Context: an optimization exercise on an open-source flow, tuned for small area, a short achievable clock period and few clock cycles. The choices shown serve that exercise and are no tape-out recipe.
At most, simulation tests tie the RTL to the original design; equivalence was not proved.
The series may have gaps, and a smaller design here may also do less where the tests do not look.
For runs 8 to 10, only the layout was checked, not whether the RTL still works.

--- flow/design.v: outline only ---
// module multipler_16x16: 14 lines
// module multipler_top: 1876 lines
module multipler_top #(
    parameter integer DATA_LENGTH       = 64,
    parameter integer BLOCK_LENGTH      = 16,
    parameter integer LENGTH            = 16
) (
    input  logic                        clk_i,
    input  logic                        rst_ni,
    input  logic                        start_i,
    output logic                        busy_o,
    output logic                        finish_o,
    input  logic [DATA_LENGTH-1:0]      indata_a_i,
    input  logic [DATA_LENGTH-1:0]      indata_b_i,
    output logic [DATA_LENGTH*2-1:0]    outdata_r_o
);
  // ...
==> flow/flow/run.sh <==
#!/bin/bash
set -euo pipefail
{
  echo "include $(pwd)/config.mk"
  cat flow/extra.mk
} > extra_config.mk
sed "s#DESIGN_CONFIG=[^ ]*#DESIGN_CONFIG=$(pwd)/extra_config.mk#" standard.sh > standard_extra.sh
bash standard_extra.sh > standard.log 2>&1
==> flow/flow/extra.mk <==
export SETUP_SLACK_MARGIN = 6.5
export BUFFER_PORTS_ARGS = -buffer_cell sky130_fd_sc_hd__buf_1
==> flow/standard.sh <==
#!/bin/bash
# synth_recipe.tcl (not shown) runs the flow's synth.tcl, then flattens the netlist and writes it again
# the make line also repeats each setting of config.mk as NAME=value (left out here)
make -C /OpenROAD-flow-scripts/flow DESIGN_CONFIG=/design/flow/config.mk WORK_HOME=/design/flow/orfs CLKGATE_MAP_FILE= SYNTH_SCRIPT=/design/flow/synth_recipe.tcl "${@:-finish}"
==> flow/config.mk <==
export PLATFORM = sky130hd
export DESIGN_NAME = multipler_top
export DESIGN_NICKNAME = multipler_top
export VERILOG_FILES = /design/flow/design.v
export SDC_FILE = /design/flow/constraint.sdc
export NUM_CORES = 4
export LEC_CHECK = 0
export CAP_MARGIN = 20
export CORE_MARGIN = 2
export CORE_UTILIZATION = 45
export SLEW_MARGIN = 20
==> flow/constraint.sdc <==
create_clock -name core_clock -period 10.0 [get_ports {clk_i}]
set_input_delay 2.0000 -clock core_clock [delete_from_list [all_inputs] [get_ports {clk_i}]]
set_output_delay 2.0000 -clock core_clock [all_outputs]
set_load 0.01 [all_outputs]
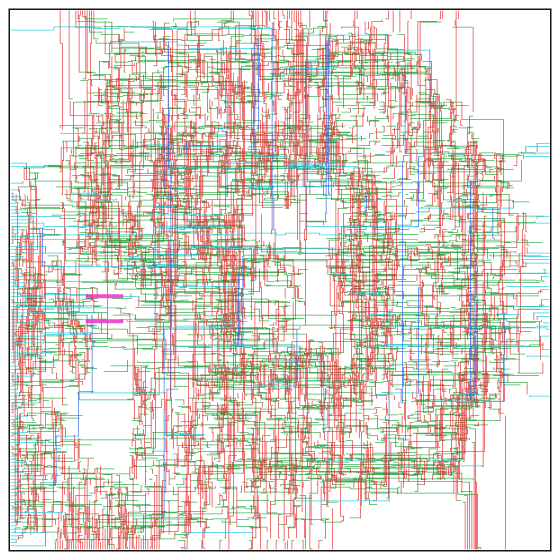
Fig. 1. Signal wires by layer (run 1).
[met4] blue | wire length: 1,480 µm
[met5] magenta | wire length: 27.6 µm
[met3] cyan | wire length: 3,590 µm
[met1] green | wire length: 24.0 mm
[met2] red | wire length: 25.2 mm
vias: 14.6k
routed len/inst: 19.9 µm
Total Routing Usage GR: 0.223

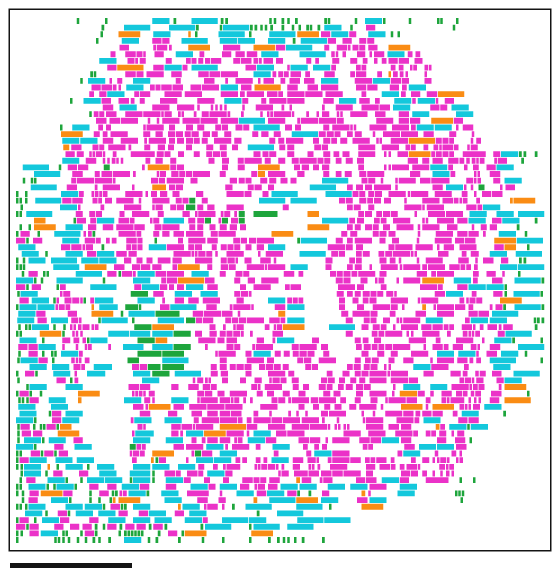
Fig. 2. Cells colored by class (run 1).
The bar under the picture is 50 µm long.
[clock drivers and dummy loads] orange | cells: 68 | share of their area: 5.7%
[all other logic] magenta | cells: 1,478 | share of their area: 60%
[other buffers and delay cells] green | cells: 285 | share of their area: 5.9%
[flip-flops] cyan | cells: 290 | share of their area: 28%

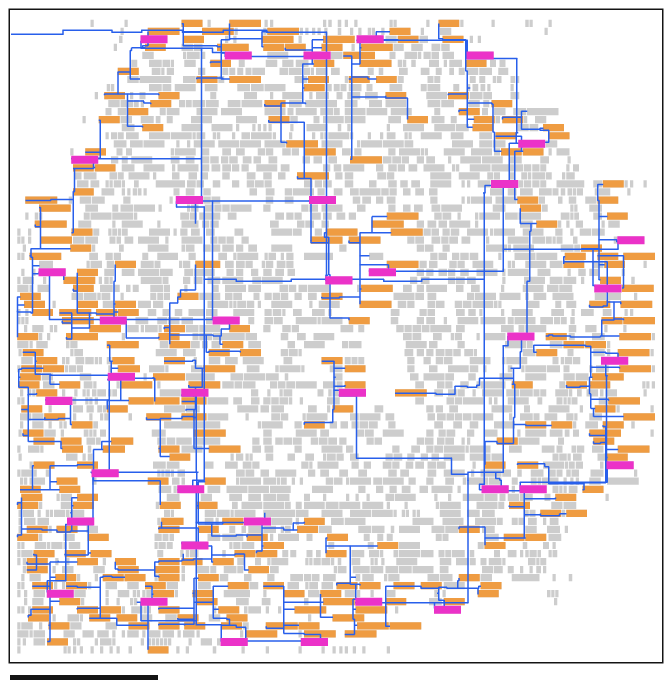
Fig. 3. Clock wires, drivers and flops (run 1).
The bar under the picture is 50 µm long.
[flip-flops] orange | count: 290
[cells driving clock nets] magenta | count: 37
[clock wires] blue | length: 4,540 µm
flops lie: widely spread
routed clock nets: 38

==> out/metrics.yaml, run 1 <==
yosys:
  synth_nets: 2424
  synth-simple-area-share: 0.0729
  synth.yosys.seq_area_share: 0.305
  synth_top_family_by_area: "adder cells"
  avgSynthCellArea_um2: 11.0
  muxShareOfSynthArea: 0.0655
  async_reset_ff_frac: 0
  synth_edf_count: 64
  synth_cells: 1923
  synth_compound_area_frac: 0.106
  ys_seq_elements: 290
  syn-cell-area_um2: 21100
  yosysUniqueCellTypes: 55
  synth_common_cells: "229 x xnor2_1, 226 x dfxtp_1, 193 x fa_1"
  ys.flop_type: "dfxtp_1"
  netlist.area_leader.share: 0.214
  yosysTopAreaCell: "dfxtp_1"
  synth.most_common_cell: "xnor2_1"
clocking:
  clock_tree.buffer_depth: 3
  hold_buffers: 0
  cts_buffers: 37
  cts_max_level: 2
  clkTransAtPathRegs_ns: 0.06
  cts-root-buf: "clkbuf_16"
  cts_tree: "yes"
  clk-insertion-delay-late_ns: 0.58
  numClockSinks: 290
hold_path:
  whs_path_depth: 1
  min_path_type: "flip-flop to flip-flop"
finish:
  design_area_um2: 23900
  seqCellArea_um2: 6480
  diodes: 0
  largest_reg_flops: 66
  n_fill_cell: 4254
  area_delta_synth_final_pct: 13.1
  drive_gt1_frac: 0.114
  multi_input_area_um2: 13400
  fin_util: 0.515
floorplanning:
  core_um2: 46500
  ios: 261
  fp.dieH_um: 221
  start_util: 0.455
  fp.dieArea_um2: 48700
  die_w_um: 221
sta:
  worstMarginPinSlew_ns: 0.975
  setup_viol: 0
  rsz0062_at_grt: "true"
  hold_ws_ns: 0.484
  final_max_slew_viol_count: 0
  fin_skew_ns: 0.0270
  finalCritPeriodShare: 0.340
  fin_crit_ns: 3.40
  tns_ns: 0
  hold_violations: 0
  fmax_mhz: 294
place:
  gp_congestion: 0.863
  placed_cell_area_um2: 22100
  io_buffers: 260
  place_hpwl_mm: 38.6
setup_path:
  reg2reg_depth: 9
  cp-start-kind: "flip-flop"
  cp.required_ns: 10.46
  ff2ff_setup_slack_ns: 6.60
  endpoint_kind: "flip-flop"
  crit_fanout: 64
routing:
  drc: 0
  totalWireLength_mm: 54.4
  drt_iter0_markers: 904
  viasPerCell: 5.35
  ant_nets: 0
  first_pass_iters: 5
grt:
  grt_pass1_wl_mm: 84.6
  grt_max_degree: 86
  grt.overflow.total: 0
status:
  status: "timing/DRC/antenna clean"
Testbench counts for the RTL of run 1, summed over its fixed seeds: cycles 33,600.
-- run 1: cell type report --
class / instances / share of cell area
Sequential cell: 290 / 0.271
Clock inverter: 18 / 0.0126
Tap cell: 607 / 0.0318
Clock buffer: 50 / 0.0429
Inverter: 152 / 0.0240
Multi-Input combinational cell: 1326 / 0.561
Timing Repair Buffer: 285 / 0.0570
-- run 1: cells by family after synthesis --
logic type	count (synthesis)
DFF	290
muxes	123
adders and majority gates	370
AOI/OAI and AO/OA	306
and+or+nand+nor	292
xor gates and xnor gates	235
buffers and inverters	307
-- run 1: per-layer routing --
layer / vias to the layer above / track usage / share of wire
li1: 6819 / - / -
met1: 7210 / 0.296 / 0.44
met2: 462 / 0.368 / 0.46
met3: 93 / 0.0456 / 0.066
met4: 4 / 0.0682 / 0.027
met5: - / 0 / 0.00050
-- run 1: cells in the final DEF (no fill, tap or decap), types with 10 or more instances in the layout --
cell type    n
nor2_1      67
a21o_1      27
nor2b_1    128
o21ai_0     14
xnor2_1    229
nand2_1     50
clkbuf_16   39
a21oi_1     25
dfxtp_1    214
nand4_1     10
buf_1      260
fa_1       193
ha_1       175
mux2_2     122
inv_1      150
edfxtp_1    64
a22oi_1    189
-- run 1: worst max-delay path, cell delays in order, from the launching register on --
cell and delay, ns:
dfxtp_2 0.32, clkbuf_8 0.37, a22oi_1 0.20, xnor2_1 0.19
fa_1 0.51, inv_1 0.05, fa_1 0.55, fa_1 0.46
ha_1 0.28, mux2_2 0.25
-- run 1: stage by stage --
| step | setup slack (ns) | std cells |
|---|---|---|
| 3_5_place_dp | 5.99 | 2643 |
| 2_1_floorplan | 6.61 | 1923 |
| 5_1_grt | 6.47 | 2728 |
| 3_3_place_gp | 6.02 | 2643 |
| 4_1_cts | 6.50 | 2718 |
| 6_report | 6.60 | 2728 |
-- run 1: repair_timing --
action                                  4_1_cts  5_1_grt
setup buffers                                 7       10
pin swaps                                     7       10
endpoints found under the setup margin       89       62
gates resized for setup                      21       17
gates cloned                                  0        0
Fig. 4: run 1, final layout
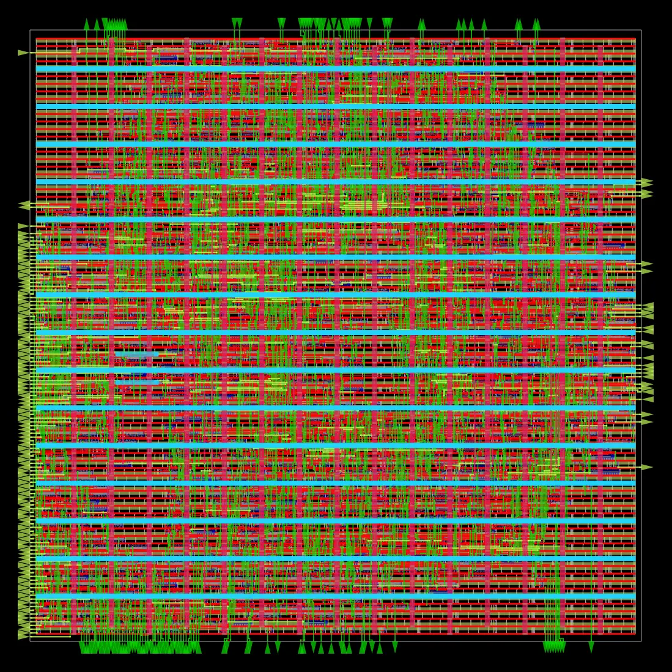

==> run 1 -> run 2 <==
--- a/flow/config.mk
+++ b/flow/config.mk
@@ -10,2 +10,4 @@
 export CORE_UTILIZATION = 45
+export CTS_CLUSTER_DIAMETER = 80
+export CTS_CLUSTER_SIZE = 24
 export SLEW_MARGIN = 20
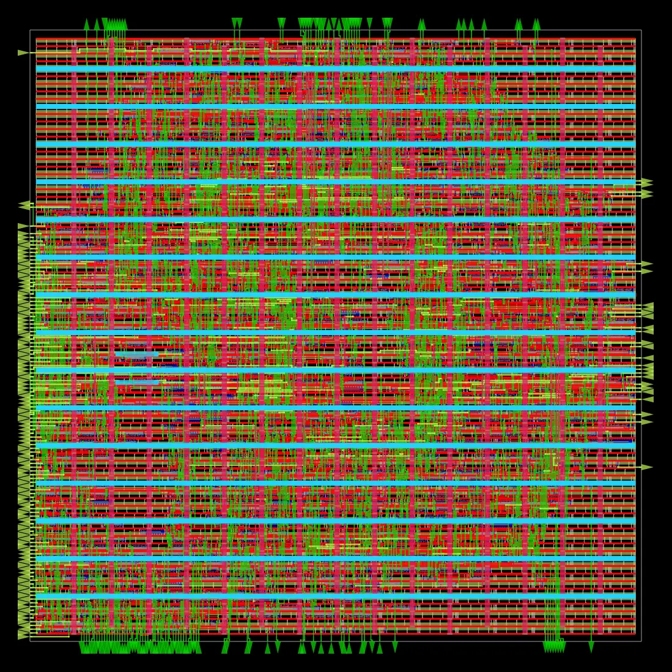
Fig. 5. Final layout (run 2).
full die area: 48,700 µm²
Die X: 221 µm
Die Ht: 221 µm
Layout Cell Area excl Fill: 23,500 µm²
boundary pin count: 261

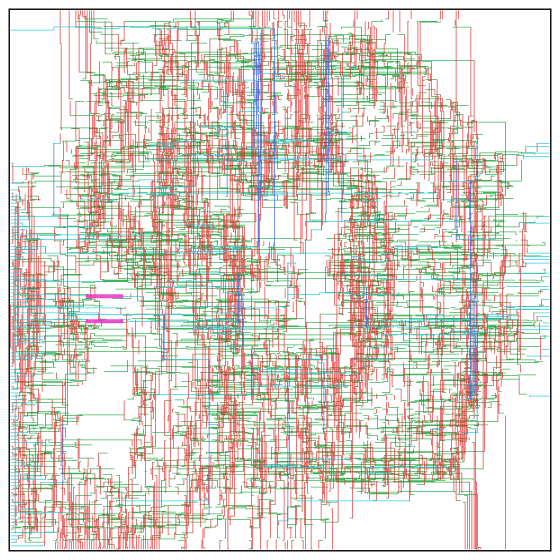
Fig. 6. Signal wires by layer (run 2).
[met3] cyan | wire length: 3,410 µm
[met1] green | wire length: 23.8 mm
[met2] red | wire length: 25.1 mm
[met5] magenta | wire length: 27.6 µm
[met4] blue | wire length: 1,570 µm

==> out/metrics.yaml, run 2 <==
status:
  status: "timing/DRC/antenna clean"
place:
  placed_cell_area_um2: 22100  # unchanged
  place_hpwl_mm: 38.6  # unchanged
  io_buffers: 260  # unchanged
yosys:
  yosysTopAreaCell: "dfxtp_1"
  synth.yosys.seq_area_share: 0.305  # unchanged
  ys.flop_type: "dfxtp_1"
  synth_edf_count: 64  # unchanged
  synth_cells: 1923  # unchanged
  netlist.area_leader.share: 0.214  # unchanged
  avgSynthCellArea_um2: 11.0  # unchanged
  yosysUniqueCellTypes: 55  # unchanged
  synth_common_cells: "229 x xnor2_1, 226 x dfxtp_1, 193 x fa_1"
  synth.most_common_cell: "xnor2_1"
  async_reset_ff_frac: 0  # unchanged
finish:
  area_delta_synth_final_pct: 11.2
  fin_util: 0.506  # -0.00894
  drive_gt1_frac: 0.109  # -0.00458
  final_cell_mix: "260 x buf_1, 229 x xnor2_1, 213 x dfxtp_1, 193 x fa_1, 189 x a22oi_1"
setup_path:
  cp.required_ns: 10.49  # +0.03 ns
  cp-start-kind: "flip-flop"
  crit_fanout: 4  # -94%
  crit_chain: "ha_2 -> or2_4 -> ha_4 -> a21o_1 -> nand4_1 -> a21bo_4 -> o21ai_4 -> a21o_1 -> a221o_1 -> a2bb2oi_4 -> a221o_1 -> ha_2 -> nor2_2 -> xnor2_1 -> mux2_4"
  ff2ff_setup_slack_ns: 6.55  # -0.05 ns
  endpoint_kind: "flip-flop"
  cpPeakStageDelay_ns: 0.40  # -0.15 ns
grt:
  grt.total_usage: 0.222  # -0.00173
  grt_pass1_wl_mm: 84.3  # -0.43%
  grt.overflow.total: 0  # unchanged
clocking:
  cts_tree: "yes"
  cts_max_level: 1  # -1
  numClockSinks: 290  # unchanged
  clock_tree.buffer_depth: 3  # unchanged
  hold_buffers: 0  # unchanged
  clkTransAtPathRegs_ns: 0.09  # +0.03 ns
routing:
  ant_nets: 0  # unchanged
  routed-wl-met2_mm: 25.1  # -0.62%
  first_pass_iters: 7  # +2
  met1Wirelength_mm: 23.8  # -0.92%
  dr_total_vias: 14481  # -0.73%
  drc: 0  # unchanged
  met3_length_mm: 3.41  # -5.1%
  drt_iter0_markers: 927  # +2.5%
sta:
  tns_ns: 0  # unchanged
  finalCritPeriodShare: 0.345  # +0.00500
  hold_ws_ns: 0.464  # -0.0197 ns
  setup_viol: 0  # unchanged
  fin_skew_ns: 0.0450  # +0.0180 ns
  fmax_mhz: 290  # -1.5%
  hold_violations: 0  # unchanged
  fin_crit_ns: 3.45  # +0.0500 ns
  final_max_slew_viol_count: 0  # unchanged
floorplanning:
  start_util: 0.455  # unchanged
hold_path:
  min_path_type: "flip-flop to flip-flop"
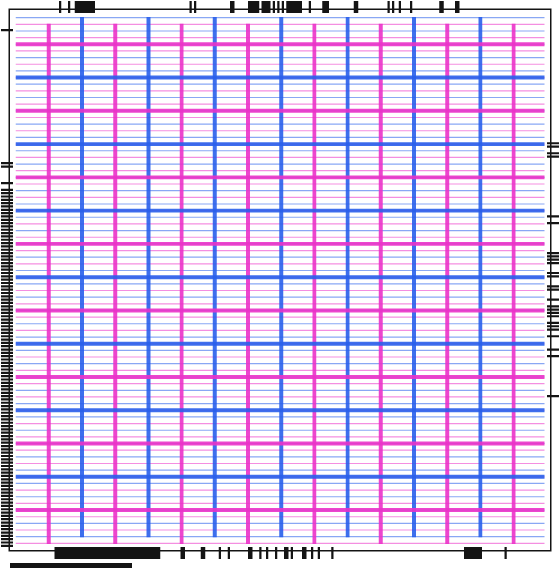
Fig. 7. Power grid (run 2).
The bar under the picture is 50 µm long. Pins as bars on the die edge.
[VSS] magenta
[VDD] blue
met1 rails: 80
met5 straps: 15
core area: 46,500 µm²

-- run 2: critical path: cells and delay by family, from the launching register on --
family | cells | cell delay [ns]
AOI/OAI and AO/OA | 7 | 1.69
xor gates and xnor gates | 1 | 0.08
adders and majority gates | 3 | 0.51
DFF | 1 | 0.32
muxes | 1 | 0.26
and+or+nand+nor | 3 | 0.46
-- run 2: layer usage --
metal / global-route usage / vias up
li1: - / 6787
met1: 0.298 / 7163
met2: 0.362 / 443
met3: 0.0441 / 84
met4: 0.0656 / 4
met5: 0 / -
-- run 2: logic make-up after synthesis --
| logic type | share of synthesized area |
|---|---|
| buffers and inverters | 0.0655 |
| multiplexers | 0.0655 |
| AND/OR/NAND/NOR | 0.0729 |
| XOR/XNOR | 0.0974 |
| flip-flops | 0.305 |
| adder cells (fa/ha/maj) | 0.288 |
| AO/OA/AOI/OAI | 0.106 |
-- run 2: final cells by class --
type / count / area (µm²)
Clock buffer: 28 / 658
Clock inverter: 14 / 174
Fill cell: 4286 / 23000
Inverter: 152 / 574
Multi-Input combinational cell: 1326 / 13400
Sequential cell: 290 / 6480
Tap cell: 607 / 759
Timing Repair Buffer: 290 / 1430
-- run 2: per-stage QoR --
| stage | setup slack (ns) | instances |
|---|---|---|
| 6_report | 6.55 | 2707 |
| 4_1_cts | 6.49 | 2694 |
| 3_3_place_gp | 6.02 | 2643 |
| 5_1_grt | 6.45 | 2707 |
| 3_5_place_dp | 5.99 | 2643 |
| 2_1_floorplan | 6.61 | 1923 |
-- run 2: repair_timing --
action                     in CTS  in global routing
setup buffers                   9                 13
setup endpoints to repair      96                 62
pin swaps                       6                 13
resized for setup              20                 26
Fig. 8: run 2, cells colored by class
The bar under the picture is 50 µm long.
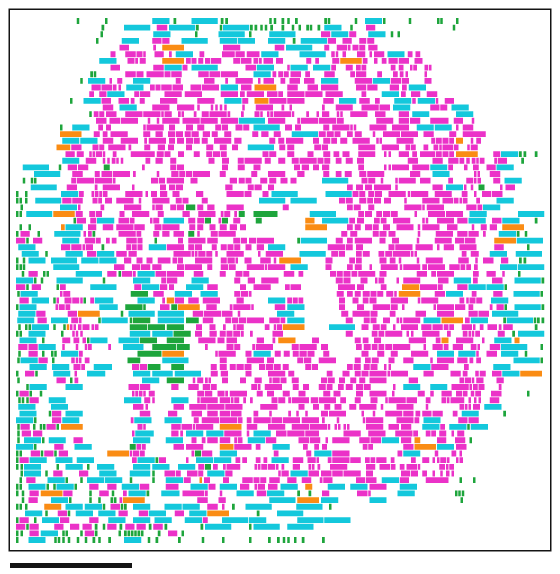

==> run 2 -> run 3 <==
--- a/flow/config.mk
+++ b/flow/config.mk
@@ -10,4 +10,5 @@
 export CORE_UTILIZATION = 45
-export CTS_CLUSTER_DIAMETER = 80
-export CTS_CLUSTER_SIZE = 24
+export CTS_BUF_LIST = sky130_fd_sc_hd__clkbuf_8
+export CTS_CLUSTER_DIAMETER = 60
+export CTS_CLUSTER_SIZE = 20
 export SLEW_MARGIN = 20
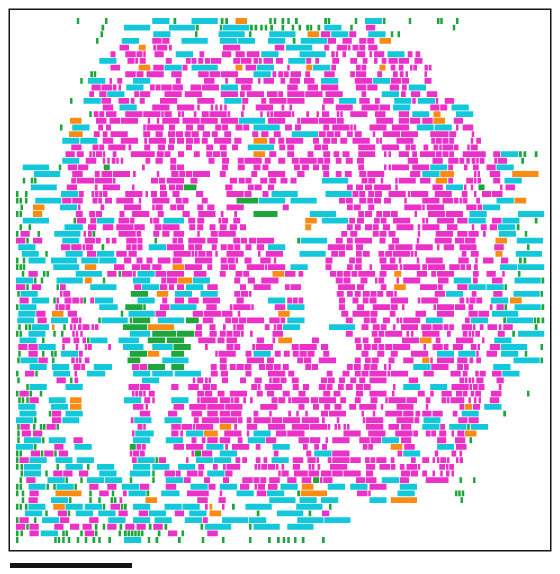
Fig. 9. Cells colored by class (run 3).
The bar under the picture is 50 µm long.
[other buffers and delay cells] green | cells: 283 | share of their area: 6.1%
[all other logic] magenta | cells: 1,478 | share of their area: 62%
[flip-flops] cyan | cells: 290 | share of their area: 29%
[clock drivers and dummy loads] orange | cells: 56 | share of their area: 3.5%

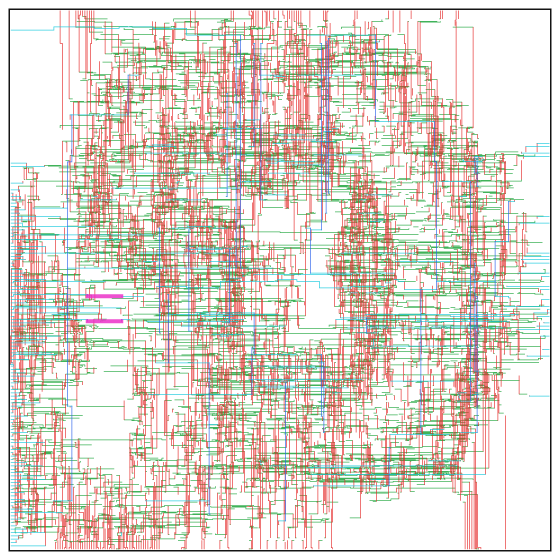
Fig. 10. Signal wires by layer (run 3).
[met1] green | wire length: 24.0 mm
[met3] cyan | wire length: 3,480 µm
[met2] red | wire length: 25.1 mm
[met4] blue | wire length: 1,520 µm
[met5] magenta | wire length: 27.6 µm
routed wire length: 54.1 mm
Total Routing Usage GR: 0.222
vias: 14.6k
routed len/inst: 20.0 µm

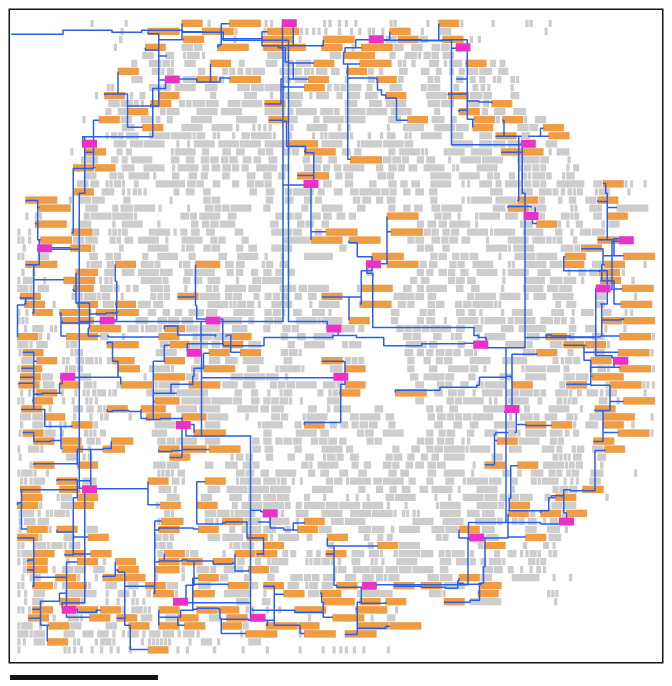
Fig. 11. Clock wires, drivers and flops (run 3).
The bar under the picture is 50 µm long.
[cells driving clock nets] magenta | count: 30
[flip-flops] orange | count: 290
[clock wires] blue | length: 4,090 µm
flops lie: widely spread

==> out/metrics.yaml, run 3 <==
status:
  status: "timing/DRC/antenna clean"
yosys:
  avgSynthCellArea_um2: 11.0  # unchanged
  yosysUniqueCellTypes: 55  # unchanged
  synth_compound_area_frac: 0.106  # unchanged
  synth_nets: 2424
  syn-cell-area_um2: 21100
  ys_seq_elements: 290
  synth_edf_count: 64  # unchanged
  synth_cells: 1923  # unchanged
  synth_common_cells: "229 x xnor2_1, 226 x dfxtp_1, 193 x fa_1"
  synth_xor_xnor_area_share: 0.0974  # unchanged
  ys_top_cells_by_area: "dfxtp_1 21%, fa_1 18%, ha_1 10%, xnor2_1 9.5%, edfxtp_1 9.1%"
  synth.yosys.seq_area_share: 0.305  # unchanged
  yosys_warnings: 1
  synth-simple-area-share: 0.0729  # unchanged
  netlist.area_leader.share: 0.214  # unchanged
  synth_top_family_by_area: "adder cells"
  async_reset_ff_frac: 0  # unchanged
  ys.flop_type: "dfxtp_1"
  muxShareOfSynthArea: 0.0655  # unchanged
  synth.most_common_cell: "xnor2_1"
  synthAdderAreaFrac: 0.288  # unchanged
  yosysTopAreaCell: "dfxtp_1"
finish:
  fin_util: 0.504  # -0.00197
  drive_gt1_frac: 0.112  # +0.00343
  largest_reg_flops: 66
  final_common_cell: "buf_1"
  area_delta_synth_final_pct: 10.7
  final_cell_mix: "260 x buf_1, 229 x xnor2_1, 212 x dfxtp_1, 193 x fa_1, 189 x a22oi_1"
sta:
  setup_viol: 0  # unchanged
  final_max_slew_viol_count: 0  # unchanged
  relSlewSlack: 0.354
  hold_violations: 0  # unchanged
  rsz0062_at_grt: "true"
  fmax_mhz: 290  # -0.20%
  tns_ns: 0  # unchanged
  finalCritPeriodShare: 0.345  # +0.000700
  worstMarginPinSlew_ns: 0.969
  fin_skew_ns: 0.0765  # +0.0316 ns
  fin_crit_ns: 3.45  # +0.00700 ns
routing:
  drc: 0  # unchanged
  first_pass_iters: 5  # -2
  ant_nets: 0  # unchanged
  drt_iter0_markers: 860  # -7.2%
grt:
  grt.overflow.total: 0  # unchanged
  grt_antenna_before_repair: 3
  grt_pass1_vias: 15207
  grt_pass1_wl_mm: 84.3  # about the same
  grt_max_degree: 86
setup_path:
  critPathTopFamily: "compound AO/OA/AOI/OAI gates"
  cpPeakStageDelay_ns: 0.40  # about the same
  cp_data_arrival_time_ns: 4.03
  ff2ff_setup_slack_ns: 6.55  # about the same
  crit_fanout: 5  # +1
  endpoint_kind: "flip-flop"
  crit_chain: "ha_1 -> or2_4 -> ha_4 -> a21o_1 -> nand4_1 -> a21bo_4 -> a2bb2oi_4 -> o21ai_4 -> a31oi_4 -> a41oi_4 -> a221o_1 -> ha_2 -> nor2_4 -> xnor2_1 -> mux2_4"
  cp.depth: 15  # unchanged
  path_buf_inv: 0  # unchanged
  cp-start-kind: "flip-flop"
  cp.required_ns: 10.58  # +0.09 ns
place:
  io_buffers: 260  # unchanged
  place_hpwl_mm: 38.6  # unchanged
clocking:
  hold_buffers: 0  # unchanged
  clkTransAtPathRegs_ns: 0.12  # +0.03 ns
  clock_tree.buffer_depth: 3  # unchanged
  cts_max_level: 1  # unchanged
  cts_tree: "yes"
  cts_buffers: 30
  numClockSinks: 290  # unchanged
run:
  maxCapViolCount: 0
hold_path:
  whs_path_depth: 1
  min_path_type: "flip-flop to flip-flop"
floorplanning:
  ios: 261  # unchanged
  fp.dieH_um: 221  # unchanged
  core_um2: 46500  # unchanged
  start_util: 0.455  # unchanged
  die_w_um: 221  # unchanged
  fp.dieArea_um2: 48700  # unchanged
==> run 3: cell counts after synthesis <==
No cell type changed its count.
==> run 3: repair_timing <==
action / 4_1_cts / 5_1_grt
setup buffers: 10 / 4
endpoints found under the setup margin: 120 / 56
gates cloned: 0 / 1
pin swaps: 9 / 11
resized for setup: 26 / 20
==> run 3: cells by family after synthesis <==
| group | count (synthesis) |
|---|---|
| muxes | 123 |
| AOI/OAI and AO/OA | 306 |
| xor gates and xnor gates | 235 |
| buffers and inverters | 307 |
| adders and majority gates | 370 |
| DFF | 290 |
| and+or+nand+nor | 292 |
==> run 3: metal layers <==
layer | global-route usage | vias to the layer above | routed length, µm
met4 | 0.0593 | 4 | 1520
met5 | 0 | - | 27
li1 | - | 6804 | -
met1 | 0.295 | 7234 | 24000
met2 | 0.368 | 445 | 25100
met3 | 0.0441 | 88 | 3480
==> run 3: worst register-to-register path, cell delays in order, from the launching register on <==
cell       delay, ns
dfxtp_2         0.33
ha_1            0.18
or2_4           0.24
ha_4            0.16
a21o_1          0.16
nand4_1         0.12
a21bo_4         0.22
a2bb2oi_4       0.21
o21ai_4         0.14
a31oi_4         0.35
a41oi_4         0.20
a221o_1         0.40
ha_2            0.19
nor2_4          0.10
xnor2_1         0.08
mux2_4          0.26
==> run 3: area by class of cell <==
cell class,instances,area (µm²)
tap,607,759
timing repair buffer,283,1380
multi-input combinational,1326,13400
inverter,152,574
clock inverter,25,359
clock buffer,31,427
sequential,290,6480
fill,4313,23100
==> run 3: metrics by stage <==
stage          hold slack [ns]  instance area (µm²)  std cells  setup slack (ns)
6_report                 0.485                23400       2714              6.55
5_1_grt                  0.509                23400       2714              6.45
4_1_cts                  0.481                23200       2709              6.49
3_5_place_dp             0.470                22100       2643              5.99
3_3_place_gp             0.461                22100       2643              6.02
2_1_floorplan            0.445                21100       1923              6.61
Fig. 12: run 3, final layout
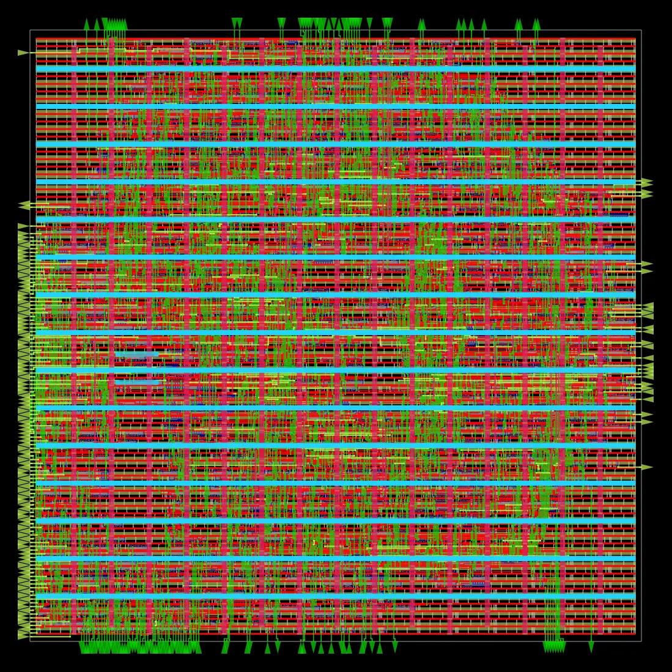

==> run 3 -> run 4 <==
--- a/flow/config.mk
+++ b/flow/config.mk
@@ -10,5 +10,4 @@
 export CORE_UTILIZATION = 45
-export CTS_BUF_LIST = sky130_fd_sc_hd__clkbuf_8
-export CTS_CLUSTER_DIAMETER = 60
-export CTS_CLUSTER_SIZE = 20
+export CTS_CLUSTER_DIAMETER = 100
+export CTS_CLUSTER_SIZE = 30
 export SLEW_MARGIN = 20
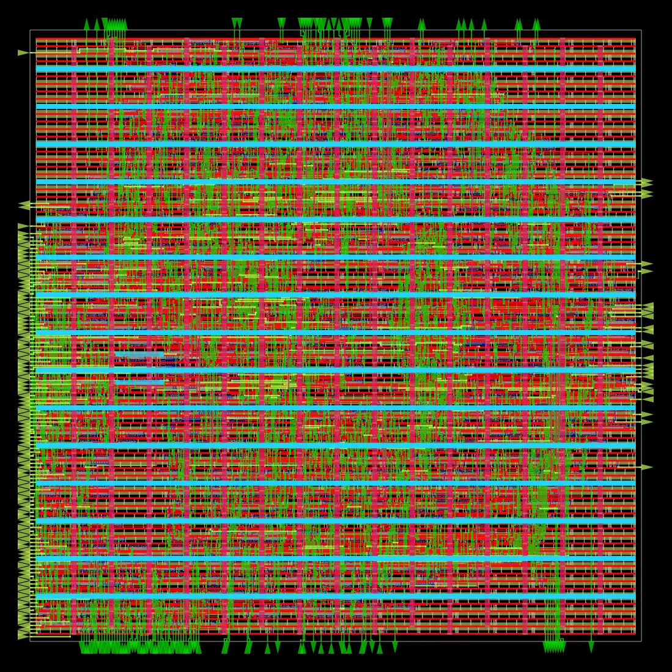
Fig. 13. Final layout (run 4).
final core occ: 0.499
routed wire length: 53.8 mm

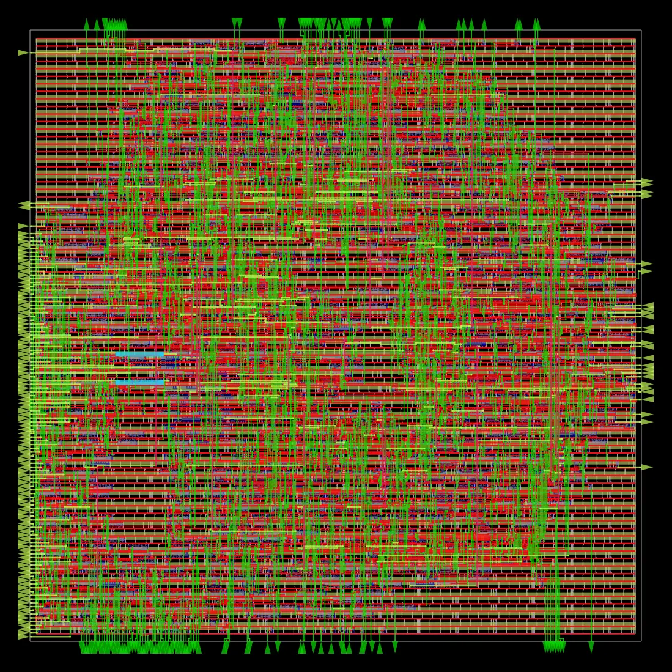
Fig. 14. Signal routing as the flow saved it (run 4).
DR top layer: met5
metal2 WL: 25.2 mm
Metal-1 WL: 23.9 mm
WL met3: 3.25 mm

==> out/metrics.yaml, run 4 <==
finish:
  final_common_cell: "buf_1"
  drive_gt1_frac: 0.103  # -0.00984
  design_area_um2: 23200  # -1.0%
  final_cell_mix: "260 x buf_1, 229 x xnor2_1, 213 x dfxtp_1, 193 x fa_1, 189 x a22oi_1"
  area_delta_synth_final_pct: 9.57
  largest_reg_flops: 66  # unchanged
yosys:
  synthAdderAreaFrac: 0.288  # unchanged
  muxShareOfSynthArea: 0.0655  # unchanged
  synth_compound_area_frac: 0.106  # unchanged
  synth.most_common_cell: "xnor2_1"
  ys_top_cells_by_area: "dfxtp_1 21%, fa_1 18%, ha_1 10%, xnor2_1 9.5%, edfxtp_1 9.1%"
  synth_top_family_by_area: "adder cells"
  synth_cells: 1923  # unchanged
  synth_nets: 2424  # unchanged
  synth_common_cells: "229 x xnor2_1, 226 x dfxtp_1, 193 x fa_1"
  avgSynthCellArea_um2: 11.0  # unchanged
  async_reset_ff_frac: 0  # unchanged
  synth.yosys.seq_area_share: 0.305  # unchanged
  ys_seq_elements: 290  # unchanged
  netlist.area_leader.share: 0.214  # unchanged
  yosysTopAreaCell: "dfxtp_1"
routing:
  drc: 0  # unchanged
  dr_total_vias: 14408  # -1.1%
  drt_iter0_markers: 928  # +7.9%
  first_pass_iters: 6  # +1
grt:
  busiest_layer: "met2"
  grt.total_usage: 0.221  # -0.000695
  grt_pass1_vias: 15112  # -0.62%
  grt_pass1_wl_mm: 84.1  # -0.34%
  use_met3: 0.0430  # -0.00110
  grt_max_degree: 86  # unchanged
  grt.overflow.total: 0  # unchanged
  use_met1: 0.296  # +0.00135
sta:
  fin_crit_ns: 3.39  # -0.0579 ns
  fmax_mhz: 295  # +1.7%
  fin_skew_ns: 0.0306  # -0.0459 ns
  setup_viol: 0  # unchanged
  relSlewSlack: 0.357  # +0.00239
  final_max_slew_viol_count: 0  # unchanged
  rsz0062_at_grt: "true"
  finalCritPeriodShare: 0.339  # -0.00579
  tns_ns: 0  # unchanged
  hold_violations: 0  # unchanged
setup_path:
  cp_data_arrival_time_ns: 3.86  # -0.17 ns
  crit_fanout: 5  # unchanged
  cpPeakStageDelay_ns: 0.40  # about the same
  path_buf_inv: 0  # unchanged
  ff2ff_setup_slack_ns: 6.61  # +0.06 ns
  crit_chain: "ha_2 -> or2_4 -> ha_4 -> a21o_1 -> nand4_1 -> a21bo_4 -> a2bb2oi_4 -> o21ai_4 -> a31oi_4 -> a41oi_4 -> a221o_1 -> ha_2 -> nor2_2 -> xnor2_1 -> mux2_2"
  cp.required_ns: 10.46  # -0.12 ns
  cp-start-kind: "flip-flop"
  cp.depth: 15  # unchanged
  endpoint_kind: "flip-flop"
clocking:
  numClockSinks: 290  # unchanged
  clock_tree.buffer_depth: 3  # unchanged
  cts_tree: "yes"
  clkTransAtPathRegs_ns: 0.12  # about the same
  cts_buffers: 16  # -47%
floorplanning:
  fp.dieArea_um2: 48700  # unchanged
  die_w_um: 221  # unchanged
  fp.dieH_um: 221  # unchanged
place:
  placed_cell_area_um2: 22100  # unchanged
  io_buffers: 260  # unchanged
  pre_cts_ws_ns: 5.99  # unchanged
  dp_cells: 2643  # unchanged
status:
  status: "timing/DRC/antenna clean"
hold_path:
  min_path_type: "flip-flop to flip-flop"
run:
  maxCapViolCount: 0  # unchanged
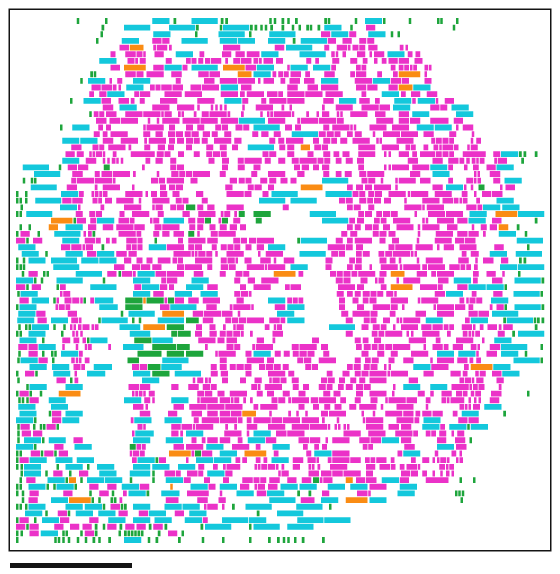
Fig. 15. Cells colored by class (run 4).
The bar under the picture is 50 µm long.
[other buffers and delay cells] green | cells: 289 | share of their area: 6.2%
[all other logic] magenta | cells: 1,478 | share of their area: 62%
[flip-flops] cyan | cells: 290 | share of their area: 29%
[clock drivers and dummy loads] orange | cells: 28 | share of their area: 2.4%

## run 4: cell types whose count changed in the layout (fill, tap and decap cells not counted), moves of 2 or more
cell	previous run	this run
buf_4	5	12
inv_1	152	150
clkbuf_1	0	2
clkinv_8	2	4
clkinvlp_4	4	1
inv_12	4	1
inv_6	7	1
bufinv_16	5	0
inv_8	1	3
clkbuf_8	31	1
clkbuf_16	1	16
## run 4: cells by family after synthesis
kind of cell / Yosys count
xor+xnor: 235
buf+inv: 307
flops: 290
mux: 123
fa+ha+maj: 370
simple gates: 292
compound gates: 306
## run 4: worst reg2reg max path: stages, from the launching register on
cell and delay, ns:
dfxtp_2 0.33, ha_2 0.16, or2_4 0.23, ha_4 0.16, a21o_1 0.16, nand4_1 0.11, a21bo_4 0.22, a2bb2oi_4 0.21
o21ai_4 0.14, a31oi_4 0.37, a41oi_4 0.19, a221o_1 0.40, ha_2 0.18, nor2_2 0.11, xnor2_1 0.07, mux2_2 0.26
## run 4: routing by layer
metal	up-vias	part of all wire
met5	-	0.00058
li1	6766	-
met4	4	0.027
met1	7141	0.44
met2	424	0.47
met3	73	0.060
## run 4: cell type report
type / count / area, µm²
Clock buffer: 18 / 408
Clock inverter: 10 / 133
Fill cell: 4343 / 23300
Inverter: 152 / 574
Multi-Input combinational cell: 1326 / 13400
Sequential cell: 290 / 6480
Tap cell: 607 / 759
Timing Repair Buffer: 289 / 1390
## run 4: timing repair
action                                  4_1_cts  5_1_grt
endpoints found under the setup margin       94       56
hold buffers                                  0        0
pin swaps                                     7        9
buffers inserted                             10       11
hold endpoints to repair                      0        0
resized for setup                            23       19
## run 4: stage by stage
stage / hold slack, ns / util
after floorplan: 0.445 / -
after global routing: 0.509 / 0.499
after global placement: 0.461 / 0.477
after CTS: 0.483 / 0.494
after detailed placement: 0.470 / 0.477
final: 0.484 / 0.499
Fig. 16: run 4, clock wires, drivers and flops
The bar under the picture is 50 µm long.
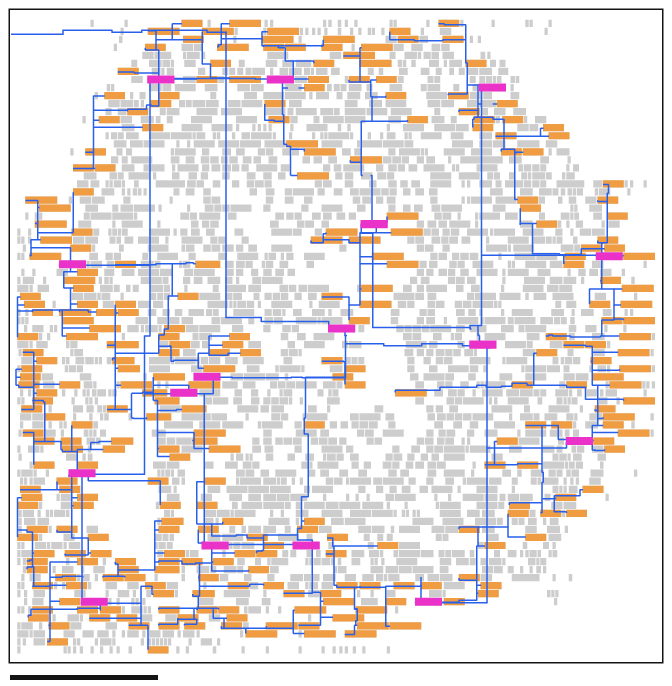

==> run 4 -> run 5 <==
--- a/flow/config.mk
+++ b/flow/config.mk
@@ -9,5 +9,6 @@
 export CORE_MARGIN = 2
-export CORE_UTILIZATION = 45
+export CORE_UTILIZATION = 55
 export CTS_CLUSTER_DIAMETER = 100
 export CTS_CLUSTER_SIZE = 30
+export PLACE_DENSITY = 0.65
 export SLEW_MARGIN = 20
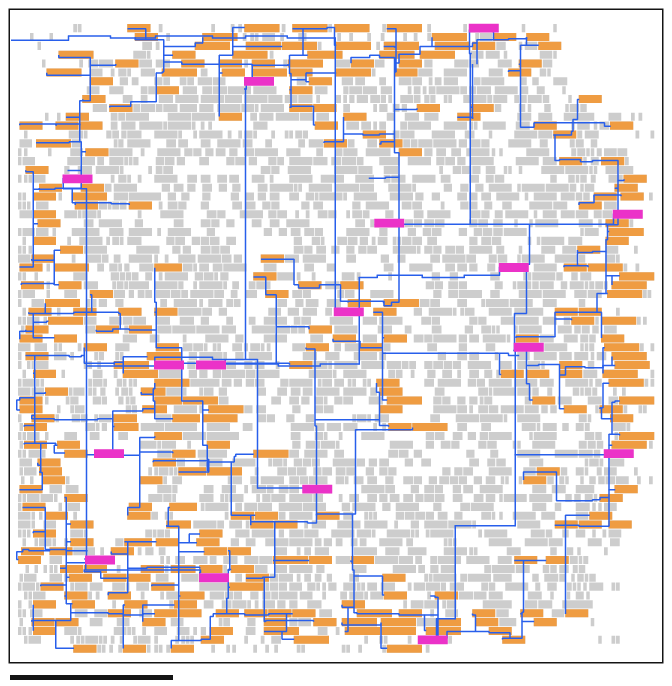
Fig. 17. Clock wires, drivers and flops (run 5).
The bar under the picture is 50 µm long.
[flip-flops] orange | count: 290
[cells driving clock nets] magenta | count: 16
[clock wires] blue | length: 3,880 µm
routed clock nets: 17
flops lie: widely spread
worst skew pair latency: 0.55 ns

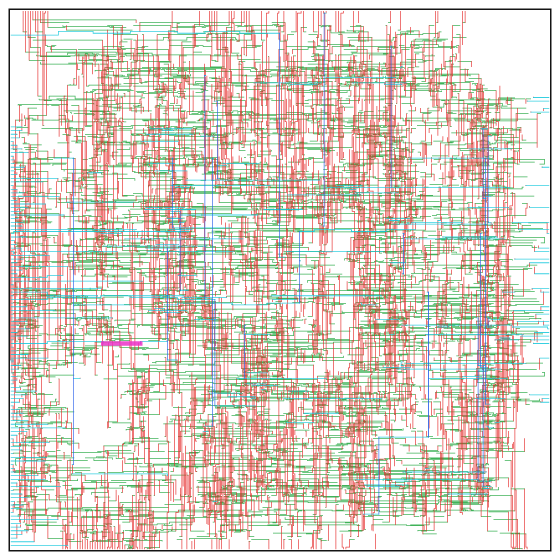
Fig. 18. Signal wires by layer (run 5).
[met3] cyan | wire length: 3,160 µm
[met1] green | wire length: 23.0 mm
[met4] blue | wire length: 1,120 µm
[met2] red | wire length: 25.4 mm
[met5] magenta | wire length: 13.8 µm
vias: 14.5k
routed len/inst: 20.2 µm

==> out/metrics.yaml, run 5 <==
status:
  status: "timing/DRC/antenna clean"
routing:
  met1Wirelength_mm: 23.0  # -3.5%
  routed-wl-met2_mm: 25.4  # +0.87%
  top_layer: "met5"
  first_pass_iters: 5  # -1
  viasPerCell: 5.58
  ant_nets: 0
  drt_iter0_markers: 909  # -2.0%
  drc: 0  # unchanged
  totalWireLength_mm: 52.7  # -1.9%
  met3_length_mm: 3.16  # -2.6%
grt:
  grt_pass1_wl_mm: 83.0  # -1.3%
  grt_pass1_vias: 15128  # +0.11%
  grt_max_degree: 86  # unchanged
  grt.overflow.total: 0  # unchanged
  grt.total_usage: 0.267  # +0.0458
  grt_antenna_before_repair: 4
setup_path:
  path_buf_inv: 13  # +13
  cp_slowest_cell: "dfxtp_2"
  ff2ff_setup_slack_ns: 6.52  # -0.09 ns
  crit_fanout: 2  # -3
  cp.depth: 24  # +9
  cp-start-kind: "flip-flop"
  crit_chain: "ha_2 -> or2_4 -> ha_4 -> a21o_1 -> nand4_1 -> buf_4 -> buf_4 -> buf_4 -> buf_4 -> buf_6 -> buf_6 -> buf_6 -> buf_6 -> buf_4 -> buf_4 -> buf_4 -> buf_6 -> buf_6 -> nand2_4 -> a31o_4 -> ha_4 -> nor2_4 -> xnor2_2 -> mux2_4"
  reg2reg_depth: 24
  critPathTopFamily: "buffers and inverters"
  criticalPathCategory: "flip-flop to flip-flop"
  endpoint_kind: "flip-flop"
  cp_common_cell: "buf_4"
  cp_data_arrival_time_ns: 3.91  # +0.05 ns
  cpPeakStageDelay_ns: 0.33  # -0.07 ns
  cp.required_ns: 10.43  # -0.03 ns
clocking:
  cts-root-buf: "clkbuf_16"
  cts_max_level: 1
  cts_tree: "yes"
  numClockSinks: 290  # unchanged
  clock_tree.buffer_depth: 3  # unchanged
  cts_buffers: 16  # unchanged
  clkTransAtPathRegs_ns: 0.11  # about the same
yosys:
  synth.yosys.seq_area_share: 0.305  # unchanged
  synth_xor_xnor_area_share: 0.0974
  yosysUniqueCellTypes: 55
  synth-simple-area-share: 0.0729
  synth_common_cells: "229 x xnor2_1, 226 x dfxtp_1, 193 x fa_1"
  synthAdderAreaFrac: 0.288  # unchanged
  synth_edf_count: 64
  synth_compound_area_frac: 0.106  # unchanged
  synth.most_common_cell: "xnor2_1"
  syn-cell-area_um2: 21100
  synth_top_family_by_area: "adder cells"
  yosys_warnings: 1
  ys.flop_type: "dfxtp_1"
  avgSynthCellArea_um2: 11.0  # unchanged
  netlist.area_leader.share: 0.214  # unchanged
  ys_seq_elements: 290  # unchanged
  async_reset_ff_frac: 0  # unchanged
  muxShareOfSynthArea: 0.0655  # unchanged
  ys_top_cells_by_area: "dfxtp_1 21%, fa_1 18%, ha_1 10%, xnor2_1 9.5%, edfxtp_1 9.1%"
  synth_cells: 1923  # unchanged
  yosysTopAreaCell: "dfxtp_1"
  synth_nets: 2424  # unchanged
sta:
  rsz0062_at_grt: "true"
  finalCritPeriodShare: 0.348  # +0.00856
  final_max_slew_viol_count: 0  # unchanged
  tns_ns: 0  # unchanged
  fin_skew_ns: 0.0267  # -0.00398 ns
  hold_violations: 0  # unchanged
  fin_crit_ns: 3.48  # +0.0856 ns
  relSlewSlack: 0.291  # -0.0658
  fmax_mhz: 287  # -2.5%
  setup_viol: 0  # unchanged
  worstMarginPinSlew_ns: 1.06
place:
  io_buffers: 260  # unchanged
  place_hpwl_mm: 37.1
  gp_congestion: 0.887
floorplanning:
  start_util: 0.560
  fp.dieH_um: 200  # -9.4%
  ios: 261
  fp.dieArea_um2: 40000  # -18%
  die_w_um: 200  # -9.4%
finish:
  n_fill_cell: 3163  # -27%
  final_cell_mix: "260 x buf_1, 228 x xnor2_1, 212 x dfxtp_1, 193 x fa_1, 189 x a22oi_1"
  multi_input_area_um2: 13500  # +0.52%
  largest_reg_flops: 66  # unchanged
  area_delta_synth_final_pct: 9.67  # about the same
  fin_nets: 2585
  seqCellArea_um2: 6480  # about the same
  drive_gt1_frac: 0.109  # +0.00672
  final_common_cell: "buf_1"
hold_path:
  min_path_type: "flip-flop to flip-flop"
  whs_path_depth: 1
run:
  maxCapViolCount: 0  # unchanged
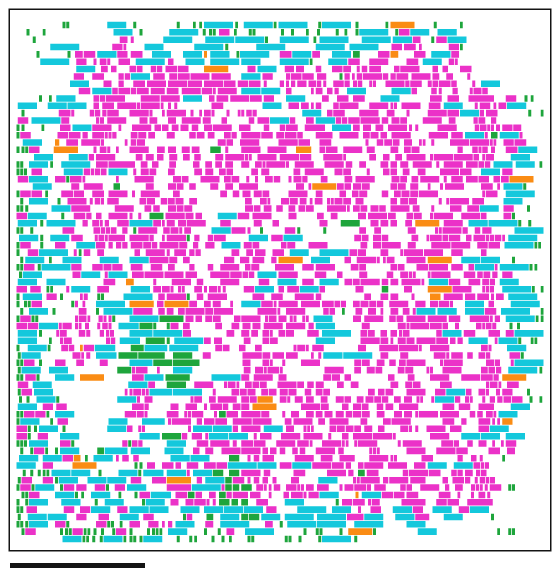
Fig. 19. Cells colored by class (run 5).
The bar under the picture is 50 µm long.
[flip-flops] cyan | cells: 290 | share of their area: 29%
[clock drivers and dummy loads] orange | cells: 28 | share of their area: 2.3%
[other buffers and delay cells] green | cells: 298 | share of their area: 6.6%
[all other logic] magenta | cells: 1,478 | share of their area: 62%
Layout Cell Area excl Fill: 23,200 µm²
FP Rows: 71
core area: 37,800 µm²
fraction of area in registers: 0.280
final core occ: 0.614

[run 5: final cells by class]
cell class                      instances  area share
Clock buffer                           20      0.0188
Multi-Input combinational cell       1326       0.582
Antenna cell                            1    0.000108
Clock inverter                          8     0.00367
Sequential cell                       290       0.280
Timing Repair Buffer                  298      0.0637
Tap cell                              511      0.0276
Inverter                              152      0.0246
[run 5: repair_timing]
item	in CTS	in global routing
pin swaps	7	16
resized for setup	23	36
endpoints found under the setup margin	115	62
buffers inserted	23	7
hold buffers	0	0
endpoints found under the hold margin	0	0
[run 5: cells by family (layout without fill, tap and decap cells)]
logic type	after synthesis	count (layout)
AOI/OAI and AO/OA	306	306
xor gates and xnor gates	235	235
adders and majority gates	370	370
buffers and inverters	307	478
DFF	290	290
muxes	123	123
other	0	1
and+or+nand+nor	292	292
[run 5: through the flow]
step,hold WS [ns],instance area (µm²),utilization,setup slack (ns),cells
2_1_floorplan,0.445,21100,-,6.61,1923
3_3_place_gp,0.463,22000,0.583,6.05,2547
3_5_place_dp,0.468,22000,0.583,5.98,2547
4_1_cts,0.498,22900,0.607,6.49,2598
5_1_grt,0.512,23200,0.614,6.43,2606
6_report,0.491,23200,0.614,6.52,2606
[run 5: per-layer routing]
metal  up-vias  GRT usage
met5         -          0
met4         2     0.0590
met3        56     0.0452
met2       426      0.453
met1      7282      0.358
li1       6781          -
Fig. 20: run 5, final layout
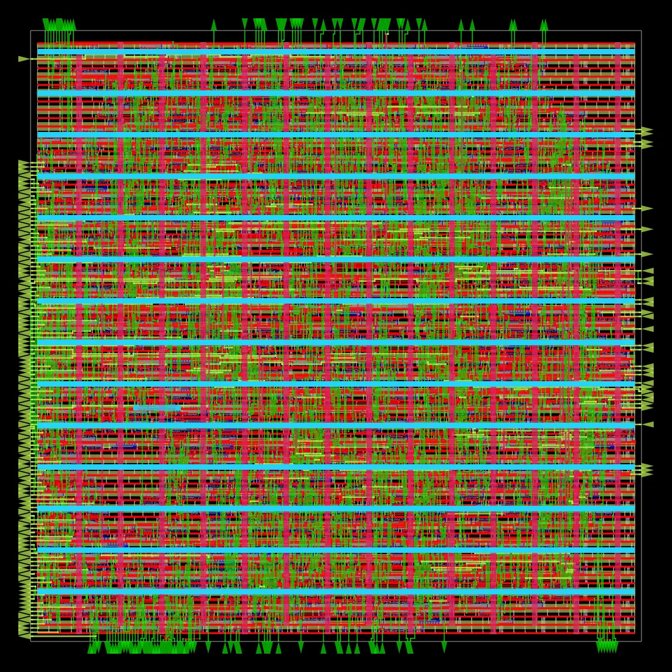

==> run 5 -> run 6 <==
==> flow/flow/extra.mk (replaced) <==
export SETUP_SLACK_MARGIN = 6.25
export BUFFER_PORTS_ARGS = -buffer_cell sky130_fd_sc_hd__buf_1
--- a/flow/config.mk
+++ b/flow/config.mk
@@ -9,6 +9,5 @@
 export CORE_MARGIN = 2
-export CORE_UTILIZATION = 55
+export CORE_UTILIZATION = 45
 export CTS_CLUSTER_DIAMETER = 100
 export CTS_CLUSTER_SIZE = 30
-export PLACE_DENSITY = 0.65
 export SLEW_MARGIN = 20
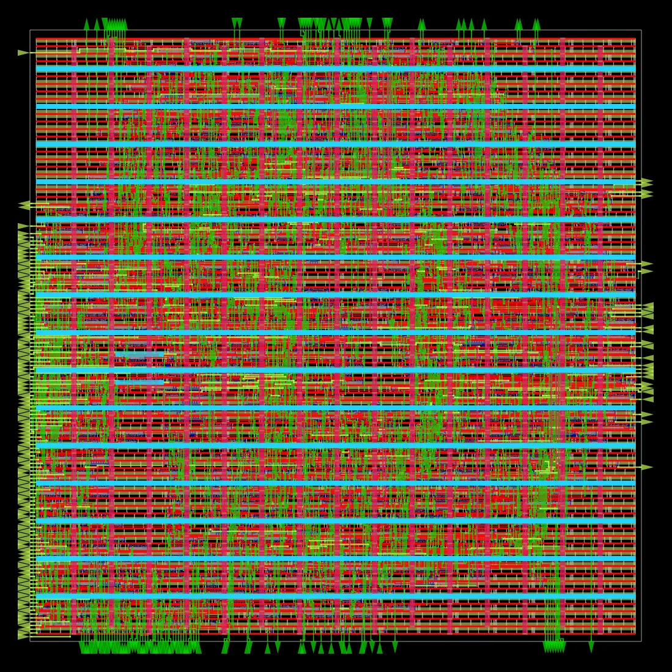
Fig. 21. Final layout (run 6).
routed wire length: 51.8 mm
Layout Cell Area excl Fill: 22,800 µm²

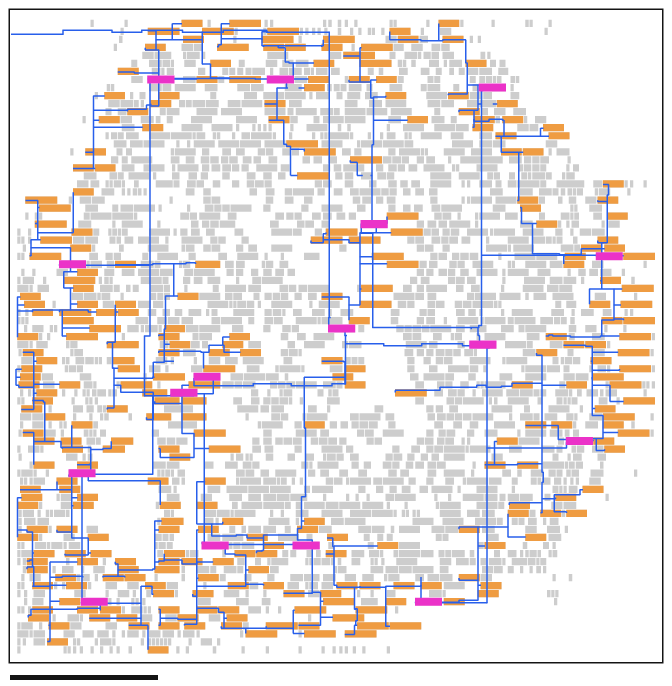
Fig. 22. Clock wires, drivers and flops (run 6).
The bar under the picture is 50 µm long.
[cells driving clock nets] magenta | count: 16
[clock wires] blue | length: 3,780 µm
[flip-flops] orange | count: 290
flops lie: widely spread

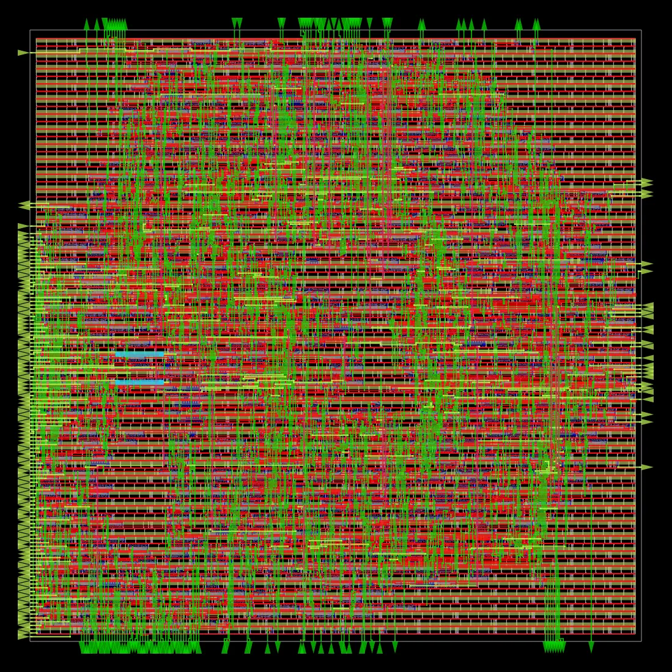
Fig. 23. Signal routing as the flow saved it (run 6).
WL met3: 3.03 mm
vias: 14.3k
metal2 WL: 24.1 mm

==> out/metrics.yaml, run 6 <==
status:
  status: "timing/DRC/antenna clean"
yosys:
  ys.flop_type: "dfxtp_1"
  synth.yosys.seq_area_share: 0.305  # unchanged
  synth_common_cells: "229 x xnor2_1, 226 x dfxtp_1, 193 x fa_1"
  avgSynthCellArea_um2: 11.0  # unchanged
  yosysTopAreaCell: "dfxtp_1"
  async_reset_ff_frac: 0  # unchanged
  yosys_warnings: 1  # unchanged
  synth_cells: 1923  # unchanged
  ys_top_cells_by_area: "dfxtp_1 21%, fa_1 18%, ha_1 10%, xnor2_1 9.5%, edfxtp_1 9.1%"
  syn-cell-area_um2: 21100  # unchanged
  synth_edf_count: 64  # unchanged
  netlist.area_leader.share: 0.214  # unchanged
  synth.most_common_cell: "xnor2_1"
  synth_nets: 2424  # unchanged
  yosysUniqueCellTypes: 55  # unchanged
  ys_seq_elements: 290  # unchanged
clocking:
  cts-root-buf: "clkbuf_16"
  clkTransAtPathRegs_ns: 0.11  # about the same
  cts_max_level: 1  # unchanged
  clock_tree.buffer_depth: 3  # unchanged
  cts_buffers: 16  # unchanged
  clk-insertion-delay-late_ns: 0.55  # about the same
  numClockSinks: 290  # unchanged
  cts_tree: "yes"
setup_path:
  reg2reg_depth: 9  # -63%
  cp-start-kind: "flip-flop"
  cp.required_ns: 10.44  # about the same
  ff2ff_setup_slack_ns: 6.38  # -0.14 ns
  crit_fanout: 64  # +62
  criticalPathCategory: "flip-flop to flip-flop"
  endpoint_kind: "flip-flop"
  cp_data_arrival_time_ns: 4.06  # +0.15 ns
floorplanning:
  fp.dieArea_um2: 48700  # +22%
  core_um2: 46500  # +23%
  ios: 261  # unchanged
  die_w_um: 221  # +10%
  rows: 79  # +11%
  start_util: 0.455  # -0.105
  fp.dieH_um: 221  # +10%
finish:
  area_delta_synth_final_pct: 8.09
  drive_gt1_frac: 0.0924  # -0.0170
  final_common_cell: "buf_1"
  diodes: 0  # -1
  largest_reg_flops: 66  # unchanged
  fin_nets: 2559  # -1.0%
  final_cell_mix: "260 x buf_1, 229 x xnor2_1, 214 x dfxtp_1, 193 x fa_1, 189 x a22oi_1"
  n_fill_cell: 4365  # +38%
  stdcell_count: 2675  # +2.6%
grt:
  grt_antenna_before_repair: 2  # -2
  grt.total_usage: 0.215  # -0.0521
  grt.overflow.total: 0  # unchanged
  grt_pass1_wl_mm: 82.1  # -1.0%
  grt_pass1_vias: 14966  # -1.1%
  grt_max_degree: 86  # unchanged
sta:
  finalCritPeriodShare: 0.362  # +0.0136
  rsz0062_at_grt: "false"
  final_max_slew_viol_count: 0  # unchanged
  fmax_mhz: 277  # -3.8%
  hold_violations: 0  # unchanged
  fin_skew_ns: 0.0288  # +0.00214 ns
  setup_viol: 0  # unchanged
  fin_crit_ns: 3.62  # +0.136 ns
  relSlewSlack: 0.358  # +0.0670
  worstMarginPinSlew_ns: 0.963  # -0.100 ns
  tns_ns: 0  # unchanged
hold_path:
  min_path_type: "flip-flop to flip-flop"
  whs_path_depth: 1  # unchanged
routing:
  avgRoutedWirePerCell_um: 19.4  # -4.3%
  viasPerCell: 5.33  # -4.5%
  first_pass_iters: 6  # +1
  drt_iter0_markers: 872  # -4.1%
  drc: 0  # unchanged
  ant_nets: 0  # unchanged
place:
  gp_congestion: 0.863  # -2.7%
  place_hpwl_mm: 38.6  # +4.1%
  io_buffers: 260  # unchanged
  dp_cells: 2643  # +3.8%
run:
  maxCapViolCount: 0  # unchanged
## run 6: cell counts after synthesis
No cell type changed its count.
## run 6: cells by family (layout without fill, tap and decap cells)
| family | Yosys count | after routing | synth area share |
|---|---|---|---|
| compound gates | 306 | 306 | 0.106 |
| xor+xnor | 235 | 235 | 0.0974 |
| fa+ha+maj | 370 | 370 | 0.288 |
| buf+inv | 307 | 452 | 0.0655 |
| flops | 290 | 290 | 0.305 |
| mux | 123 | 123 | 0.0655 |
| simple gates | 292 | 292 | 0.0729 |
## run 6: area by class of cell
cell class | count | area (µm²) | share of cell area
Clock buffer | 18 | 408 | 0.0179
Clock inverter | 10 | 133 | 0.00581
Inverter | 152 | 574 | 0.0251
Multi-Input combinational cell | 1326 | 13400 | 0.585
Sequential cell | 290 | 6480 | 0.284
Tap cell | 607 | 759 | 0.0332
Timing Repair Buffer | 272 | 1140 | 0.0497
## run 6: routing by layer
layer | track usage | vias up | wire [µm]
li1 | - | 6734 | -
met3 | 0.0374 | 68 | 3030
met4 | 0.0620 | 4 | 1430
met1 | 0.291 | 7060 | 23200
met5 | 0 | - | 31
met2 | 0.352 | 399 | 24100
## run 6: through the flow
stage / hold WS, ns / utilization / setup WS [ns] / cell area [µm²]
6_report: 0.485 / 0.492 / 6.38 / 22800
5_1_grt: 0.509 / 0.492 / 6.24 / 22800
4_1_cts: 0.483 / 0.490 / 6.26 / 22800
3_5_place_dp: 0.470 / 0.477 / 5.99 / 22100
3_3_place_gp: 0.461 / 0.477 / 6.02 / 22100
2_1_floorplan: 0.445 / - / 6.61 / 21100
## run 6: repair_timing
action	4_1_cts	5_1_grt
resized for setup	5	13
pin swaps	0	5
endpoints found under the setup margin	64	50
hold endpoints to repair	0	0
gates cloned	0	0
hold buffers	0	0
buffers inserted	2	2
## run 6: worst max-delay path, cell delays in order, from the launching register on
cell	delay, ns
dfxtp_2	0.33
buf_4	0.54
a22oi_1	0.22
xnor2_1	0.19
fa_1	0.55
inv_1	0.07
fa_1	0.46
fa_1	0.50
ha_1	0.29
mux2_2	0.26
Fig. 24: run 6, signal wires by layer
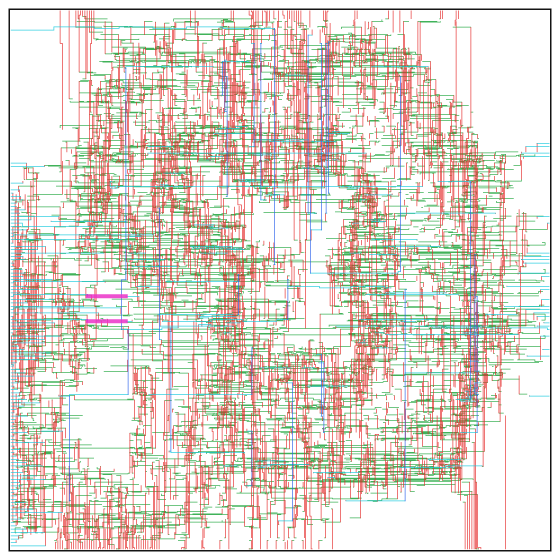

==> run 6 -> run 7 <==
==> flow/flow/extra.mk (replaced) <==
export SETUP_SLACK_MARGIN = 6.75
export BUFFER_PORTS_ARGS = -buffer_cell sky130_fd_sc_hd__buf_1
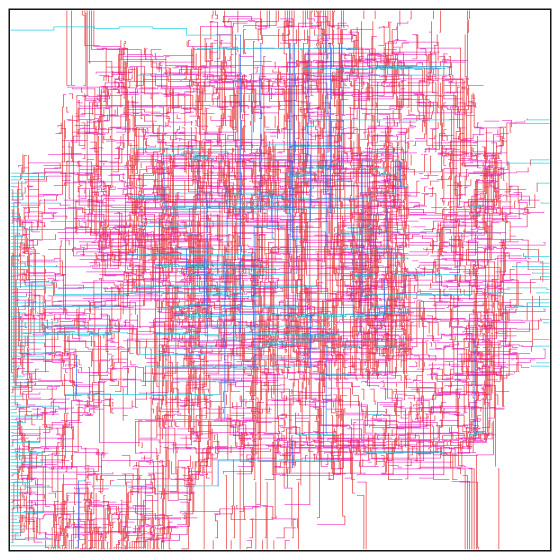
Fig. 25. Signal wires by layer (run 7).
[met4] blue | wire length: 2,040 µm
[met2] red | wire length: 28.5 mm
[met1] magenta | wire length: 25.8 mm
[met3] cyan | wire length: 5,180 µm
Total Routing Usage GR: 0.228
vias: 15.2k

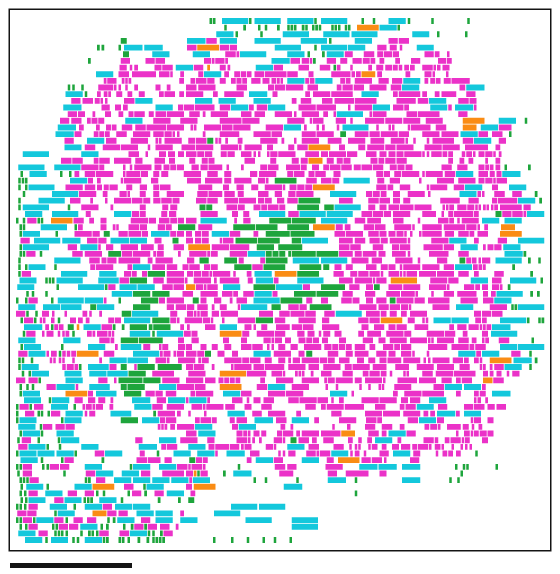
Fig. 26. Cells colored by class (run 7).
The bar under the picture is 50 µm long.
[clock drivers and dummy loads] orange | cells: 32 | share of their area: 2.7%
[other buffers and delay cells] green | cells: 342 | share of their area: 9.7%
[all other logic] magenta | cells: 1,478 | share of their area: 61%
[flip-flops] cyan | cells: 290 | share of their area: 26%
fraction of area in registers: 0.257
final core occ: 0.548
FP Rows: 79
core area: 46,500 µm²
Layout Cell Area excl Fill: 25,400 µm²

==> out/metrics.yaml, run 7 <==
place:
  gp_congestion: 0.822  # -4.8%
  pre_cts_ws_ns: 5.94  # -0.0516 ns
  io_buffers: 260  # unchanged
  place_hpwl_mm: 37.4  # -3.2%
  dp_cells: 2644  # +0.038%
yosys:
  synth_cells: 1923  # unchanged
  synth_xor_xnor_area_share: 0.0974  # unchanged
  ys.flop_type: "dfxtp_1"
  muxShareOfSynthArea: 0.0655  # unchanged
  ys_top_cells_by_area: "dfxtp_1 21%, fa_1 18%, ha_1 10%, xnor2_1 9.5%, edfxtp_1 9.1%"
  avgSynthCellArea_um2: 11.0  # unchanged
  synth-simple-area-share: 0.0729  # unchanged
  netlist.area_leader.share: 0.214  # unchanged
  synth_nets: 2424  # unchanged
  synth_edf_count: 64  # unchanged
  synthAdderAreaFrac: 0.288  # unchanged
  async_reset_ff_frac: 0  # unchanged
  synth.yosys.seq_area_share: 0.305  # unchanged
  synth.most_common_cell: "xnor2_1"
  synth_compound_area_frac: 0.106  # unchanged
  syn-cell-area_um2: 21100  # unchanged
  ys_seq_elements: 290  # unchanged
  yosysUniqueCellTypes: 55  # unchanged
  yosysTopAreaCell: "dfxtp_1"
  synth_top_family_by_area: "adder cells"
  synth_common_cells: "229 x xnor2_1, 226 x dfxtp_1, 193 x fa_1"
  yosys_warnings: 1  # unchanged
sta:
  worstMarginPinSlew_ns: 1.03  # +0.0637 ns
  tns_ns: 0  # unchanged
  rsz0062_at_grt: "true"
  fin_crit_ns: 3.34  # -0.279 ns
  final_max_slew_viol_count: 0  # unchanged
  fin_skew_ns: 0.0322  # +0.00342 ns
  relSlewSlack: 0.315  # -0.0425
  finalCritPeriodShare: 0.334  # -0.0279
  hold_violations: 0  # unchanged
  setup_viol: 0  # unchanged
  fmax_mhz: 300  # +8.4%
  finalWorstSetupSlack_ns: 6.66  # +0.279 ns
routing:
  viasPerCell: 5.52  # +3.5%
  avgRoutedWirePerCell_um: 22.4  # +16%
  ant_nets: 0  # unchanged
  drc: 0  # unchanged
  drt_iter0_markers: 1151  # +32%
  first_pass_iters: 5  # -1
setup_path:
  cpPeakStageDelay_ns: 0.40  # -0.15 ns
  endpoint_kind: "flip-flop"
  cp_data_arrival_time_ns: 3.80  # -0.26 ns
  path_buf_inv: 0  # -2
  reg2reg_depth: 15  # +6
  crit_fanout: 3  # -95%
  cp-start-kind: "flip-flop"
  critPathTopFamily: "compound AO/OA/AOI/OAI gates"
  cp.depth: 15  # +6
  crit_chain: "ha_2 -> or2_4 -> ha_4 -> a21o_1 -> nand4_1 -> a21bo_4 -> o21ai_4 -> a21o_1 -> a221o_1 -> a2bb2oi_4 -> a221o_1 -> ha_4 -> nor2_2 -> xnor2_1 -> mux2_2"
  criticalPathCategory: "flip-flop to flip-flop"
  cp.required_ns: 10.46  # +0.02 ns
  ff2ff_setup_slack_ns: 6.66  # +0.28 ns
  cp_slowest_cell: "a221o_1"
clocking:
  cts_tree: "yes"
  numClockSinks: 290  # unchanged
  cts_max_level: 1  # unchanged
  clkTransAtPathRegs_ns: 0.11  # about the same
  cts_buffers: 18  # +2
  hold_buffers: 0  # unchanged
  clock_tree.buffer_depth: 3  # unchanged
  clk-insertion-delay-late_ns: 0.56  # about the same
  cts-root-buf: "clkbuf_16"
finish:
  drive_gt1_frac: 0.235  # +0.143
  largest_reg_flops: 66  # unchanged
  final_cell_mix: "260 x buf_1, 191 x xnor2_1, 181 x dfxtp_1, 167 x fa_1, 160 x ha_1"
  fin_nets: 2631  # +2.8%
  n_fill_cell: 3986  # -8.7%
  final_common_cell: "buf_1"
  area_delta_synth_final_pct: 20.4
status:
  status: "timing/DRC/antenna clean"
floorplanning:
  start_util: 0.455  # unchanged
  ios: 261  # unchanged
  fp.dieArea_um2: 48700  # unchanged
  fp.dieH_um: 221  # unchanged
  die_w_um: 221  # unchanged
hold_path:
  min_path_type: "flip-flop to flip-flop"
  whs_path_depth: 1  # unchanged
grt:
  grt_pass1_vias: 15316  # +2.3%
  grt_max_degree: 78  # -9.3%
  grt.overflow.total: 0  # unchanged
  grt_antenna_before_repair: 2  # unchanged
  grt_pass1_wl_mm: 86.4  # +5.2%
run:
  maxCapViolCount: 0  # unchanged
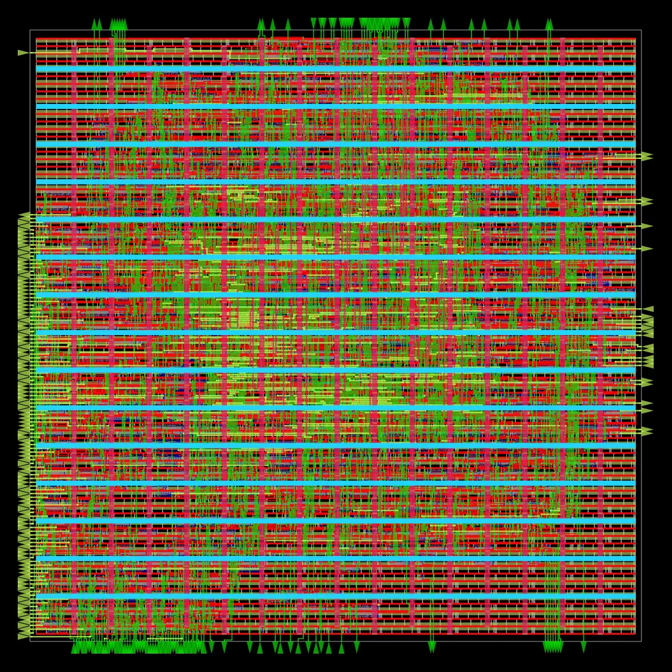
Fig. 27. Final layout (run 7).
routed wire length: 61.6 mm
Post-Layout Cell Count: 2,751

[run 7: final cells by class]
| cell class | instances | area [µm²] | area share |
|---|---|---|---|
| diodes | 2 | 5.00 | 0.000197 |
| clock buffers | 21 | 483 | 0.0190 |
| clock inverters | 11 | 184 | 0.00723 |
| inverters | 152 | 572 | 0.0225 |
| multi-input cells | 1326 | 14500 | 0.571 |
| flip-flops and latches | 290 | 6530 | 0.257 |
| well taps | 607 | 759 | 0.0299 |
| repair buffers | 342 | 2390 | 0.0938 |
[run 7: layer usage]
layer	share of wire	vias to the layer above	GRT usage
li1	-	6901	-
met4	0.033	0	0.0591
met2	0.46	614	0.367
met3	0.084	119	0.0429
met5	0	-	0
met1	0.42	7544	0.316
[run 7: repair_timing]
| action | CTS | global route |
|---|---|---|
| cloned | 6 | 26 |
| pin swaps | 23 | 187 |
| setup endpoints to repair | 145 | 82 |
| resized for setup | 67 | 236 |
| setup buffers | 18 | 23 |
[run 7: cell families (layout without fill, tap and decap cells)]
kind of cell	count (synthesis)	after routing
flip-flops	290	290
buffers and inverters	307	526
AO/OA/AOI/OAI	306	306
XOR/XNOR	235	235
AND/OR/NAND/NOR	292	292
multiplexers	123	123
other	0	2
adder cells (fa/ha/maj)	370	370
[run 7: stage by stage]
step	instance area (µm²)	hold slack, ns
2_1_floorplan	21200	0.445
3_3_place_gp	22200	0.462
3_5_place_dp	22200	0.468
4_1_cts	23500	0.493
5_1_grt	25400	0.508
6_report	25400	0.484
Fig. 28: run 7, clock wires, drivers and flops
The bar under the picture is 50 µm long.
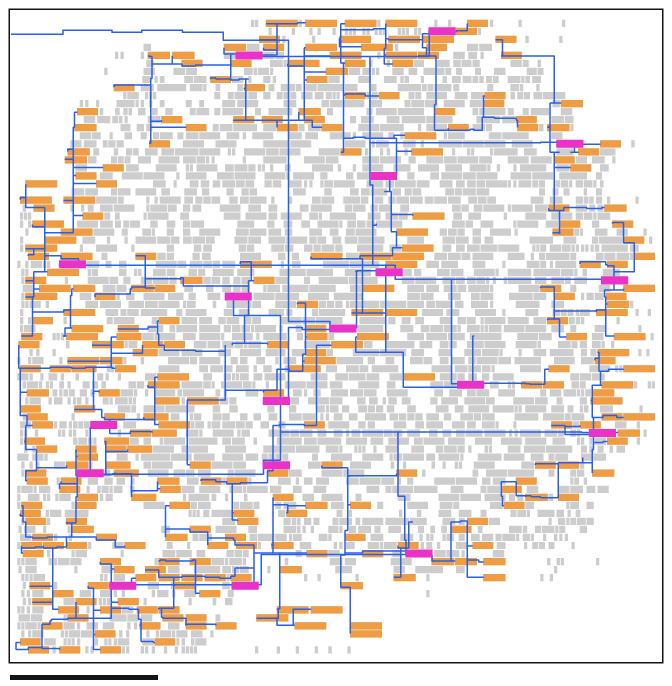

--- run 8: outline of the changes from run 7 ---
flow/design.v: 1890 -> 1743 lines; modules unchanged: 1
  multipler_top: edited, 1876 -> 1729 lines
==> flow/flow/extra.mk (replaced) <==
export SETUP_SLACK_MARGIN = 6.5
export BUFFER_PORTS_ARGS = -buffer_cell sky130_fd_sc_hd__buf_1
--- a/flow/config.mk
+++ b/flow/config.mk
@@ -9,5 +9,3 @@
 export CORE_MARGIN = 2
 export CORE_UTILIZATION = 45
-export CTS_CLUSTER_DIAMETER = 100
-export CTS_CLUSTER_SIZE = 30
 export SLEW_MARGIN = 20
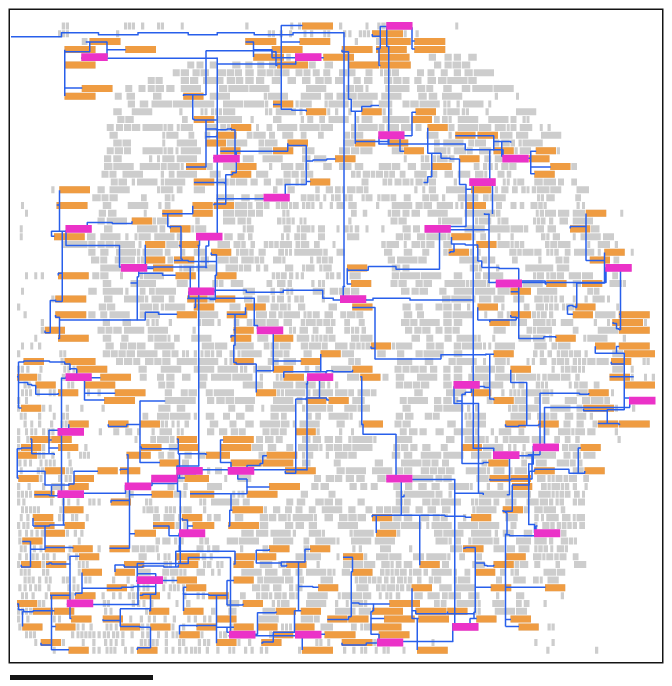
Fig. 29. Clock wires, drivers and flops (run 8).
The bar under the picture is 50 µm long.
[cells driving clock nets] magenta | count: 38
[flip-flops] orange | count: 285
[clock wires] blue | length: 4,700 µm
flops lie: widely spread
worst skew pair latency: 0.57 ns
skew final: 0.0349 ns

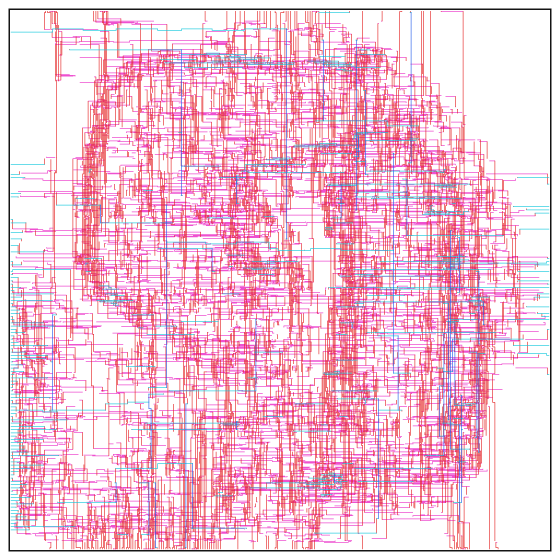
Fig. 30. Signal wires by layer (run 8).
[met2] red | wire length: 28.5 mm
[met4] blue | wire length: 1,420 µm
[met1] magenta | wire length: 28.3 mm
[met3] cyan | wire length: 3,560 µm
Total Routing Usage GR: 0.240
vias: 17.4k
routed len/inst: 19.5 µm

==> out/metrics.yaml, run 8 <==
grt:
  use_met3: 0.0368  # -0.00610
  grt_pass1_vias: 17533  # +14%
  grt_pass1_wl_mm: 97.5  # +13%
  grt.overflow.total: 0  # unchanged
  use_met1: 0.339  # +0.0221
  grt_max_degree: 85  # +9.0%
  grt_util_met2: 0.382  # +0.0144
  busiest_layer: "met2"
sta:
  hold_ws_ns: 0.441  # -0.0432 ns
  setup_viol: 0  # unchanged
  fmax_mhz: 287  # -4.3%
  hold_violations: 0  # unchanged
  worstMarginPinSlew_ns: 1.05  # +0.0196 ns
  finalCritPeriodShare: 0.349  # +0.0150
  rsz0062_at_grt: "true"
  final_max_slew_viol_count: 0  # unchanged
  tns_ns: 0  # unchanged
  fin_crit_ns: 3.49  # +0.150 ns
  relSlewSlack: 0.302  # -0.0131
routing:
  viasPerCell: 5.50  # -0.40%
  first_pass_iters: 6  # +1
  totalWireLength_mm: 61.8  # +0.39%
  drt_iter0_markers: 1806  # +57%
  ant_nets: 0  # unchanged
setup_path:
  cp.required_ns: 10.46  # about the same
  endpoint_kind: "flip-flop"
  cp_data_arrival_time_ns: 3.95  # +0.15 ns
  criticalPathCategory: "flip-flop to flip-flop"
  reg2reg_depth: 13  # -2
  cp-start-kind: "flip-flop"
  crit_chain: "ha_1 -> o211ai_1 -> o211ai_1 -> a21o_1 -> o211ai_1 -> buf_4 -> a2111oi_4 -> o211ai_2 -> a2111oi_4 -> buf_4 -> o21ai_2 -> a21o_1 -> a31o_1"
  cpPeakStageDelay_ns: 0.45  # +0.05 ns
  ff2ff_setup_slack_ns: 6.51  # -0.15 ns
place:
  place_hpwl_mm: 46.4  # +24%
  io_buffers: 260  # unchanged
  placed_cell_area_um2: 23400  # +5.6%
  pre_cts_ws_ns: 6.27  # +0.330 ns
  gp_congestion: 0.908  # +10%
clocking:
  cts_max_level: 2  # +1
  cts_tree: "yes"
  cts_buffers: 38  # +20
  hold_buffers: 0  # unchanged
  clkTransAtPathRegs_ns: 0.06  # -0.05 ns
floorplanning:
  fp.dieH_um: 227  # +3.0%
  start_util: 0.457  # +0.00223
  ios: 261  # unchanged
  fp.dieArea_um2: 51600  # +6.0%
  core_um2: 49100  # +5.6%
  rows: 81  # +2.5%
finish:
  drive_gt1_frac: 0.0722  # -0.163
  design_area_um2: 25000  # -1.7%
  final_cell_mix: "269 x nand2_1, 260 x buf_1, 212 x inv_1, 212 x dfxtp_1, 194 x fa_1"
  final_common_cell: "nand2_1"
  fin_nets: 2942  # +12%
  area_delta_synth_final_pct: 11.5
  n_fill_cell: 4619  # +16%
yosys:
  ys.flop_type: "dfxtp_1"
  synth_nets: 2817  # +16%
  synth_edf_count: 64  # unchanged
  yosys_warnings: 1  # unchanged
  async_reset_ff_frac: 0  # unchanged
  ys_top_cells_by_area: "dfxtp_1 20%, fa_1 17%, edfxtp_1 8.6%, ha_1 7.8%, a22oi_1 6.4%"
  yosysTopAreaCell: "dfxtp_1"
  synth.yosys.seq_area_share: 0.283  # -0.0220
  syn-cell-area_um2: 22400  # +6.1%
  avgSynthCellArea_um2: 9.54  # -13%
  synth.most_common_cell: "nand2_1"
  synth_cells: 2352  # +22%
  ys_seq_elements: 285  # -1.7%
run:
  maxCapViolCount: 0  # unchanged
status:
  status: "timing/DRC/antenna clean"
hold_path:
  whs_path_depth: 2  # +1
  min_path_type: "flip-flop to flip-flop"
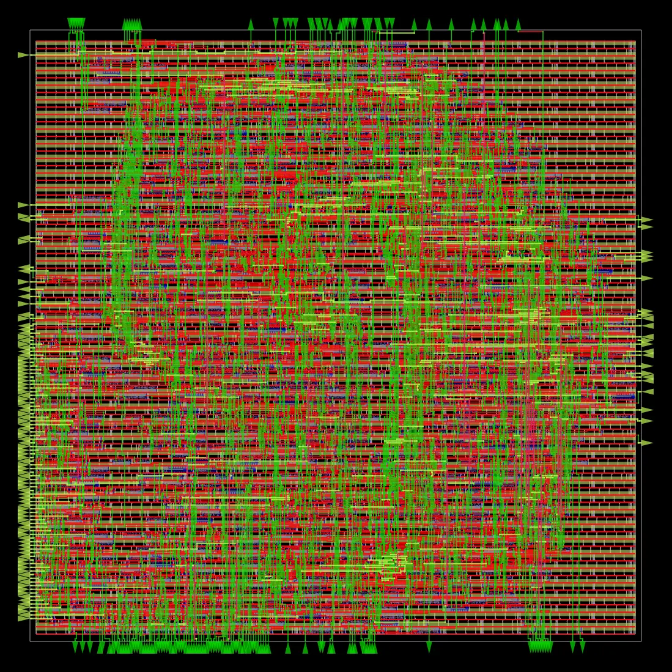
Fig. 31. Signal routing as the flow saved it (run 8).
DR top layer: met4
WL met3: 3.56 mm

[run 8: critical path: cells and delay by family (launching register included)]
kind                       cells  cell delay, ns
buffers and inverters          2            0.36
DFF                            1            0.30
AOI/OAI and AO/OA             10            2.35
adders and majority gates      1            0.35
[run 8: layout make-up]
class	count	area, µm²	area share
inverters	215	811	0.0324
clock inverters	15	221	0.00886
well taps	664	831	0.0332
flip-flops and latches	285	6370	0.255
repair buffers	279	1190	0.0476
multi-input cells	1658	14400	0.578
clock buffers	55	1140	0.0455
diodes	1	2.50	0.000100
[run 8: metal layers]
layer  wire, µm  up-vias  part of all wire
met5          0        -                 0
met4       1420        0             0.023
met3       3560       92             0.058
met2      28500      578              0.46
met1      28300     8691              0.46
li1           -     8070                 -
[run 8: cells by family after synthesis]
family | share of synthesized area
AND/OR/NAND/NOR | 0.116
AO/OA/AOI/OAI | 0.141
buffers and inverters | 0.0794
adder cells (fa/ha/maj) | 0.251
flip-flops | 0.283
XOR/XNOR | 0.104
multiplexers | 0.0261
[run 8: through the flow]
stage,utilization,std cells
finish,0.510,3172
global route,0.510,3172
CTS,0.506,3166
detailed placement,0.477,3095
global placement,0.477,3095
floorplan,-,2352
[run 8: timing repair]
action                                  4_1_cts  5_1_grt
resized for setup                            15       24
endpoints found under the setup margin       61       53
setup buffers                                 1        4
gates cloned                                  0        1
pin swaps                                     1        8
Fig. 32: run 8, power grid
The bar under the picture is 50 µm long. Pins as bars on the die edge.
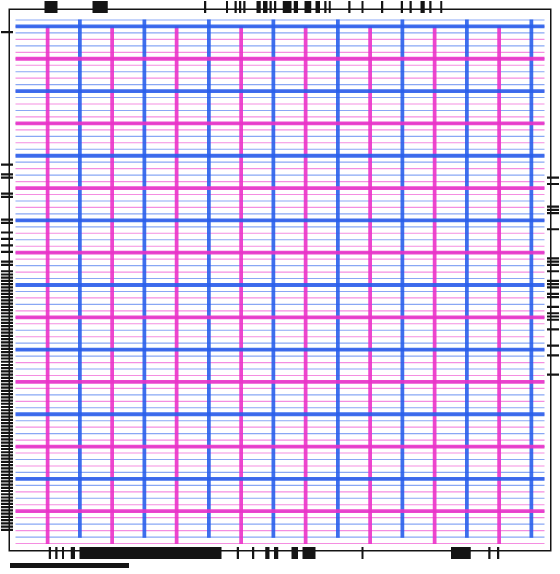

--- run 9: outline of the changes from run 8 ---
flow/design.v: 1743 -> 2712 lines; modules unchanged: 1
  multipler_top: edited, 1729 -> 2698 lines
--- a/flow/config.mk
+++ b/flow/config.mk
@@ -9,3 +9,5 @@
 export CORE_MARGIN = 2
 export CORE_UTILIZATION = 45
+export CTS_CLUSTER_DIAMETER = 100
+export CTS_CLUSTER_SIZE = 30
 export SLEW_MARGIN = 20
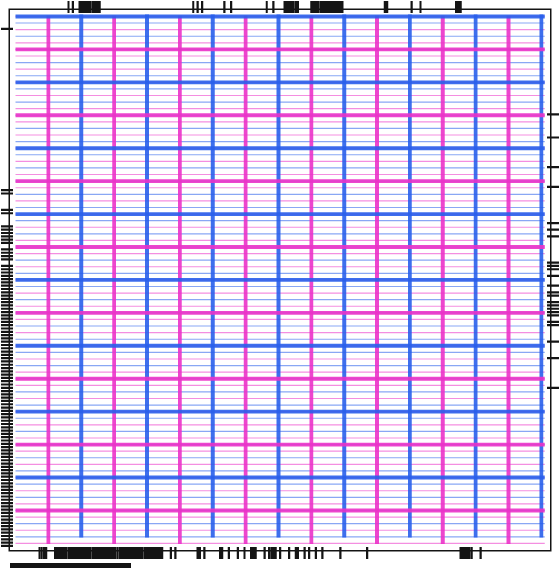
Fig. 33. Power grid (run 9).
The bar under the picture is 50 µm long. Pins as bars on the die edge.
[VSS] magenta
[VDD] blue
rows: 80
met4 straps: 16
met1 rails: 81
signal pins: 261
met5 straps: 16

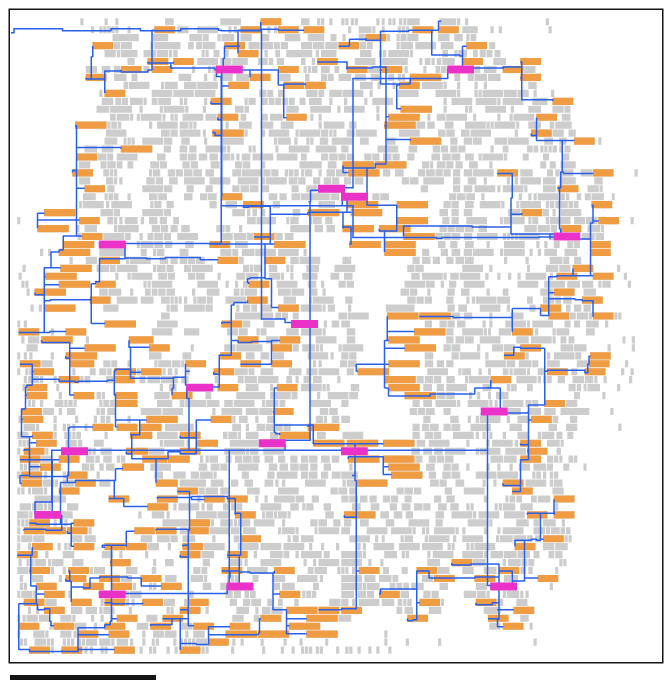
Fig. 34. Clock wires, drivers and flops (run 9).
The bar under the picture is 50 µm long.
[cells driving clock nets] magenta | count: 16
[clock wires] blue | length: 3,900 µm
[flip-flops] orange | count: 290
routed clock nets: 17
flops lie: widely spread

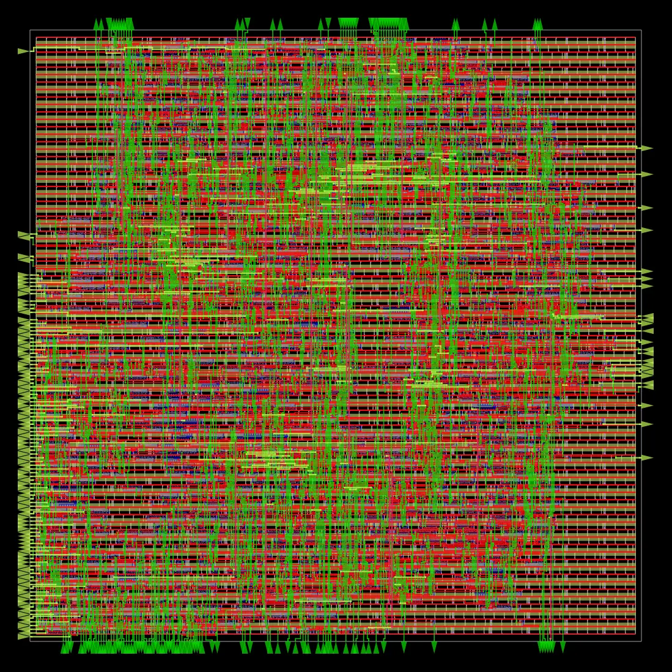
Fig. 35. Signal routing as the flow saved it (run 9).
Metal-1 WL: 23.4 mm
vias: 14.8k
WL met3: 2.97 mm

==> out/metrics.yaml, run 9 <==
status:
  status: "timing/DRC/antenna clean"
routing:
  first_pass_iters: 5  # -1
  drt_iter0_markers: 1136  # -37%
  viasPerCell: 5.19  # -5.6%
  drc: 0
  ant_nets: 0  # unchanged
  totalWireLength_mm: 52.8  # -15%
  avgRoutedWirePerCell_um: 18.6  # -4.7%
setup_path:
  ff2ff_setup_slack_ns: 6.43  # -0.09 ns
  endpoint_kind: "flip-flop"
  criticalPathCategory: "flip-flop to flip-flop"
  cp_common_cell: "ha_4"
  cpPeakStageDelay_ns: 0.40  # -0.05 ns
  reg2reg_depth: 16  # +3
  cp.required_ns: 10.43  # -0.03 ns
  crit_fanout: 4
  crit_chain: "ha_4 -> or2_4 -> ha_4 -> a21o_1 -> nand4_1 -> a311o_1 -> a21o_1 -> o41ai_4 -> buf_6 -> and2_4 -> a31oi_4 -> o31ai_4 -> ha_4 -> nor2_2 -> xnor2_1 -> mux2_4"
  cp_slowest_cell: "a311o_1"
  path_buf_inv: 1  # -1
  cp_data_arrival_time_ns: 4.00  # +0.05 ns
  critPathTopFamily: "compound AO/OA/AOI/OAI gates"
  cp.depth: 16  # +3
  cp-start-kind: "flip-flop"
clocking:
  cts_max_level: 1  # -1
  clkTransAtPathRegs_ns: 0.12  # +0.06 ns
  numClockSinks: 290
  clock_tree.buffer_depth: 3
  hold_buffers: 0  # unchanged
  cts_buffers: 16  # -58%
  cts_tree: "yes"
  clk-insertion-delay-late_ns: 0.55  # -0.02 ns
  cts-root-buf: "clkbuf_16"
grt:
  grt_pass1_vias: 15410  # -12%
  grt_max_degree: 77  # -9.4%
  grt.total_usage: 0.211  # -0.0295
  grt_antenna_before_repair: 0
  grt.overflow.total: 0  # unchanged
  grt_pass1_wl_mm: 83.6  # -14%
yosys:
  ys_top_cells_by_area: "dfxtp_1 21%, fa_1 18%, ha_1 10%, xnor2_1 9.3%, edfxtp_1 8.9%"
  netlist.area_leader.share: 0.210
  synth.most_common_cell: "inv_1"
  yosysTopAreaCell: "dfxtp_1"
  async_reset_ff_frac: 0  # unchanged
  ys_seq_elements: 290  # +1.8%
  yosys_warnings: 1  # unchanged
  synth.yosys.seq_area_share: 0.299  # +0.0158
  yosysUniqueCellTypes: 51
  syn-cell-area_um2: 21600  # -3.8%
  avgSynthCellArea_um2: 10.5  # +9.6%
  ys.flop_type: "dfxtp_1"
  synth_edf_count: 64  # unchanged
  synth_cells: 2065  # -12%
  synth_nets: 2566  # -8.9%
  synth_common_cells: "329 x inv_1, 229 x xnor2_1, 226 x dfxtp_1"
sta:
  tns_ns: 0  # unchanged
  finalCritPeriodShare: 0.357  # +0.00877
  fmax_mhz: 280  # -2.5%
  worstMarginPinSlew_ns: 1.07  # +0.0245 ns
  relSlewSlack: 0.286  # -0.0163
  rsz0062_at_grt: "true"
  final_max_slew_viol_count: 0  # unchanged
  setup_viol: 0  # unchanged
  fin_crit_ns: 3.57  # +0.0877 ns
  hold_violations: 0  # unchanged
  fin_skew_ns: 0.0370  # +0.00206 ns
floorplanning:
  ios: 261  # unchanged
  fp.dieH_um: 223  # -1.9%
  start_util: 0.454  # -0.00336
  die_w_um: 223
  rows: 80  # -1.2%
  core_um2: 47500  # -3.1%
  fp.dieArea_um2: 49700  # -3.7%
finish:
  final_cell_mix: "325 x inv_1, 260 x buf_1, 229 x xnor2_1, 213 x dfxtp_1, 193 x fa_1"
  diodes: 0  # -1
  area_delta_synth_final_pct: 10.4
  drive_gt1_frac: 0.108  # +0.0359
  fin_nets: 2721  # -7.5%
  largest_reg_flops: 66
  stdcell_count: 2845  # -10%
  final_common_cell: "inv_1"
run:
  maxCapViolCount: 0  # unchanged
place:
  place_hpwl_mm: 37.9  # -18%
  gp_congestion: 0.831  # -8.4%
  io_buffers: 260  # unchanged
  dp_cells: 2797  # -9.6%
hold_path:
  min_path_type: "flip-flop to flip-flop"
  whs_path_depth: 1  # -1
run 9: layer usage:
metal  up-vias  wire [µm]  GRT usage  share of wire
met2       413      25200      0.349           0.48
met1      7304      23400      0.283           0.44
met5         -          0          0              0
met4         0       1270     0.0617          0.024
met3        65       2970     0.0356          0.056
li1       6978          -          -              -
run 9: area by class of cell:
type	count	area, µm²
Clock buffer	20	415
Clock inverter	8	111
Fill cell	4360	23700
Inverter	331	1250
Multi-Input combinational cell	1289	13400
Sequential cell	290	6470
Tap cell	615	769
Timing Repair Buffer	292	1450
run 9: per-stage QoR:
stage	setup WS [ns]	instance area [µm²]	util	hold WS [ns]
2_1_floorplan	6.48	21600	-	0.445
3_3_place_gp	5.90	22600	0.476	0.460
3_5_place_dp	6.07	22600	0.476	0.469
4_1_cts	6.32	23500	0.493	0.451
5_1_grt	6.31	23800	0.501	0.461
6_report	6.43	23800	0.501	0.450
run 9: worst register-to-register path, cell delays in order, from the launching register on:
cell,delay (ns)
dfxtp_2,0.36
ha_4,0.12
or2_4,0.11
ha_4,0.12
a21o_1,0.13
nand4_1,0.15
a311o_1,0.40
a21o_1,0.30
o41ai_4,0.23
buf_6,0.18
and2_4,0.23
a31oi_4,0.16
o31ai_4,0.37
ha_4,0.18
nor2_2,0.03
xnor2_1,0.12
mux2_4,0.25
run 9: kinds of logic after synthesis:
group           Yosys count  synth area share
xor+xnor                235            0.0954
compound gates          298            0.0990
buf+inv                 486            0.0953
simple gates            263            0.0658
flops                   290             0.299
mux                     123            0.0641
fa+ha+maj               370             0.282
run 9: timing repair:
item	in CTS	in global routing
setup buffers	10	9
setup endpoints to repair	123	62
resized for setup	37	69
cloned	1	0
pin swaps	14	29
Fig. 36: run 9, cells colored by class
The bar under the picture is 50 µm long.
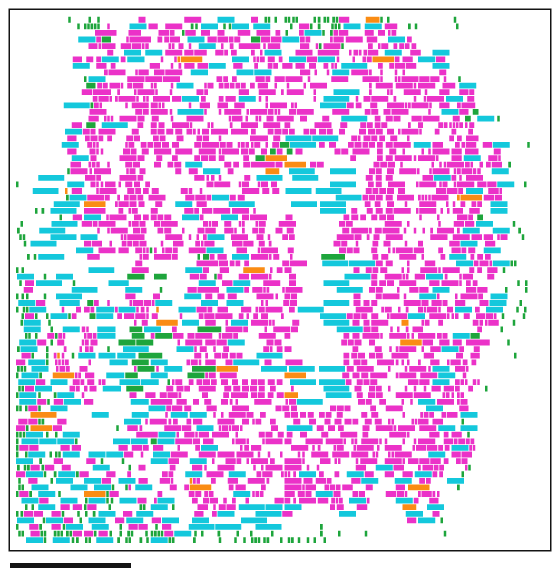

--- run 10: outline of the changes from run 9 ---
flow/design.v: 2712 -> 2023 lines; modules unchanged: 1
  multipler_top: edited, 2698 -> 2009 lines
--- a/flow/config.mk
+++ b/flow/config.mk
@@ -9,5 +9,3 @@
 export CORE_MARGIN = 2
 export CORE_UTILIZATION = 45
-export CTS_CLUSTER_DIAMETER = 100
-export CTS_CLUSTER_SIZE = 30
 export SLEW_MARGIN = 20
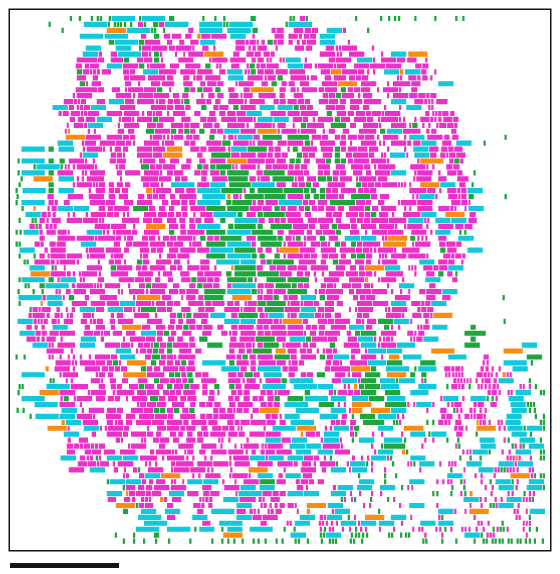
Fig. 37. Cells colored by class (run 10).
The bar under the picture is 50 µm long.
[other buffers and delay cells] green | cells: 502 | share of their area: 13%
[all other logic] magenta | cells: 2,137 | share of their area: 62%
[clock drivers and dummy loads] orange | cells: 72 | share of their area: 4.2%
[flip-flops] cyan | cells: 306 | share of their area: 21%

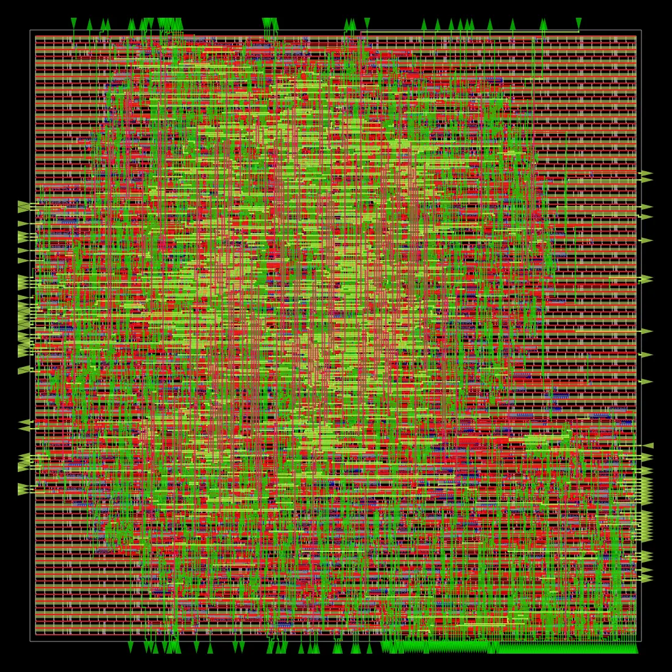
Fig. 38. Signal routing as the flow saved it (run 10).
routed wire length: 101 mm
Total Routing Usage GR: 0.303
WL met3: 11.2 mm

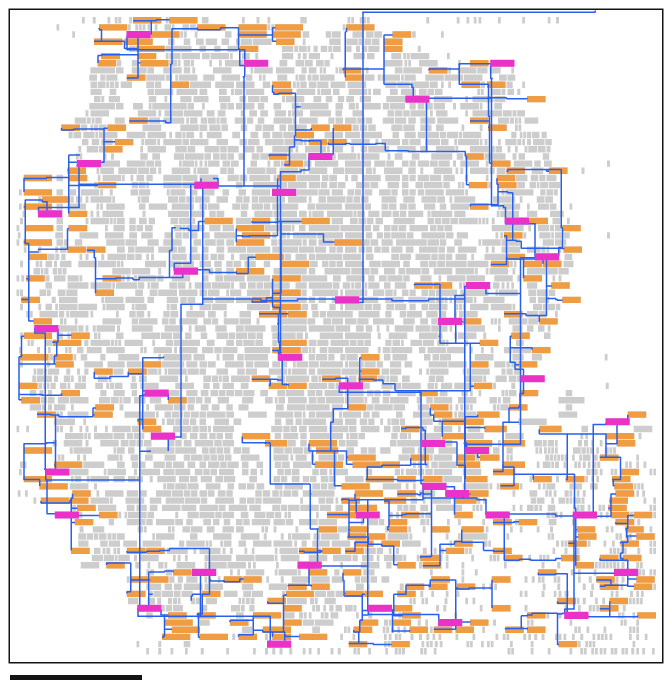
Fig. 39. Clock wires, drivers and flops (run 10).
The bar under the picture is 50 µm long.
[clock wires] blue | length: 5,090 µm
[flip-flops] orange | count: 306
[cells driving clock nets] magenta | count: 39
routed clock nets: 40
flops lie: widely spread

==> out/metrics.yaml, run 10 <==
yosys:
  ys.flop_type: "dfxtp_1"
  synth.yosys.seq_area_share: 0.254  # -0.0447
  synth_common_cells: "350 x nand2_1, 327 x fa_1, 317 x a22oi_1"
  syn-cell-area_um2: 26600  # +23%
  synth.most_common_cell: "nand2_1"
  netlist.area_leader.share: 0.246  # +0.0361
  synth_cells: 2707  # +31%
  ys_top_cells_by_area: "fa_1 25%, dfxtp_1 18%, a22oi_1 8.9%, xnor2_1 7.5%, edfxtp_1 7.2%"
  ys_seq_elements: 306  # +5.5%
clocking:
  clock_tree.buffer_depth: 3  # unchanged
  clk-insertion-delay-late_ns: 0.61  # +0.06 ns
  numClockSinks: 306  # +5.5%
  hold_buffers: 0  # unchanged
  cts_tree: "yes"
  cts_max_level: 2  # +1
place:
  place_hpwl_mm: 59.9  # +58%
  io_buffers: 260  # unchanged
  gp_congestion: 1.01  # +21%
finish:
  final_cell_mix: "349 x nand2_1, 274 x fa_1, 260 x buf_1, 251 x inv_1, 225 x dfxtp_1"
  final_common_cell: "nand2_1"
  largest_reg_flops: 70  # +6.1%
  design_area_um2: 33200  # +39%
  drive_gt1_frac: 0.214  # +0.106
  area_delta_synth_final_pct: 24.6
hold_path:
  min_path_type: "flip-flop to flip-flop"
  whs_path_depth: 2  # +1
grt:
  grt_max_degree: 88  # +14%
  grt_pass1_wl_mm: 137  # +64%
  grt.overflow.total: 0  # unchanged
  grt_pass1_vias: 21883  # +42%
  grt_antenna_before_repair: 2  # +2
floorplanning:
  fp.dieArea_um2: 61200  # +23%
  die_w_um: 247  # +11%
  start_util: 0.453  # -0.000770
  fp.dieH_um: 247  # +11%
  ios: 261  # unchanged
  rows: 89  # +11%
sta:
  tns_ns: 0  # unchanged
  finalCritPeriodShare: 0.376  # +0.0183
  hold_ws_ns: 0.440  # -0.0107 ns
  worstMarginPinSlew_ns: 0.955  # -0.116 ns
  fin_skew_ns: 0.0368  # -0.000175 ns
setup_path:
  cp_data_arrival_time_ns: 4.23  # +0.23 ns
  endpoint_kind: "flip-flop"
  crit_fanout: 8  # +4
  cp-start-kind: "flip-flop"
  reg2reg_depth: 11  # -5
  cp.required_ns: 10.48  # +0.05 ns
run:
  maxCapViolCount: 0  # unchanged
routing:
  drc: 0  # unchanged
  ant_nets: 0  # unchanged
  avgRoutedWirePerCell_um: 26.7  # +44%
  first_pass_iters: 6  # +1
status:
  status: "timing/DRC/antenna clean"
-- run 10: cell count changes in the layout (fill, tap and decap cells not counted), moves of 53 or more --
cell and delta:
nand2_1 +313, buf_4 +149, xor2_1 +143, nor2b_1 -120, a22oi_2 +111, mux2_2 -85, fa_1 +81, inv_1 -74
fa_2 +53
-- run 10: what timing repair did --
action                                  in CTS  in global routing
pin swaps                                   24                224
buffers inserted                            78                100
endpoints found under the setup margin     128                 58
gates cloned                                25                 23
gates resized for setup                    135                255
-- run 10: through the flow --
| step | util |
|---|---|
| floorplan | - |
| global placement | 0.469 |
| detailed placement | 0.469 |
| CTS | 0.524 |
| global route | 0.564 |
| finish | 0.564 |
-- run 10: routing by layer --
layer	global-route usage	routed length [µm]
met1	0.399	38300
met2	0.481	44800
met3	0.0628	11200
met4	0.135	6950
met5	0	0
-- run 10: area by class of cell --
class | count | area (µm²)
Fill cell | 4990 | 25600
Inverter | 290 | 1130
Clock inverter | 23 | 280
Sequential cell | 306 | 6830
Tap cell | 773 | 967
Antenna cell | 2 | 5.00
Clock buffer | 49 | 1070
Timing Repair Buffer | 502 | 4070
Multi-Input combinational cell | 1844 | 18800
Timing Repair inverter | 3 | 26.3
-- run 10: worst max-delay path, cell delays in order, from the launching register on --
cell and delay (ns):
dfxtp_4 0.36, buf_12 0.15, clkbuf_16 0.20, a22oi_2 0.22, xor2_2 0.24, fa_1 0.47
inv_1 0.10, fa_2 0.50, fa_1 0.52, inv_1 0.05, fa_1 0.51, mux2_2 0.29
-- run 10: cells by family after synthesis --
family,after synthesis,synth area share
AOI/OAI and AO/OA,478,0.129
xor gates and xnor gates,383,0.126
adders and majority gates,469,0.312
buffers and inverters,559,0.0870
DFF,306,0.254
muxes,41,0.0173
and+or+nand+nor,471,0.0740

==> notes/layouts.md <==
Pictures saved along the way, in no particular order.

Final layout.
panel A
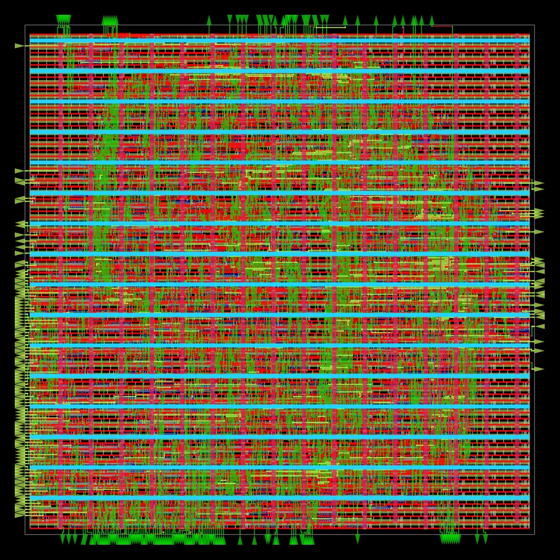
panel B
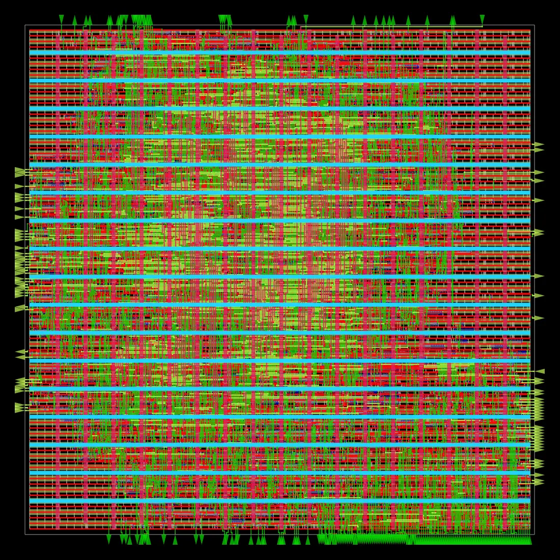
| picture | from |
|---|---|
| panel B | run 10 |
| panel A | run 8 |
The one with the most wire is panel B.

==> re-timing with driven ports <==
How much do the figures lean on ideal ports? The routed layouts below were timed once more, with nothing changed but the port constraints.
Step 1: set_driving_cell puts a clkbuf_16 on clk_i and a buf_2 on each other input, an assumption about the parent block.
Step 2 also shifts input and output timing later by t, the mid clock arrival at the registers, as if the neighbouring blocks saw the same clock.
a / b / c = ideal ports / drivers / drivers and shift; a / b = the first two.
run	t (ns)	slack for setup (ns)	worst setup path after step 2	worst slew at a driven data input, ns
run 1	0.615	6.604 / 6.604 / 6.604	register to register	0.08
run 2	0.629	6.554 / 6.554 / 6.554	register to register	0.08
run 3	0.709	6.547 / 6.539 / 6.547	register to register	0.08
run 4	0.599	6.605 / 6.605 / 6.605	register to register	0.09
run 5	0.589	6.519 / 6.519 / 6.519	register to register	0.10
run 6	0.595	6.384 / 6.384 / 6.384	register to register	0.08
run 7	0.603	6.663 / 6.663 / 6.663	register to register	0.11
run 8	0.614	6.513 / 6.512 / 6.513	register to register	0.07
run 9	0.590	6.426 / 6.426 / 6.426	register to register	0.06
run 10	0.647	6.243 / 6.243 / 6.243	register to register	0.08
After both steps every run listed still meets setup and hold.
